Context: an optimization exercise on an open-source flow, tuned for a short achievable clock period and few clock cycles. The choices shown serve that exercise and are no tape-out recipe. At most, simulation tests tie the RTL to the original design; equivalence was not proved. The series may have gaps, and a smaller design here may also do less where the tests do not look. No functional check of the RTL was part of run 2. Power figures rest on the tool's default switching activity, not on a simulated workload.

==> design.v <==
`timescale 1ns / 1ps
module MUX21(mux_sel_i, in_1, in_2, out);
	input          mux_sel_i;
	input [31:0]   in_1;
	input [31:0]   in_2;
	output [31:0]  out;
	assign         out = (mux_sel_i==1'b0)?in_1:in_2;
endmodule
`timescale 1ns / 1ps
module MUX41 (
    mux_sel_i, 
    in_1, in_2, in_3, in_4,
    out
);
    input   [1:0]   mux_sel_i;
    input   [31:0]  in_1, in_2, in_3, in_4;
    output  [31:0]  out;
    assign  out =   (mux_sel_i == 2'b00) ? in_1 :
                    (mux_sel_i == 2'b01) ? in_2 :
                    (mux_sel_i == 2'b10) ? in_3 :
                    (mux_sel_i == 2'b11) ? in_4: 32'b0;
endmodule
`timescale 1ns / 1ps
module ALU (A, B, alu_sel_i, alu_result_o);
	input [3:0]        alu_sel_i;
	input [31:0]       A, B;
	output reg [31:0]  alu_result_o;
	always @(*) begin
		case(alu_sel_i)
			4'b0000: alu_result_o = A & B;
			4'b0001: alu_result_o = A | B;
			4'b0010: alu_result_o = A + B;
			4'b0011: alu_result_o = A - B;
			4'b0100: alu_result_o = ($signed(A) < $signed(B))?32'd1:32'd0;
			4'b0101: alu_result_o = !(A|B);
			4'b0110: alu_result_o = B << 12;
			4'b0111: alu_result_o = A ^ B;
			4'b1000: alu_result_o = A << B[4:0];
			4'b1001: alu_result_o = A >> B[4:0]; 
			4'b1010: alu_result_o = A + (B << 12);  
			4'b1011: alu_result_o = ($unsigned(A) < $unsigned(B))?32'd1:32'd0;
			4'b1100: begin
			     if (A[31] == 1'b0)
                    alu_result_o = A >> B[4:0];
                 else
                    alu_result_o = ~((~A) >> B[4:0]);  
			end
			default: alu_result_o = 0;
		endcase
	end
endmodule
`timescale 1ns / 1ps
module IMM_GEN(
    inst_i,
    imm_sel_i,
    imm_data_o
);
	input [31:0]   inst_i;
	input [2:0]    imm_sel_i;
	output [31:0]  imm_data_o;
	reg [31:0]     imm_reg;
	always @(*) begin
        case (imm_sel_i)
            3'b000: imm_reg = {{21{inst_i[31]}}, inst_i[30:20]};
            3'b001: imm_reg = {{12{inst_i[31]}}, inst_i[19:12], inst_i[20], inst_i[30:21], 1'b0};
            3'b010: imm_reg = {{21{inst_i[31]}}, inst_i[30:25], inst_i[11:7]};
            3'b011: imm_reg = {12'b0, inst_i[31:12]};
            3'b100: imm_reg = {{20{inst_i[31]}}, inst_i[7], inst_i[30:25], inst_i[11:8] ,1'b0};
            default: imm_reg = 32'b0;
        endcase
	end
	assign imm_data_o = imm_reg;
endmodule
`timescale 1ns / 1ps
module CONTROLLER(
    br_eq_i,
    br_lt_i,
    br_ge_i,
	inst_i,
	pc_sel_o,
	reg_we_o,
	br_un_o,
	a_sel_o,
	b_sel_o,
	mem_we_o,
	mem_re_o,
	wb_sel_o,
	imm_sel_o,
	alu_sel_o
);
    input          br_eq_i, br_lt_i, br_ge_i;
	input  [31:0]  inst_i;
	output reg     pc_sel_o;
	output         reg_we_o, a_sel_o, b_sel_o, mem_we_o, mem_re_o, br_un_o;
	output [1:0]   wb_sel_o;
	output reg [2:0]   imm_sel_o;
	output reg [3:0]   alu_sel_o;
	localparam R_type        = 7'b0110011;
    localparam I_type        = 7'b0010011;
    localparam I_type_load   = 7'b0000011;
    localparam I_type_jalr   = 7'b1100111;
    localparam S_type        = 7'b0100011;
    localparam B_type        = 7'b1100011;
    localparam J_type        = 7'b1101111;
    localparam U_type_lui    = 7'b0110111;
    localparam U_type_auipc  = 7'b0010111;
    localparam ALU_AND          = 4'b0000;
    localparam ALU_OR           = 4'b0001;
    localparam ALU_ADD          = 4'b0010;
    localparam ALU_SUB          = 4'b0011;
    localparam ALU_SLT          = 4'b0100;
    localparam ALU_NOR          = 4'b0101;
    localparam ALU_SL12         = 4'b0110;
    localparam ALU_XOR          = 4'b0111;
    localparam ALU_A_SL_B       = 4'b1000;
    localparam ALU_A_SR_B       = 4'b1001;
    localparam ALU_A_PLUS_B_SL  = 4'b1010;
    localparam ALU_SLTU         = 4'b1011;
    localparam ALU_SRA          = 4'b1100;
    localparam ALU_NO_OP        = 4'b1111;
	wire [6:0]     opcode;
	wire [2:0]     funct3;
	wire [6:0]     funct7;
	wire [4:0]     rd;
    assign opcode = inst_i[6:0];
    assign funct3 = inst_i[14:12];
    assign funct7 = inst_i[31:25];
    assign rd     = inst_i[11:7];
    assign reg_we_o = ((rd != 5'b0) && ((opcode == R_type) || (opcode == I_type) || (opcode == I_type_load) || 
                       (opcode == I_type_jalr) || (opcode == J_type) || (opcode == U_type_lui) || (opcode == U_type_auipc))) ? 1'b1 : 1'b0;
    assign a_sel_o = (opcode == B_type || opcode == J_type || opcode == U_type_auipc) ? 1'b1 : 1'b0;
    assign b_sel_o = (opcode == R_type) ? 1'b0 : 1'b1;
    assign mem_we_o = (opcode == S_type) ? 1'b1 : 1'b0;
    assign mem_re_o = (opcode == I_type_load) ? 1'b1 : 1'b0;
    assign wb_sel_o = (opcode == I_type_load)?2'b00:(opcode == R_type || opcode == I_type || opcode == U_type_lui || opcode == U_type_auipc)?2'b01:
                      (opcode == J_type || opcode == I_type_jalr) ? 2'b10 : 2'b11;
    assign br_un_o = ((opcode == B_type) && ((funct3 == 3'b110) || (funct3 == 3'b111))) ? 1'b1 : 1'b0;  
    always @(*) begin
        case(opcode)
            B_type: case(funct3)
                3'b000: pc_sel_o =  br_eq_i ;    
                3'b001: pc_sel_o = !br_eq_i ;    
                3'b100: pc_sel_o =  br_lt_i ;    
                3'b101: pc_sel_o =  br_ge_i ;    
                3'b110: pc_sel_o =  br_lt_i ;    
                3'b111: pc_sel_o = !br_lt_i ;    
                default: pc_sel_o = 1'b0;
            endcase
            J_type, I_type_jalr:
                pc_sel_o = 1'b1;
            default:
                pc_sel_o = 1'b0;
        endcase
    end
    always @(*) begin
        case(opcode)
            I_type, I_type_load, I_type_jalr:
                imm_sel_o = 3'b000;
            S_type:
                imm_sel_o = 3'b010;
            B_type:
                imm_sel_o = 3'b100;
            J_type:
                imm_sel_o = 3'b001;
            U_type_auipc, U_type_lui:
                imm_sel_o = 3'b011;  
            default:
                imm_sel_o = 3'b111;
        endcase
    end
    always @(*) begin
		case(opcode)
				R_type: case(funct3)
				    3'b000: case(funct7)
				        7'b0000000: alu_sel_o = ALU_ADD;  
				        7'b0100000: alu_sel_o = ALU_SUB;  
				        default:    alu_sel_o = ALU_NO_OP; 
				    endcase
				    3'b001:         alu_sel_o = ALU_A_SL_B;  
				    3'b010:         alu_sel_o = ALU_SLT;  
				    3'b011:         alu_sel_o = ALU_SLTU;  
				    3'b100:         alu_sel_o = ALU_XOR;  
				    3'b101: case(funct7)
				        7'b0000000: alu_sel_o = ALU_A_SR_B;  
				        7'b0100000: alu_sel_o = ALU_SRA;  
				        default:    alu_sel_o = ALU_NO_OP; 
				    endcase
				    3'b110:         alu_sel_o = ALU_OR;  
				    3'b111:         alu_sel_o = ALU_AND;  
				endcase
				I_type:     case(funct3)
				    3'b000:         alu_sel_o = ALU_ADD;  
				    3'b001:         alu_sel_o = ALU_A_SL_B;  
				    3'b010:         alu_sel_o = ALU_SLT;  
				    3'b011:         alu_sel_o = ALU_SLTU;  
				    3'b100:         alu_sel_o = ALU_XOR;  
				    3'b101: case(inst_i[31:25])  
				        7'b0000000: alu_sel_o = ALU_A_SR_B;  
				        7'b0100000: alu_sel_o = ALU_SRA;  
				        default:    alu_sel_o = ALU_NO_OP; 
				            endcase
				    3'b110:         alu_sel_o = ALU_OR;  
				    3'b111:         alu_sel_o = ALU_AND;  
				endcase
				S_type, B_type, I_type_load, J_type, I_type_jalr: 
				    alu_sel_o = ALU_ADD;
				U_type_lui:
				    alu_sel_o = ALU_SL12;  
				U_type_auipc:
				    alu_sel_o = ALU_A_PLUS_B_SL;  
				default:
					alu_sel_o = ALU_NO_OP; 
		endcase
	end
endmodule
`timescale 1ns / 1ps
module REG_FILE(
    clk,
    rst_n,
    reg_we_i,
    addr_d_i,
    data_d_i,
    addr_a_i,
    addr_b_i,
    data_a_o,
    data_b_o
);
	input          clk, rst_n;
	input          reg_we_i;
	input [4:0]    addr_a_i, addr_b_i, addr_d_i;
	input [31:0]   data_d_i;
	output [31:0]  data_a_o;
	output [31:0]  data_b_o;
	reg [31:0]     reg_32x32 [31:0];
	integer i;
 	always @(negedge clk or negedge rst_n) begin
        if(!rst_n) begin
            for(i = 0; i < 32; i = i + 1)
                reg_32x32[i] <= 32'b0;
        end
        else if(reg_we_i && (addr_d_i!=5'b0)) begin
            reg_32x32[addr_d_i] <= data_d_i;
        end 
    end
	assign data_a_o = reg_32x32[addr_a_i];
	assign data_b_o = reg_32x32[addr_b_i];
endmodule
`timescale 1ns / 1ps
module FOWARDING_UNIT(
    id_rs1_i,
    id_rs2_i,
    ex_rs1_i, 
    ex_rs2_i, 
    ma_rd_i, 
    wb_rd_i,
    ex_rd_i,
    ex_reg_we_i,
    ma_reg_we_i,
    wb_reg_we_i,
    alu_sel_a_o, 
    alu_sel_b_o,
    br_sel_a_o,
    br_sel_b_o
);
    input [4:0]     id_rs1_i, id_rs2_i, ex_rs1_i, ex_rs2_i, ex_rd_i, ma_rd_i, wb_rd_i;
    input           ex_reg_we_i, ma_reg_we_i, wb_reg_we_i;
    output [1:0]    alu_sel_a_o, alu_sel_b_o;
    output [1:0]    br_sel_a_o, br_sel_b_o;
    assign alu_sel_a_o  =   (ma_reg_we_i && (ex_rs1_i == ma_rd_i)) ? 2'b01 :
                            (wb_reg_we_i && (ex_rs1_i == wb_rd_i)) ? 2'b10 : 2'b00; 
    assign alu_sel_b_o  =   (ma_reg_we_i && (ex_rs2_i == ma_rd_i)) ? 2'b01 : 
                            (wb_reg_we_i && (ex_rs2_i == wb_rd_i)) ? 2'b10 : 2'b00;  
    assign br_sel_a_o   =   (ex_reg_we_i && (id_rs1_i == ex_rd_i)) ? 2'b01 : 
                            (ma_reg_we_i && (id_rs1_i == ma_rd_i)) ? 2'b10 :
                            (wb_reg_we_i && (id_rs1_i == wb_rd_i)) ? 2'b11 : 2'b00;
    assign br_sel_b_o   =   (ex_reg_we_i && (id_rs2_i == ex_rd_i)) ? 2'b01 :
                            (ma_reg_we_i && (id_rs2_i == ma_rd_i)) ? 2'b10 :
                            (wb_reg_we_i && (id_rs2_i == wb_rd_i)) ? 2'b11 : 2'b00;                            
endmodule
`timescale 1ns / 1ps
module HAZARD_HANDLER(
    id_opcode_i,
    ex_opcode_i,
    ma_opcode_i,
    ex_reg_we_i,
    ma_reg_we_i,
    id_rs1_i,
    id_rs2_i,
    ex_rd_i,
    ma_rd_i,
    id_stall_load_o,
    ex_flush_load_o
);
    input [6:0]     id_opcode_i, ex_opcode_i, ma_opcode_i;
    input           ex_reg_we_i, ma_reg_we_i;
    input [4:0]     id_rs1_i, id_rs2_i, ex_rd_i, ma_rd_i;
    output          id_stall_load_o, ex_flush_load_o;
    wire            load_hazard, load_detect, br_detect, load_hz_ex, load_hz_ma;
    assign load_detect  = (ex_opcode_i==7'b0000011)||(ma_opcode_i==7'b0000011) ? 1'b1 : 1'b0;
    assign br_detect    = (id_opcode_i==7'b1100011) ? 1'b1 : 1'b0;
    assign load_hz_ex   = (ex_reg_we_i) && ((id_rs1_i == ex_rd_i) || (id_rs2_i == ex_rd_i)) ? 1'b1 : 1'b0;
    assign load_hz_ma   = (ma_reg_we_i) && ((id_rs1_i == ma_rd_i) || (id_rs2_i == ma_rd_i)) ? 1'b1 : 1'b0;
    assign load_hazard  = (load_detect && (load_hz_ex || (load_hz_ma && br_detect))) ? 1'b1 : 1'b0;
    assign id_stall_load_o = load_hazard;
    assign ex_flush_load_o = load_hazard;
endmodule
`timescale 1ns / 1ps
module IF_STAGE (
    clk             ,
    rst_n           ,
    local_stall_i   ,  
    flush_i         ,
    pc_sel_i        ,
    alu_i           ,
    imem_addr_o     ,
    imem_data_i     ,
    inst_o          ,
    pc_o            ,
    pc4_o
);
    input               clk, rst_n;
    input               local_stall_i, flush_i;
    input               pc_sel_i;
    input  [31:0]       alu_i;
    input  [31:0]       imem_data_i;
    output [31:0]       imem_addr_o;
    output reg [31:0]   inst_o, pc_o, pc4_o;
	wire   [31:0]       pc_next, pc4_cur, inst;          
	reg    [31:0]       pc_cur;
    assign  imem_addr_o  = pc_cur;
    assign  inst         = imem_data_i;
    assign  pc4_cur = pc_cur + 32'd4;
    assign  pc_next = (pc_sel_i) ? alu_i : pc4_cur;
    always @(posedge clk or negedge rst_n) begin
		if(!rst_n)
			pc_cur <= 32'b0;
	    else begin
            if(local_stall_i)  
                pc_cur <= pc_cur;
            else
                pc_cur <= pc_next;
        end
	end                
    always @(posedge clk or negedge rst_n) begin
        if(!rst_n) begin
            pc_o    <= 32'b0;
            inst_o  <= 32'b0;
            pc4_o   <= 32'b0;
        end
        else if (flush_i) begin
            pc_o    <= 32'b0;
            inst_o  <= 32'b0;
            pc4_o   <= 32'b0;
        end
        else if (local_stall_i) begin  
            pc_o    <= pc_o;
            inst_o  <= inst_o;
            pc4_o   <= pc4_o;
        end
        else begin
            pc_o    <= pc_cur;
            inst_o  <= inst;
            pc4_o   <= pc4_cur;
        end 
    end  
endmodule
`timescale 1ns / 1ps
module ID_STAGE (
    clk,
    rst_n,
    flush_i,
    inst_i,
    pc_i,
    pc4_i,
    reg_we_i,
    addr_d_i,
    data_d_i,
    fwd_br_sel_a_i,
    fwd_br_sel_b_i,
    ex_alu_result_i,
    ma_alu_result_i,
    wb_result_i,
    pc_o,
    pc4_o, 
    data_a_o,
    data_b_o,
    imm_o,    
    addr_a_o,
    addr_b_o, 
    addr_d_o,
    reg_we_o, 
    a_sel_o, 
    b_sel_o, 
    mem_we_o,
    mem_re_o,
    alu_sel_o,
    wb_sel_o,
    funct3_o,
    opcode_o,
    opcode_cur_o,
    addr_a_cur_o,
    addr_b_cur_o,
    pc_sel_o
);
    input               clk, rst_n;
    input               flush_i;
    input [31:0]        inst_i, pc_i, pc4_i;
    input               reg_we_i;
    input [4:0]         addr_d_i;
    input [31:0]        data_d_i;
    input [1:0]         fwd_br_sel_a_i, fwd_br_sel_b_i;
    input [31:0]        ex_alu_result_i, ma_alu_result_i, wb_result_i; 
    output reg [31:0]   pc_o, pc4_o, data_a_o, data_b_o, imm_o;    
    output [4:0]        addr_a_cur_o, addr_b_cur_o;
    output reg [4:0]    addr_a_o, addr_b_o, addr_d_o;
    output reg          pc_sel_o, reg_we_o, a_sel_o, b_sel_o, mem_we_o, mem_re_o;
    output reg [3:0]    alu_sel_o;
    output reg [1:0]    wb_sel_o;
    output reg [2:0]    funct3_o;
    output reg [6:0]    opcode_o;
    output [6:0]        opcode_cur_o;
    reg    [4:0]        addr_a, addr_b;  
    wire   [4:0]        addr_d;
    wire   [31:0]       reg_data_a, br_data_a, reg_data_b, br_data_b;
    wire                pc_sel, reg_we, a_sel, b_sel, mem_we, mem_re,
                        br_un, br_eq, br_lt, br_ge;               
    wire   [2:0]        imm_sel;
    wire   [1:0]        wb_sel;
    wire   [3:0]        alu_sel;
    wire   [31:0]       imm_data;
    assign  addr_d = inst_i[11:7];
    assign  addr_a_cur_o = addr_a;
    assign  addr_b_cur_o = addr_b;
    assign  opcode_cur_o = inst_i[6:0];
    assign br_eq = (br_data_a == br_data_b);
    assign br_lt = br_un ? (br_data_a < br_data_b) : ($signed(br_data_a) < $signed(br_data_b));
    assign br_ge = ~br_lt;
    always @(*) begin
        case (inst_i[6:0])
            7'b0110011: begin  
                addr_a = inst_i[19:15];
                addr_b = inst_i[24:20];
            end
            7'b0010011: begin  
                addr_a = inst_i[19:15];
                addr_b = 5'b0;
            end
            7'b0000011: begin  
                addr_a = inst_i[19:15];
                addr_b = 5'b0;
            end
            7'b1100111: begin  
                addr_a = inst_i[19:15];
                addr_b = 5'b0;
            end
            7'b0100011: begin  
                addr_a = inst_i[19:15];
                addr_b = inst_i[24:20];
            end
            7'b1100011: begin  
                addr_a = inst_i[19:15];
                addr_b = inst_i[24:20];
            end
            default: begin
                addr_a = 5'b0;
                addr_b = 5'b0;
            end
        endcase
    end
    REG_FILE    ID_REG_32x32(
                            .clk            ( clk           ),
                            .rst_n          ( rst_n         ),
                            .reg_we_i       ( reg_we_i      ), 
                            .addr_d_i       ( addr_d_i      ), 
                            .data_d_i       ( data_d_i      ), 
                            .addr_a_i       ( addr_a        ),
                            .addr_b_i       ( addr_b        ), 
                            .data_a_o       ( reg_data_a    ), 
                            .data_b_o       ( reg_data_b    )
                        );
    CONTROLLER  ID_CTRL(
                            .br_eq_i        ( br_eq         ), 
                            .br_lt_i        ( br_lt         ), 
                            .br_ge_i        ( br_ge         ),
                            .inst_i         ( inst_i        ), 
                            .pc_sel_o       ( pc_sel        ), 
                            .reg_we_o       ( reg_we        ),
                            .br_un_o        ( br_un         ), 
                            .a_sel_o        ( a_sel         ), 
                            .b_sel_o        ( b_sel         ), 
                            .mem_we_o       ( mem_we        ), 
                            .mem_re_o       ( mem_re        ),
                            .alu_sel_o      ( alu_sel       ), 
                            .imm_sel_o      ( imm_sel       ),
                            .wb_sel_o       ( wb_sel        )
                    );
    MUX41       ID_MUX41A   (  
                            .mux_sel_i      ( fwd_br_sel_a_i    ),
                            .in_1           ( reg_data_a        ),
                            .in_2           ( ex_alu_result_i   ),
                            .in_3           ( ma_alu_result_i   ),
                            .in_4           ( wb_result_i       ),
                            .out            ( br_data_a         )
                            );
    MUX41       ID_MUX41B   (  
                            .mux_sel_i      ( fwd_br_sel_b_i    ),
                            .in_1           ( reg_data_b        ),
                            .in_2           ( ex_alu_result_i   ),
                            .in_3           ( ma_alu_result_i   ),
                            .in_4           ( wb_result_i       ),
                            .out            ( br_data_b         )
                            );
    IMM_GEN     ID_IMM_GEN  (
                            .inst_i         ( inst_i            ),
                            .imm_sel_i      ( imm_sel           ),
                            .imm_data_o     ( imm_data          )
                            );
    always @(posedge clk or negedge rst_n) begin
        if(!rst_n) begin
            pc_o        <= 32'b0;
            pc4_o       <= 32'b0;
            data_a_o    <= 32'b0;
            data_b_o    <= 32'b0;
            addr_a_o    <= 5'b0;
            addr_b_o    <= 5'b0;
            addr_d_o    <= 5'b0;
            imm_o       <= 32'b0;
            pc_sel_o    <= 1'b0;
            reg_we_o    <= 1'b0;
            a_sel_o     <= 1'b0;
            b_sel_o     <= 1'b0;
            alu_sel_o   <= 4'b0;
            mem_we_o    <= 1'b0;
            mem_re_o    <= 1'b0;
            wb_sel_o    <= 2'b0;
            funct3_o    <= 3'b0;
            opcode_o    <= 7'b0;
        end
        else if(flush_i) begin
            pc_o        <= 32'b0;
            pc4_o       <= 32'b0;
            data_a_o    <= 32'b0;
            data_b_o    <= 32'b0;
            addr_a_o    <= 5'b0;
            addr_b_o    <= 5'b0;
            addr_d_o    <= 5'b0;
            imm_o       <= 32'b0;
            pc_sel_o    <= 1'b0;
            reg_we_o    <= 1'b0;
            a_sel_o     <= 1'b0;
            b_sel_o     <= 1'b0;
            alu_sel_o   <= 4'b0;
            mem_we_o    <= 1'b0;
            mem_re_o    <= 1'b0;
            wb_sel_o    <= 2'b0;
            funct3_o    <= 3'b0;
            opcode_o    <= 7'b0;
        end
        else begin
            pc_o        <= pc_i;
            pc4_o       <= pc4_i;
            data_a_o    <= reg_data_a;
            data_b_o    <= reg_data_b;
            addr_a_o    <= addr_a;
            addr_b_o    <= addr_b;
            addr_d_o    <= addr_d;
            imm_o       <= imm_data;
            pc_sel_o    <= pc_sel;
            reg_we_o    <= reg_we;
            a_sel_o     <= a_sel;
            b_sel_o     <= b_sel;
            alu_sel_o   <= alu_sel;
            mem_we_o    <= mem_we;
            mem_re_o    <= mem_re;
            wb_sel_o    <= wb_sel;
            funct3_o    <= inst_i[14:12];
            opcode_o    <= inst_i[6:0];
        end
    end
endmodule
`timescale 1ns / 1ps
module EX_STAGE(
    clk,
    rst_n,
    flush_i,
    pc_i,
    pc4_i,
    data_a_i,
    data_b_i, 
    imm_i, 
    ma_alu_result_i,
    wb_data_wb_i,
    addr_d_i,
    reg_we_i,
    a_sel_i,
    b_sel_i,
    mem_we_i, 
    mem_re_i,  
    alu_sel_i,
    wb_sel_i,
    funct3_i,
    fwd_sel_a_i,
    fwd_sel_b_i,
    opcode_i,
    reg_we_o,
    mem_we_o,
    mem_re_o,
    wb_sel_o,
    funct3_o,
    alu_result_o,
    ex_alu_result_o,
    data_b_o,
    pc_o,
    pc4_o,
    addr_d_o,
    opcode_o
);
    input               clk, rst_n, flush_i;
    input [31:0]        pc_i, pc4_i,
                        data_a_i, data_b_i, 
                        imm_i, ma_alu_result_i, wb_data_wb_i;
    input [ 4:0]        addr_d_i;
    input               reg_we_i, a_sel_i, b_sel_i, mem_we_i, mem_re_i;
    input [ 3:0]        alu_sel_i;
    input [ 2:0]        funct3_i;
    input [ 1:0]        wb_sel_i, fwd_sel_a_i, fwd_sel_b_i;
    input [ 6:0]        opcode_i;
    output reg           reg_we_o, mem_we_o, mem_re_o;
    output reg  [ 1:0]   wb_sel_o;
    output reg  [ 2:0]   funct3_o;
    output reg  [31:0]   alu_result_o, pc_o, pc4_o;
    output      [31:0]   ex_alu_result_o;
    output reg  [31:0]   data_b_o;
    output reg  [ 4:0]   addr_d_o;
    output reg  [ 6:0]   opcode_o;
    wire   [31:0]   alu_in_a, 
                    alu_in_b, 
                    alu_result,
                    fwd_data_a, 
                    fwd_data_b;
    assign          ex_alu_result_o = alu_result;
    MUX41   EX_MUX41_A(
                        .mux_sel_i      ( fwd_sel_a_i    ), 
                        .in_1           ( data_a_i       ), 
                        .in_2           ( ma_alu_result_i), 
                        .in_3           ( wb_data_wb_i   ), 
                        .in_4           ( 32'b0          ),
                        .out            ( fwd_data_a     )
                    );
    MUX41   EX_MUX41_B(
                        .mux_sel_i      ( fwd_sel_b_i    ), 
                        .in_1           ( data_b_i       ), 
                        .in_2           ( ma_alu_result_i), 
                        .in_3           ( wb_data_wb_i   ),
                        .in_4           ( 32'b0          ),
                        .out            ( fwd_data_b     )
                    );
    MUX21   EX_MUX21_A(
                        .mux_sel_i      ( a_sel_i    ), 
                        .in_1           ( fwd_data_a ), 
                        .in_2           ( pc_i       ), 
                        .out            ( alu_in_a   )
                    );
    MUX21   EX_MUX21_B(
                        .mux_sel_i      ( b_sel_i    ), 
                        .in_1           ( fwd_data_b ), 
                        .in_2           ( imm_i      ), 
                        .out            ( alu_in_b   )
                    );
    ALU     EX_ALU  (
                        .A              ( alu_in_a   ), 
                        .B              ( alu_in_b   ), 
                        .alu_sel_i      ( alu_sel_i  ), 
                        .alu_result_o   ( alu_result )
                    );
    always @(posedge clk or negedge rst_n) begin
        if(!rst_n) begin
            addr_d_o        <=  5'b0;
            reg_we_o        <=  1'b0;
            mem_we_o        <=  1'b0;
            mem_re_o        <=  1'b0;
            wb_sel_o        <=  2'b0;
            funct3_o        <=  3'b0;
            alu_result_o    <= 32'b0;
            data_b_o        <= 32'b0;
            pc4_o           <= 32'b0;
            pc_o            <= 32'b0;
            opcode_o        <=  7'b0;
        end
        else if(flush_i) begin
            addr_d_o        <=  5'b0;
            reg_we_o        <=  1'b0;
            mem_we_o        <=  1'b0;
            mem_re_o        <=  1'b0;
            wb_sel_o        <=  2'b0;
            funct3_o        <=  3'b0;
            alu_result_o    <= 32'b0;
            data_b_o        <= 32'b0;
            pc4_o           <= 32'b0;
            pc_o            <= 32'b0;
            opcode_o        <=  7'b0;
        end
        else begin
            addr_d_o        <= addr_d_i;
            reg_we_o        <= reg_we_i;
            mem_we_o        <= mem_we_i;
            mem_re_o        <= mem_re_i;
            wb_sel_o        <= wb_sel_i;
            funct3_o        <= funct3_i;
            alu_result_o    <= alu_result;
            data_b_o        <= fwd_data_b;
            pc4_o           <= pc4_i;        
            pc_o            <= pc_i; 
            opcode_o        <= opcode_i;                       
        end
    end
endmodule
`timescale 1ns / 1ps
module MA_STAGE (
    clk,
    rst_n,
    reg_we_i,
    mem_we_i,
    mem_re_i,
    wb_sel_i,
    funct3_i,
    alu_result_i,
    data_w_i,
    pc4_i,
    addr_d_i,
    opcode_i,
    reg_we_o,
    wb_sel_o,
    alu_result_o,
    data_r_o,
    pc4_o,
    addr_d_o,
    dmem_addr_o,
    dmem_wdata_o,
    dmem_wstrb_o,
    dmem_re_o,
    dmem_rdata_i
);
    input           clk; 
    input           rst_n;
    input           reg_we_i, mem_we_i, mem_re_i;
    input [1:0]     wb_sel_i;
    input [2:0]     funct3_i;
    input [31:0]    alu_result_i;
    input [31:0]    data_w_i;
    input [31:0]    pc4_i;
    input [4:0]     addr_d_i;
    input [6:0]     opcode_i;
    output reg           reg_we_o;
    output reg [1:0]     wb_sel_o;
    output reg [31:0]    data_r_o;
    output reg [31:0]    alu_result_o;
    output reg [31:0]    pc4_o;
    output reg [4:0]     addr_d_o;
    output [31:0]        dmem_addr_o;
    output reg [31:0]    dmem_wdata_o;
    output reg [3:0]     dmem_wstrb_o;
    output               dmem_re_o;
    input  [31:0]        dmem_rdata_i;
    wire            lw_sw;
    wire [1:0]      byte_offset;
    reg  [1:0]      byte_offset_r;
    reg  [2:0]      funct3_r;
    wire [31:0]     raw_read_data;
    assign lw_sw        = (opcode_i == 7'b0000011 || opcode_i ==  7'b0100011) ? 1'b1 : 1'b0;
    assign dmem_addr_o  = lw_sw ? alu_result_i : 32'b0;
    assign dmem_re_o    = lw_sw ? mem_re_i : 1'b0;
    assign byte_offset  = alu_result_i[1:0];
    assign raw_read_data = dmem_rdata_i;
    always @(*) begin
        dmem_wdata_o = 32'b0;
        dmem_wstrb_o = 4'b0;
        if (lw_sw && mem_we_i) begin
            case(funct3_i)
                3'b000: begin  
                    dmem_wdata_o = {4{data_w_i[7:0]}};
                    case(byte_offset)
                        2'b00: dmem_wstrb_o = 4'b0001;
                        2'b01: dmem_wstrb_o = 4'b0010;
                        2'b10: dmem_wstrb_o = 4'b0100;
                        2'b11: dmem_wstrb_o = 4'b1000;
                    endcase      
                end
                3'b001: begin
                    dmem_wdata_o = {2{data_w_i[15:0]}};
                    if (byte_offset[0] == 1'b0)  
                        case(byte_offset[1])
                            1'b0: dmem_wstrb_o = 4'b0011;
                            1'b1: dmem_wstrb_o = 4'b1100;
                        endcase
                end
                3'b010: begin
                    dmem_wdata_o = data_w_i;
                    if(byte_offset == 2'b0)  
                        dmem_wstrb_o = 4'b1111;
                end
                default:;
            endcase
        end
    end
    always @(posedge clk or negedge rst_n) begin
        if(!rst_n) begin
            funct3_r        <= 3'b0;
            byte_offset_r   <= 2'b0;
        end
        else if (dmem_re_o) begin
            funct3_r        <= funct3_i;
            byte_offset_r   <= byte_offset;
        end
    end
    always @(*) begin
        data_r_o = 32'b0;
        case(funct3_r)
            3'b000: begin  
                case(byte_offset_r)
                    2'b00: data_r_o = {{24{raw_read_data[7]}},  raw_read_data[7:0]};  
                    2'b01: data_r_o = {{24{raw_read_data[15]}}, raw_read_data[15:8]};  
                    2'b10: data_r_o = {{24{raw_read_data[23]}}, raw_read_data[23:16]};  
                    2'b11: data_r_o = {{24{raw_read_data[31]}}, raw_read_data[31:24]};  
                endcase
            end
            3'b001: begin  
                if(byte_offset_r[0] == 1'b0) begin
                    case(byte_offset_r[1])
                        1'b0: data_r_o = {{16{raw_read_data[15]}}, raw_read_data[15:0]};
                        1'b1: data_r_o = {{16{raw_read_data[31]}}, raw_read_data[31:16]};
                    endcase
                end
            end
            3'b010: begin  
                if(byte_offset_r == 2'b0)
                    data_r_o = raw_read_data; 
            end  
            3'b100: begin  
                case(byte_offset_r)
                    2'b00: data_r_o = {24'b0, raw_read_data[7:0]};  
                    2'b01: data_r_o = {24'b0, raw_read_data[15:8]};  
                    2'b10: data_r_o = {24'b0, raw_read_data[23:16]};  
                    2'b11: data_r_o = {24'b0, raw_read_data[31:24]};  
                endcase                                                  
            end
            3'b101: begin  
                if(byte_offset_r[0] == 1'b0) begin
                    case(byte_offset_r[1])
                        1'b0: data_r_o = {16'b0, raw_read_data[15:0]};
                        1'b1: data_r_o = {16'b0, raw_read_data[31:16]};
                    endcase
                end
            end
            default:;
        endcase
    end
    always @(posedge clk or negedge rst_n) begin
        if(!rst_n) begin
            reg_we_o    <= 1'b0;
            wb_sel_o    <= 2'b0;
            addr_d_o    <= 5'b0;
            alu_result_o<= 32'b0;
            pc4_o       <= 32'b0;
        end
        else begin
            reg_we_o    <= reg_we_i;
            wb_sel_o    <= wb_sel_i;
            addr_d_o    <= addr_d_i;
            alu_result_o<= alu_result_i;
            pc4_o       <= pc4_i;
        end
    end
endmodule
`timescale 1ns / 1ps
module WB_STAGE(
    wb_sel_i,
    data_r_i,
    alu_result_i,
    pc4_i,
    data_wb_o
);
    input [1:0]         wb_sel_i;
    input [31:0]        data_r_i;
    input [31:0]        alu_result_i;
    input [31:0]        pc4_i;
    output [31:0]       data_wb_o;
    MUX41  U_WB_MUX31(
                        .mux_sel_i  ( wb_sel_i      ), 
                        .in_1       ( data_r_i      ), 
                        .in_2       ( alu_result_i  ), 
                        .in_3       ( pc4_i         ), 
                        .in_4       ( 32'b0         ),
                        .out        ( data_wb_o     )
                    ); 
endmodule
`timescale 1ns / 1ps
module RV32I_CORE (
    clk,
    rst_n,
    imem_addr_o,
    imem_data_i,
    dmem_addr_o,
    dmem_wdata_o,
    dmem_wstrb_o,
    dmem_re_o,
    dmem_rdata_i
);
    input           clk, rst_n;
    output [31:0]   imem_addr_o;
    input  [31:0]   imem_data_i;
    output [31:0]   dmem_addr_o, dmem_wdata_o;
    output [3:0]    dmem_wstrb_o;
    output          dmem_re_o;
    input  [31:0]   dmem_rdata_i;
    wire            if_pc_sel;
    wire [31:0]     id_inst, id_pc, id_pc4;
    wire [4:0]      id_addr_a, id_addr_b;
    wire [6:0]      id_opcode;
    wire            ex_reg_we, ex_a_sel, ex_b_sel, ex_mem_we, ex_mem_re;
    wire [1:0]      ex_wb_sel;
    wire [2:0]      ex_funct3;
    wire [3:0]      ex_alu_sel;
    wire [4:0]      ex_addr_a, ex_addr_b, ex_addr_d;             
    wire [31:0]     ex_pc, ex_pc4, ex_data_a, ex_data_b, ex_imm;
    wire [6:0]      ex_opcode;
    wire            ma_reg_we, ma_mem_we, ma_mem_re;
    wire [1:0]      ma_wb_sel;
    wire [2:0]      ma_funct3;
    wire [4:0]      ma_addr_d;
    wire [31:0]     ma_alu_result, ma_alu_data_b, ma_pc4, ma_pc;
    wire [6:0]      ma_opcode;
    wire            wb_reg_we;
    wire [1:0]      wb_wb_sel;
    wire [4:0]      wb_addr_d;
    wire [31:0]     wb_data_r;
    wire [31:0]     wb_alu_result;
    wire [31:0]     wb_pc4;
    wire [31:0]     wb_data_wb;
    wire [31:0]     ex_alu_result; 
    wire [1:0]      fwd_alu_sel_a, fwd_alu_sel_b;
    wire [1:0]      fwd_br_sel_a, fwd_br_sel_b;
    wire            id_stall_load, id_stall_jmp, id_stall_final;
    wire            id_flush_final, ex_flush_final, ex_flush_load, ma_flush_final;
    assign id_stall_jmp = ( id_inst[6:0] == 7'b1100011 ||    
                            id_inst[6:0] == 7'b1101111 ||    
                            id_inst[6:0] == 7'b1100111       
                          ) ? 1'b1 : 1'b0;
    assign id_stall_final   = (id_stall_jmp || id_stall_load);
    assign id_flush_final   = ((id_stall_jmp && !id_stall_load) || if_pc_sel)? 1'b1 : 1'b0;
    assign ex_flush_final   = (ex_flush_load  || if_pc_sel)? 1'b1 : 1'b0;  
    assign ma_flush_final   = 1'b0;
    IF_STAGE    U_IF_STAGE(
                            .clk            ( clk               ),
                            .rst_n          ( rst_n             ),
                            .local_stall_i  ( id_stall_final    ),
                            .flush_i        ( id_flush_final    ),
                            .pc_sel_i       ( if_pc_sel         ),
                            .alu_i          ( ex_alu_result     ),
                            .imem_addr_o    ( imem_addr_o       ),
                            .imem_data_i    ( imem_data_i       ),
                            .inst_o         ( id_inst           ),
                            .pc_o           ( id_pc             ),
                            .pc4_o          ( id_pc4            )
    );    
    ID_STAGE    U_ID_STAGE(
                            .clk            ( clk           ),
                            .rst_n          ( rst_n         ),
                            .flush_i        ( ex_flush_final),
                            .inst_i         ( id_inst       ),
                            .pc_i           ( id_pc         ),
                            .pc4_i          ( id_pc4        ),
                            .reg_we_i       ( wb_reg_we     ),
                            .addr_d_i       ( wb_addr_d     ),
                            .data_d_i       ( wb_data_wb    ),
                            .fwd_br_sel_a_i ( fwd_br_sel_a  ),
                            .fwd_br_sel_b_i ( fwd_br_sel_b  ),
                            .ex_alu_result_i( ex_alu_result ),
                            .ma_alu_result_i( ma_alu_result ),
                            .wb_result_i    ( wb_data_wb    ),
                            .pc_o           ( ex_pc         ),
                            .pc4_o          ( ex_pc4        ), 
                            .data_a_o       ( ex_data_a     ),
                            .data_b_o       ( ex_data_b     ),
                            .imm_o          ( ex_imm        ),    
                            .addr_a_o       ( ex_addr_a     ),  
                            .addr_b_o       ( ex_addr_b     ),  
                            .addr_d_o       ( ex_addr_d     ),
                            .reg_we_o       ( ex_reg_we     ), 
                            .a_sel_o        ( ex_a_sel      ), 
                            .b_sel_o        ( ex_b_sel      ), 
                            .mem_we_o       ( ex_mem_we     ),
                            .mem_re_o       ( ex_mem_re     ), 
                            .alu_sel_o      ( ex_alu_sel    ),
                            .wb_sel_o       ( ex_wb_sel     ),
                            .funct3_o       ( ex_funct3     ),
                            .opcode_o       ( ex_opcode     ),
                            .opcode_cur_o   ( id_opcode     ),
                            .addr_a_cur_o   ( id_addr_a     ), 
                            .addr_b_cur_o   ( id_addr_b     ),
                            .pc_sel_o       ( if_pc_sel     )
                        );
    EX_STAGE    U_EX_STAGE(
                            .clk            ( clk           ),
                            .rst_n          ( rst_n         ),
                            .flush_i        ( ma_flush_final),  
                            .pc_i           ( ex_pc         ),
                            .pc4_i          ( ex_pc4        ),
                            .data_a_i       ( ex_data_a     ),
                            .data_b_i       ( ex_data_b     ), 
                            .imm_i          ( ex_imm        ), 
                            .ma_alu_result_i( ma_alu_result ),
                            .wb_data_wb_i   ( wb_data_wb    ),
                            .addr_d_i       ( ex_addr_d     ),
                            .reg_we_i       ( ex_reg_we     ),
                            .a_sel_i        ( ex_a_sel      ),
                            .b_sel_i        ( ex_b_sel      ),
                            .mem_we_i       ( ex_mem_we     ),   
                            .mem_re_i       ( ex_mem_re     ), 
                            .alu_sel_i      ( ex_alu_sel    ),
                            .wb_sel_i       ( ex_wb_sel     ),
                            .funct3_i       ( ex_funct3     ),
                            .fwd_sel_a_i    ( fwd_alu_sel_a ),
                            .fwd_sel_b_i    ( fwd_alu_sel_b ),
                            .opcode_i       ( ex_opcode     ),
                            .reg_we_o       ( ma_reg_we     ),
                            .mem_we_o       ( ma_mem_we     ),
                            .mem_re_o       ( ma_mem_re     ),
                            .wb_sel_o       ( ma_wb_sel     ),
                            .funct3_o       ( ma_funct3     ),
                            .alu_result_o   ( ma_alu_result ),
                            .ex_alu_result_o( ex_alu_result ),  
                            .data_b_o       ( ma_alu_data_b ),
                            .pc_o           ( ma_pc         ),  
                            .pc4_o          ( ma_pc4        ),
                            .addr_d_o       ( ma_addr_d     ),
                            .opcode_o       ( ma_opcode     )
                        );
    MA_STAGE    U_MA_STAGE (
                            .clk            ( clk           ),
                            .rst_n          ( rst_n         ),
                            .reg_we_i       ( ma_reg_we     ),
                            .mem_we_i       ( ma_mem_we     ),
                            .mem_re_i       ( ma_mem_re     ),
                            .wb_sel_i       ( ma_wb_sel     ),
                            .funct3_i       ( ma_funct3     ),
                            .alu_result_i   ( ma_alu_result ),
                            .data_w_i       ( ma_alu_data_b ),
                            .pc4_i          ( ma_pc4        ),
                            .addr_d_i       ( ma_addr_d     ),  
                            .opcode_i       ( ma_opcode     ),
                            .reg_we_o           ( wb_reg_we     ),
                            .wb_sel_o           ( wb_wb_sel     ),
                            .alu_result_o       ( wb_alu_result ),
                            .data_r_o           ( wb_data_r     ),
                            .pc4_o              ( wb_pc4        ),
                            .addr_d_o           ( wb_addr_d     ),  
                            .dmem_addr_o        ( dmem_addr_o   ),
                            .dmem_wdata_o       ( dmem_wdata_o  ),
                            .dmem_wstrb_o       ( dmem_wstrb_o  ),
                            .dmem_re_o          ( dmem_re_o     ),
                            .dmem_rdata_i       ( dmem_rdata_i  )
                        );
    WB_STAGE U_WB_STAGE(
                            .wb_sel_i       ( wb_wb_sel     ),
                            .data_r_i       ( wb_data_r     ),
                            .alu_result_i   ( wb_alu_result ),
                            .pc4_i          ( wb_pc4        ), 
                            .data_wb_o      ( wb_data_wb    )
                        );
    FOWARDING_UNIT U_FOWARDING_UNIT(
                            .id_rs1_i       ( id_addr_a     ),
                            .id_rs2_i       ( id_addr_b     ),
                            .ex_rs1_i       ( ex_addr_a     ), 
                            .ex_rs2_i       ( ex_addr_b     ), 
                            .ex_rd_i        ( ex_addr_d     ),
                            .ma_rd_i        ( ma_addr_d     ), 
                            .wb_rd_i        ( wb_addr_d     ),
                            .ex_reg_we_i    ( ex_reg_we     ),
                            .ma_reg_we_i    ( ma_reg_we     ),
                            .wb_reg_we_i    ( wb_reg_we     ),
                            .alu_sel_a_o    ( fwd_alu_sel_a ), 
                            .alu_sel_b_o    ( fwd_alu_sel_b ),
                            .br_sel_a_o     ( fwd_br_sel_a  ),
                            .br_sel_b_o     ( fwd_br_sel_b  )
                        );
    HAZARD_HANDLER U_HAZARD_HANDLER(
                            .id_opcode_i    ( id_opcode     ),
                            .ex_opcode_i    ( ex_opcode     ),
                            .ma_opcode_i    ( ma_opcode     ),
                            .ex_reg_we_i    ( ex_reg_we     ),
                            .ma_reg_we_i    ( ma_reg_we     ),
                            .id_rs1_i       ( id_addr_a     ),
                            .id_rs2_i       ( id_addr_b     ),
                            .ex_rd_i        ( ex_addr_d     ),
                            .ma_rd_i        ( ma_addr_d     ),
                            .id_stall_load_o( id_stall_load ),
                            .ex_flush_load_o( ex_flush_load )
                    );
endmodule
==> run.sh <==
#!/bin/bash
# synth_recipe.tcl (not shown) runs the flow's synth.tcl, then flattens the netlist and writes it again
# the make line also repeats each setting of config.mk as NAME=value (left out here)
make -C /OpenROAD-flow-scripts/flow DESIGN_CONFIG=/design/flow/config.mk WORK_HOME=/design/flow/orfs CLKGATE_MAP_FILE= SYNTH_SCRIPT=/design/flow/synth_recipe.tcl finish
==> config.mk <==
export PLATFORM = sky130hd
export DESIGN_NAME = RV32I_CORE
export DESIGN_NICKNAME = RV32I_CORE
export VERILOG_FILES = /design/flow/design.v
export SDC_FILE = /design/flow/constraint.sdc
export NUM_CORES = 4
export LEC_CHECK = 0
export CAP_MARGIN = 20
export CORE_MARGIN = 2
export CORE_UTILIZATION = 40
export SLEW_MARGIN = 20
==> constraint.sdc <==
create_clock -name core_clock -period 12.0 [get_ports {clk}]
set_input_delay 2.4000 -clock core_clock [delete_from_list [all_inputs] [get_ports {clk}]]
set_output_delay 2.4000 -clock core_clock [all_outputs]
set_load 0.01 [all_outputs]
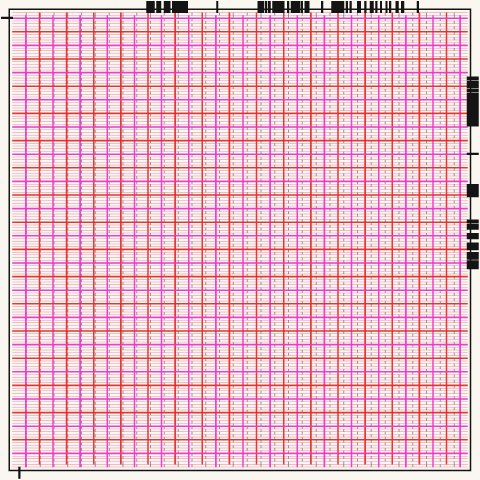
run_1/pdn.png
Drawn at 1 px/um. Pins as bars on the die edge. Tap cells in gray.
color	net
red	VDD
magenta	VSS
met4 straps	33
tap cells	2,704
signal pins	167
met1 rails	168

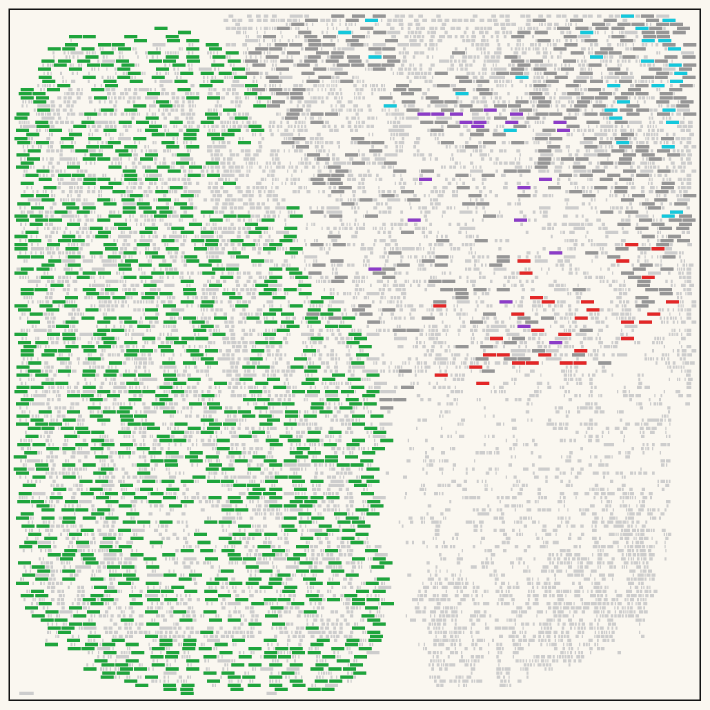
run_1/registers.png
Drawn at 1.5 px/um. Other sequential cells in the stronger gray, the rest of the logic in the fainter gray.
color	netlist name	flops
red	`U_EX_STAGE.data_b_o`	32
purple	`U_ID_STAGE.imm_o`	21
green	`U_ID_STAGE.ID_REG_32x32.reg_32x32`	1,024
cyan	`U_ID_STAGE.pc4_o`	30
not colored	420

==> implementation parameters, run 1 <==
Parameter                              Value

Global route
  Antenna violations before repair    58
  Pin count of the biggest net entering global routing    133
  Layer with the highest usage    met2
  Vias in the first global route    79,800
  GR Layer Usage met3    16.7%
  Global-route met2 utilization    a little under two thirds

Timing
  Final hold viol count    0
  Setup Skew    0.132 ns
  Number of max-slew violations in the final report    0
  Total negative slack for setup checks    0 ns
  Max-Slew Margin vs Limit    a little over an eighth

Worst setup path
  Sum of buffers and inverters on the critical path    0
  Max Fanout on Critical Path    3
  Cells on worst reg2reg path    22
  Endpoint type of the worst setup path    flop
  Critical path type    reg -> reg
  Worst-path cell with the longest stage delay    a21oi_1
  Required @ worst endpoint    12.67 ns
  Setup slack of the most critical reg-to-reg path    1.03 ns
  Count of cell instances traversed by the critical path    22
  CP Launch Point    U_ID_STAGE.ID_REG_32x32.reg_32x32[22][1]
  Critical Path Max Stage Delay    about 0.9 ns
  CP endpoint    U_ID_STAGE.pc_sel_o
  Nature of the critical path startpoint    flop
  Reg-to-reg endpoint    U_ID_STAGE.pc_sel_o

Clocking
  Hold-fix buffer count after cts    0
  Deepest level of the CTS H-tree    4
  Clk slew on worst S/H paths    0.06 ns
  Root buffer selected by CTS    clkbuf_16
  CTS tree    built
  Bufs on Longest Clock Path    3
  CTS-repair resized insts    0
  Post-CTS setup-driven buffer insertion count    0

Synth
  Fraction of the mapped netlist area in simple logic gates    16.4%
  Dominant cell by count in the synthesized netlist    nand2_1
  Cells after Synth    9,376
  Seq cells post-synth    1,527
  Sequential-to-total area share from yosys stat    between 40% and 50%
  Post-synth design cell area    between 0.08 and 0.09 mm2
  Number of flops mapped to enable cells by yosys    0
  Parity-gate share of the synthesized area counting xor and xnor cells    ~1.1%
  Fraction of post-synthesis cell area in the top cell type by area    30.8%
  Mapped Nets    9,594
  Share of synthesized flip-flops with an asynchronous set or reset    100%
  Top area cells in the synthesized netlist    dfrtn_1 31%, dfrtp_1 15%, o21ai_0 7.6%, nand2_1 6.7%, a22oi_1 5.5%
  Cell type with the largest total area after synthesis    dfrtn_1

Die
  Starting utilization of the core area    40.2%
  Inserted tap cell count    2,704
  Site row count    167
  Die width    ~460 um

Final layout
  Fraction of standard cell area in multi-input logic    43.9%
  Number of filler cells placed in the layout    20,000
  Final #Nets    9,497
  Number of logic inverters in the finished layout    about 150
  FF/Latch Area    0.0382 mm2
  Max reg flops    1,024
  Register bank with the most flops    U_ID_STAGE.ID_REG_32x32.reg_32x32
  Number of clock-tree buffers in the layout    between 200 and 300
  Multi-input combinational gate total    6,823
  Ant diodes    37

Detailed routing
  Count of TritonRoute iterations in the first routing pass    12
  Highest metal layer used by the detailed router    met5
  Ratio of routed vias to standard cells    6.99
  Total via count after detailed routing    85,000
  Detailed-routed wire length on met3    63.4 mm
  Starting DRT DRC Count    13,700
  Total length of routed wires    486 mm

Pwr
  Cell area power density    roughly 140 mW/mm2

Place
  Last weighted congestion value of the routability-driven placer    1.04

Flow run
  Max-cap violations    0

Hold path
  Source of the worst hold timing path    U_ID_STAGE.funct3_o[2]
  Worst hold stages    0
  End point of the most critical hold path    U_EX_STAGE.funct3_o[2]

Outcome
  Status  no timing/DRC/antenna violations
Testbench counts for the RTL of run 1, summed over its fixed seeds: cycles 315,751.
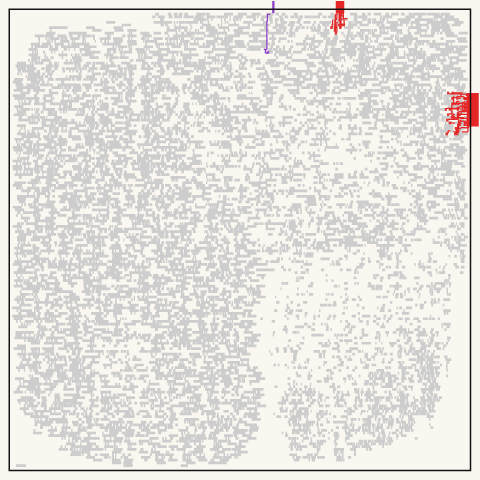
run_1/port_nets.png
Drawn at 1 px/um.
color	port	bits	direction	end cells	buffers	wire
purple	`dmem_re_o`	1	output	1	1	51.1 um
red	`dmem_addr_o`	32	output	32	32	592 um

run 1: report_power, final:
| group | switching [mW] | total (mW) | internal (mW) |
|---|---|---|---|
| Clock | 2.38 | 5.52 | 3.14 |
| Sequential | 0.595 | 6.38 | 5.78 |
| Combinational | 0.983 | 1.57 | 0.590 |
| Total | 3.96 | 13.5 | 9.51 |
run 1: metrics by stage:
stage	cells	setup WS (ns)	cell area [um2]	total power [mW]	util, %
2_1_floorplan	9376	1.73	83100	7.06	-
3_3_place_gp	11800	0.456	88900	7.94	43.0
3_5_place_dp	11800	0.567	88900	7.98	43.0
4_1_cts	12100	1.19	94700	13.4	45.8
5_1_grt	12100	0.882	94700	13.9	45.8
6_report	12200	1.03	94800	13.5	45.8
run 1: cells in the final DEF, fill, tap and decap left out, types with 219 or more instances in the layout:
master	synthesis	routed
a21oi_1	414	413
o21ai_0	1259	1256
nand4_1	219	219
nor2_1	534	472
dfrtp_1	503	501
buf_4	12	424
a221oi_1	235	235
a22oi_1	612	612
nand2_1	1479	1447
dfrtn_1	1024	1024
--- run 2 (changed files replaced; the others as in run 1) ---
==> design.v <==
`timescale 1ns / 1ps
module RV32I_CORE (
    clk,
    rst_n,
    imem_addr_o,
    imem_data_i,
    dmem_addr_o,
    dmem_wdata_o,
    dmem_wstrb_o,
    dmem_re_o,
    dmem_rdata_i
);
    input           clk, rst_n;
    output [31:0]   imem_addr_o;
    input  [31:0]   imem_data_i;
    output [31:0]   dmem_addr_o, dmem_wdata_o;
    output [3:0]    dmem_wstrb_o;
    output          dmem_re_o;
    input  [31:0]   dmem_rdata_i;
    localparam [6:0] OP_LUI = 7'b0110111, OP_AUIPC = 7'b0010111, OP_JAL = 7'b1101111,
                     OP_JALR = 7'b1100111, OP_BR = 7'b1100011, OP_LD = 7'b0000011,
                     OP_ST = 7'b0100011, OP_IMM = 7'b0010011, OP_REG = 7'b0110011;
    reg  [31:0] pc;
    reg         d_valid, d_pred;
    reg  [31:0] d_inst, d_pc;
    reg         e_valid, e_br, e_jalr, e_ld, e_st, e_we, e_pred;
    reg         e_sub, e_sra;
    reg  [2:0]  e_f3;
    reg  [8:0]  e_sel;       
    reg  [4:0]  e_rd;
    reg  [31:0] e_a, e_b, e_c, e_alt;
    reg         fa_m, fa_x, fb_m, fb_x, fc_m, fc_x;
    reg         m_we, m_ld;
    reg  [2:0]  m_f3;
    reg  [4:0]  m_rd;
    reg  [31:0] m_res, m_wdata;
    reg         r_redir;
    reg  [31:0] r_tgt;
    reg  [3:0]  m_strb;
    reg         w_we, w_ld;
    reg  [2:0]  w_f3;
    reg  [4:0]  w_rd;
    reg  [31:0] w_res;
    reg         x_we;
    reg  [4:0]  x_rd;
    reg  [31:0] x_res;
    wire        stall, id_jal;
    wire [31:0] d_tgtj;
    assign imem_addr_o = pc;
    wire [31:0] f_inst = imem_data_i;
    wire        f_pred = (f_inst[6:0] == OP_BR) && f_inst[31];
    wire [12:0] f_offb = {f_inst[31], f_inst[7], f_inst[30:25], f_inst[11:8], 1'b0};
    wire [13:0] f_tlo  = {1'b0, pc[12:0]} + {1'b0, f_offb};
    wire [18:0] f_hm1  = pc[31:13] - 19'd1;
    wire [31:0] f_tgt  = {f_tlo[13] ? pc[31:13] : f_hm1, f_tlo[12:0]};
    wire [31:0] f_pc4  = pc + 32'd4;
    always @(posedge clk or negedge rst_n) begin
        if (!rst_n)
            pc <= 32'b0;
        else if (r_redir)
            pc <= r_tgt;
        else if (id_jal)
            pc <= d_tgtj;
        else if (stall)
            pc <= pc;
        else if (f_pred)
            pc <= f_tgt;
        else
            pc <= f_pc4;
    end
    wire flush_d = r_redir || id_jal;
    always @(posedge clk or negedge rst_n) begin
        if (!rst_n) begin
            d_valid <= 1'b0;
            d_pred  <= 1'b0;
            d_inst  <= 32'b0;
            d_pc    <= 32'b0;
        end else begin
            if (flush_d)
                d_valid <= 1'b0;
            else if (!stall)
                d_valid <= 1'b1;
            if (!stall) begin
                d_pred  <= f_pred;
                d_inst  <= f_inst;
                d_pc    <= pc;
            end
        end
    end
    wire [6:0] op  = d_inst[6:0];
    wire [4:0] rd  = d_inst[11:7];
    wire [2:0] f3  = d_inst[14:12];
    wire [4:0] rs1 = d_inst[19:15];
    wire [4:0] rs2 = d_inst[24:20];
    wire is_lui   = op == OP_LUI;
    wire is_auipc = op == OP_AUIPC;
    wire is_jal   = op == OP_JAL;
    wire is_jalr  = op == OP_JALR;
    wire is_br    = op == OP_BR;
    wire is_ld    = op == OP_LD;
    wire is_st    = op == OP_ST;
    wire is_imm   = op == OP_IMM;
    wire is_reg   = op == OP_REG;
    wire use1 = is_jalr | is_br | is_ld | is_st | is_imm | is_reg;
    wire use2 = is_br | is_st | is_reg;
    wire d_we = d_valid && (rd != 5'd0) &&
                (is_lui | is_auipc | is_jal | is_jalr | is_ld | is_imm | is_reg);
    wire [31:0] imm_i = {{20{d_inst[31]}}, d_inst[31:20]};
    wire [31:0] imm_s = {{20{d_inst[31]}}, d_inst[31:25], d_inst[11:7]};
    wire [31:0] imm_b = {{20{d_inst[31]}}, d_inst[7], d_inst[30:25], d_inst[11:8], 1'b0};
    wire [31:0] imm_u = {d_inst[31:12], 12'b0};
    wire [31:0] imm_j = {{12{d_inst[31]}}, d_inst[19:12], d_inst[20], d_inst[30:21], 1'b0};
    wire [31:0] d_pc4  = d_pc + 32'd4;
    wire [31:0] d_tgtb = d_pc + imm_b;
    assign      d_tgtj = d_pc + imm_j;
    wire [31:0] rf [0:31];
    assign rf[0] = 32'b0;
    genvar gi;
    generate
        for (gi = 1; gi < 32; gi = gi + 1) begin : g_rf
            reg [31:0] q;
            always @(posedge clk or negedge rst_n) begin
                if (!rst_n)
                    q <= 32'b0;
                else if (x_we && x_rd == gi)
                    q <= x_res;
            end
            assign rf[gi] = q;
        end
    endgenerate
    wire e1 = e_we && e_rd == rs1;
    wire e2 = e_we && e_rd == rs2;
    wire m1 = m_we && m_rd == rs1;
    wire m2 = m_we && m_rd == rs2;
    wire w1 = w_we && w_rd == rs1;
    wire w2 = w_we && w_rd == rs2;
    wire x1 = x_we && x_rd == rs1;
    wire x2 = x_we && x_rd == rs2;
    wire [31:0] v1 = (m1 && !m_ld) ? m_res :
                     (w1 && !w_ld) ? w_res :
                     x1            ? x_res : rf[rs1];
    wire [31:0] v2 = (m2 && !m_ld) ? m_res :
                     (w2 && !w_ld) ? w_res :
                     x2            ? x_res : rf[rs2];
    assign stall = d_valid && (
                   (use1 && ((e1 && e_ld) || (!e1 && m1 && m_ld))) ||
                   (use2 && ((e2 && e_ld) || (!e2 && m2 && m_ld))));
    wire n1_m = e1;                          
    wire n1_x = !e1 && !m1 && w1 && w_ld;    
    wire n2_m = e2;
    wire n2_x = !e2 && !m2 && w2 && w_ld;
    assign id_jal = d_valid && is_jal && !r_redir;
    wire        alu_op = is_reg | is_imm;
    wire        link   = is_jal | is_jalr;
    wire [8:0]  d_sel  = link ? 9'b1_0000_0000 :
                         alu_op ? {1'b0, f3 == 3'd7, f3 == 3'd6, f3 == 3'd5, f3 == 3'd4,
                                   f3 == 3'd3, f3 == 3'd2, f3 == 3'd1, f3 == 3'd0} :
                         9'b0_0000_0001;
    wire flush_e = r_redir || stall || !d_valid;
    always @(posedge clk or negedge rst_n) begin
        if (!rst_n) begin
            e_valid <= 1'b0; e_br <= 1'b0; e_jalr <= 1'b0;
            e_ld <= 1'b0; e_st <= 1'b0; e_we <= 1'b0;
        end else if (flush_e) begin
            e_valid <= 1'b0; e_br <= 1'b0; e_jalr <= 1'b0;
            e_ld <= 1'b0; e_st <= 1'b0; e_we <= 1'b0;
        end else begin
            e_valid <= 1'b1;
            e_br    <= is_br;
            e_jalr  <= is_jalr;
            e_ld    <= is_ld;
            e_st    <= is_st;
            e_we    <= d_we;
        end
    end
    always @(posedge clk or negedge rst_n) begin
        if (!rst_n) begin
            e_pred <= 1'b0; e_sub <= 1'b0; e_sra <= 1'b0;
            e_sel <= 9'b0; e_f3 <= 3'b0; e_rd <= 5'b0;
            e_a <= 32'b0; e_b <= 32'b0; e_c <= 32'b0; e_alt <= 32'b0;
            fa_m <= 1'b0; fa_x <= 1'b0; fb_m <= 1'b0; fb_x <= 1'b0;
            fc_m <= 1'b0; fc_x <= 1'b0;
        end else begin
            e_pred  <= d_pred;
            e_sub   <= is_reg && f3 == 3'b000 && d_inst[30];
            e_sra   <= d_inst[30];
            e_sel   <= d_sel;
            e_f3    <= f3;
            e_rd    <= rd;
            e_a     <= is_lui ? 32'b0 : is_auipc ? d_pc : v1;
            e_b     <= (is_reg | is_br) ? v2 :
                       is_st ? imm_s :
                       (is_lui | is_auipc) ? imm_u : imm_i;
            e_c     <= is_st ? v2 : d_pc4;
            e_alt   <= d_pred ? d_pc4 : d_tgtb;
            fa_m    <= use1 && n1_m;
            fa_x    <= use1 && n1_x;
            fb_m    <= (is_reg | is_br) && n2_m;
            fb_x    <= (is_reg | is_br) && n2_x;
            fc_m    <= is_st && n2_m;
            fc_x    <= is_st && n2_x;
        end
    end
    wire [31:0] a = fa_m ? m_res : fa_x ? x_res : e_a;
    wire [31:0] b = fb_m ? m_res : fb_x ? x_res : e_b;
    wire [31:0] c = fc_m ? m_res : fc_x ? x_res : e_c;
    wire [31:0] sum  = a + (e_sub ? ~b : b) + {31'b0, e_sub};
    wire        eq   = a == b;
    wire        ltu  = a < b;
    wire        lts  = (a[31] ^ b[31]) ? a[31] : ltu;
    wire [31:0] sll  = a << b[4:0];
    wire [31:0] sr   = $signed({e_sra & a[31], a}) >>> b[4:0];
    wire [31:0] ex_res = ({32{e_sel[0]}} & sum) |
                         ({32{e_sel[1]}} & sll) |
                         {31'b0, e_sel[2] & lts} |
                         {31'b0, e_sel[3] & ltu} |
                         ({32{e_sel[4]}} & (a ^ b)) |
                         ({32{e_sel[5]}} & sr) |
                         ({32{e_sel[6]}} & (a | b)) |
                         ({32{e_sel[7]}} & (a & b)) |
                         ({32{e_sel[8]}} & e_c);
    reg taken;
    always @(*) begin
        case (e_f3)
            3'b000: taken = eq;
            3'b001: taken = !eq;
            3'b100: taken = lts;
            3'b101: taken = !lts;
            3'b110: taken = ltu;
            3'b111: taken = !ltu;
            default: taken = 1'b0;
        endcase
    end
    wire ex_ok    = !r_redir;
    wire ex_redir = ex_ok && ((e_br && (taken != e_pred)) || e_jalr);
    reg [3:0]  st_strb;
    reg [31:0] st_data;
    always @(*) begin
        case (e_f3[1:0])
            2'b00: begin
                st_strb = 4'b0001 << sum[1:0];
                st_data = {4{c[7:0]}};
            end
            2'b01: begin
                st_strb = sum[1] ? 4'b1100 : 4'b0011;
                st_data = {2{c[15:0]}};
            end
            default: begin
                st_strb = 4'b1111;
                st_data = c;
            end
        endcase
    end
    always @(posedge clk or negedge rst_n) begin
        if (!rst_n) begin
            m_we <= 1'b0; m_ld <= 1'b0;
            m_f3 <= 3'b0; m_rd <= 5'b0;
            m_res <= 32'b0; m_wdata <= 32'b0; m_strb <= 4'b0;
            r_redir <= 1'b0; r_tgt <= 32'b0;
        end else begin
            m_we    <= e_we && ex_ok;
            m_ld    <= e_ld && ex_ok;
            m_f3    <= e_f3;
            m_rd    <= e_rd;
            m_res   <= ex_res;
            m_wdata <= st_data;
            m_strb  <= (e_st && ex_ok) ? st_strb : 4'b0000;
            r_redir <= ex_redir;
            r_tgt   <= e_jalr ? {sum[31:1], 1'b0} : e_alt;
        end
    end
    assign dmem_addr_o  = m_res;
    assign dmem_wdata_o = m_wdata;
    assign dmem_wstrb_o = m_strb;
    assign dmem_re_o    = m_ld;
    always @(posedge clk or negedge rst_n) begin
        if (!rst_n) begin
            w_we <= 1'b0; w_ld <= 1'b0; w_f3 <= 3'b0; w_rd <= 5'b0; w_res <= 32'b0;
        end else begin
            w_we  <= m_we;
            w_ld  <= m_ld;
            w_f3  <= m_f3;
            w_rd  <= m_rd;
            w_res <= m_res;
        end
    end
    wire [1:0]  off = w_res[1:0];
    wire [7:0]  lb  = off == 2'd0 ? dmem_rdata_i[7:0]   :
                      off == 2'd1 ? dmem_rdata_i[15:8]  :
                      off == 2'd2 ? dmem_rdata_i[23:16] : dmem_rdata_i[31:24];
    wire [15:0] lh  = off[1] ? dmem_rdata_i[31:16] : dmem_rdata_i[15:0];
    reg  [31:0] ldata;
    always @(*) begin
        case (w_f3)
            3'b000:  ldata = {{24{lb[7]}}, lb};
            3'b001:  ldata = {{16{lh[15]}}, lh};
            3'b100:  ldata = {24'b0, lb};
            3'b101:  ldata = {16'b0, lh};
            default: ldata = dmem_rdata_i;
        endcase
    end
    always @(posedge clk or negedge rst_n) begin
        if (!rst_n) begin
            x_we <= 1'b0; x_rd <= 5'b0; x_res <= 32'b0;
        end else begin
            x_we  <= w_we;
            x_rd  <= w_rd;
            x_res <= w_ld ? ldata : w_res;
        end
    end
endmodule
==> config.mk <==
export PLATFORM = sky130hd
export DESIGN_NAME = RV32I_CORE
export DESIGN_NICKNAME = RV32I_CORE
export VERILOG_FILES = /design/flow/design.v
export SDC_FILE = /design/flow/constraint.sdc
export NUM_CORES = 4
export LEC_CHECK = 0
export ABC_CLOCK_PERIOD_IN_PS = 3000
export CAP_MARGIN = 20
export CORE_MARGIN = 2
export CORE_UTILIZATION = 40
export SETUP_SLACK_MARGIN = 5
export SLEW_MARGIN = 20
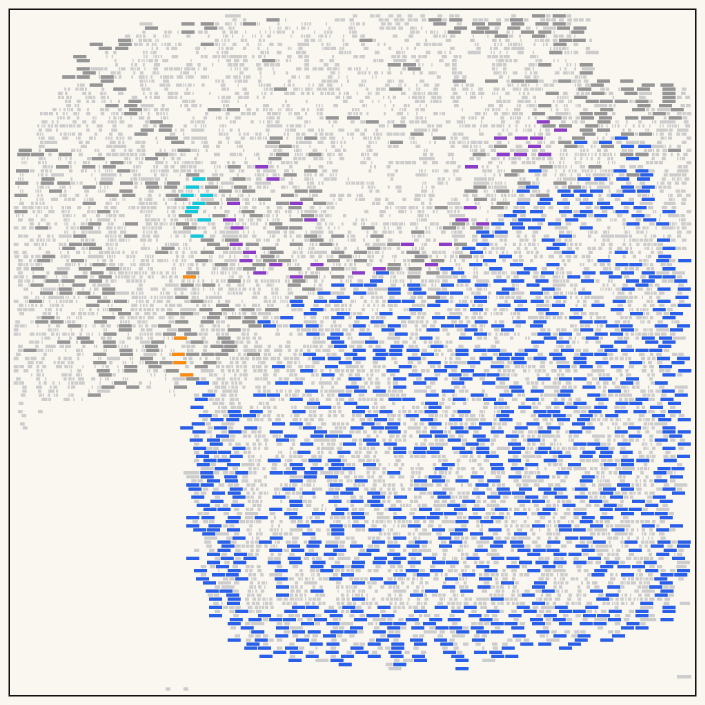
run_2/registers.png
Drawn at 1.5 px/um. Other sequential cells in the stronger gray, the rest of the logic in the fainter gray.
color	netlist name	flops
purple	`e_b`	32
orange	`e_rd`	5
cyan	`e_sel`	9
blue	`g_rf.q`	992
not colored	402

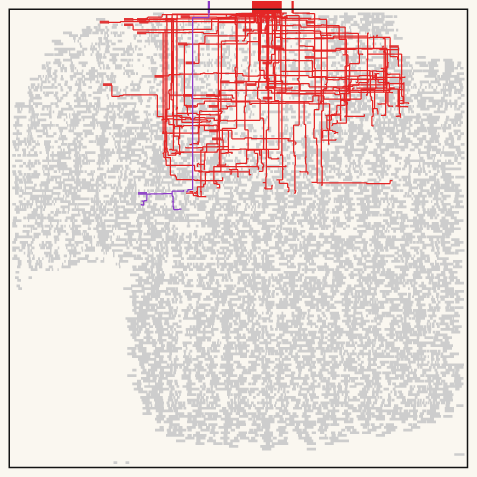
run_2/port_nets.png
Drawn at 1 px/um.
color	port	bits	direction	end cells	buffers	wire
purple	`dmem_re_o`	1	output	1	1	289 um
red	`dmem_addr_o`	32	output	32	32	10,900 um

==> run 2 against run 1 <==
Against the previous run:
- register-to-register slack gained 5.5 ns
- non-clock buffer count decreased by 196
- global-route usage decreased by 4.8 points
- largest power group unchanged
- synthesized area shrank 1.3%
- still clean on timing, DRC and antenna
- count of clock-buffer cells in the layout down 23
- critical path depth decreased by 12
- clock power down 2%
- total power up 14%
- cell count shrank 12%
==> implementation parameters, run 2 <==
Parameter                              Value

Outcome
  Status  no timing/DRC/antenna violations

Pwr
  Clock network power consumption    between 5 and 6 mW
  Clock Power Share    35.4%
  Portion of total power attributed to sequential cells    40.8%
  Switching power    5.52 mW
  Cell area power density    166 mW/mm2
  Seq. pwr    6.26 mW
  Combinational Power    3.63 mW
  Share of total power consumed by net switching    36.0%

Synth
  Cell type with the largest total area after synthesis    dfrtp_1
  Post-synth design cell area    0.0820 mm2
  Share of synthesized flip-flops with an asynchronous set or reset    100%
  Cells after Synth    around 8,000
  Number of flops mapped to enable cells by yosys    0
  Sequential-to-total area share from yosys stat    44.0%
  Mapped Nets    8,241
  Fraction of post-synthesis cell area in the top cell type by area    44.0%
  Top area cells in the synthesized netlist    dfrtp_1 44%, mux2_2 15%, a22oi_1 7.3%, nand2_1 3.6%, mux2i_1 3.0%
  Dominant cell by count in the synthesized netlist    dfrtp_1

Timing
  Setup Skew    0.0650 ns
  Max-Slew Margin vs Limit    a little over a tenth
  Number of max-slew violations in the final report    0
  Final hold viol count    0
  Final Worst Setup Slack    about 6.6 ns

Worst setup path
  Worst-path cell with the longest stage delay    and2_2
  Critical path type    reg -> reg
  Required @ worst endpoint    12.75 ns
  Count of cell instances traversed by the critical path    10
  CP endpoint    e_b[25]
  Cells on worst reg2reg path    10
  Max Fanout on Critical Path    18
  Reg-to-reg endpoint    e_b[25]
  Critical Path Max Stage Delay    1.06 ns
  Endpoint type of the worst setup path    flop
  Nature of the critical path startpoint    flop
  CP Launch Point    d_inst[21]

Clocking
  CTS tree    built
  Post-CTS setup-driven buffer insertion count    0
  Clk slew on worst S/H paths    0.06 ns
  CTS-repair resized insts    0

Hold path
  Worst hold stages    0
  End point of the most critical hold path    w_f3[2]
  Source of the worst hold timing path    m_f3[2]

Detailed routing
  Starting DRT DRC Count    between 10,000 and 15,000
  Total via count after detailed routing    76,200
  Total length of routed wires    432 mm
  Count of TritonRoute iterations in the first routing pass    8

Die
  Site row count    166
  Die width    between 400 and 500 um
  Starting utilization of the core area    40.2%

Place
  Last weighted congestion value of the routability-driven placer    1.06
  Placed insts    a little over 10,000
  Placed Area    0.0864 mm2

Global route
  Vias in the first global route    72,300
  Layer with the highest usage    met2
  Antenna violations before repair    between 40 and 50
  Pin count of the biggest net entering global routing    167
  Global-route met2 utilization    roughly 53%

Final layout
  Register bank with the most flops    g_rf.q
  Post-route core utilization    45.2%
  Commonest non-fill, non-tap cell in the layout    dfrtp_1
  Most frequent cells in the layout    1,427 x dfrtp_1, 1,059 x mux2_2, 795 x a22oi_1
  Max reg flops    about 990
  Final Non-Filler Cells    approximately 11,000
[run 2: metal layers]
layer  vias to the layer above  wire [um]  share of wire (%)
met5                         -        447               0.10
met4                        36      32300                7.5
met3                      1829      68600                 16
met2                      6672     167000                 39
met1                     38300     164000                 38
li1                      29400          -                  -
[run 2: worst reg2reg max path: cells and delay by family, from the launching register on]
kind	cells	cell delay, ns
buffers and inverters	1	0.58
and+or+nand+nor	4	1.69
AOI/OAI and AO/OA	5	2.22
DFF	1	0.87
[run 2: logic make-up (layout without fill, tap and decap cells)]
kind of cell               after synthesis  in the layout  synth area share, %
AOI/OAI and AO/OA                     2177           2177                 18.7
and+or+nand+nor                       1794           1794                 10.2
DFF                                   1440           1440                 44.0
muxes                                 1312           1312                 17.8
buffers and inverters                  876            860                 4.35
xor gates and xnor gates               196            196                 2.09
adders and majority gates              190            190                 2.94
other                                    0             24                    0
[run 2: area by class of cell]
class	instances	area, um2	share of cell area (%)
Antenna cell	24	60.1	0.0651
Clock buffer	228	4800	5.20
Clock inverter	75	980	1.06
Inverter	149	562	0.609
Multi-Input combinational cell	5669	42800	46.4
Sequential cell	1440	36100	39.1
Tap cell	2688	3360	3.65
Timing Repair Buffer	408	3600	3.90

==> what the ideal ports hide <==
Ports are ideal in the flow. The routed layout listed here was re-timed in OpenROAD.
Step 1 (the two cells are an assumption about what drives the block):
set clk [get_ports {clk}]
set_driving_cell -lib_cell sky130_fd_sc_hd__clkbuf_16 $clk
set_driving_cell -lib_cell sky130_fd_sc_hd__buf_2 [delete_from_list [all_inputs] $clk]
Step 2 moves the port delays by t, midway between the first and last clock arrival at a register: inputs arrive t later, outputs are due t later. That takes back most of the time a late clock gives input paths.
Slacks: no drivers / after step 1 / after step 2; pairs: no drivers / after step 1.
run: run 2
t (ns): 0.927
setup slack, ns: 6.574 / 6.574 / 5.973
hold WS [ns]: 0.349 / 0.349 / 0.349
clock arrival spread, ns: 0.078 / 0.078
worst register clock-pin slew, ns: 0.07 / 0.07
After both steps setup and hold are still met in run 2. The setup slack of run 2 moves by 0.000 ns with the drivers and by -0.601 ns with both steps.
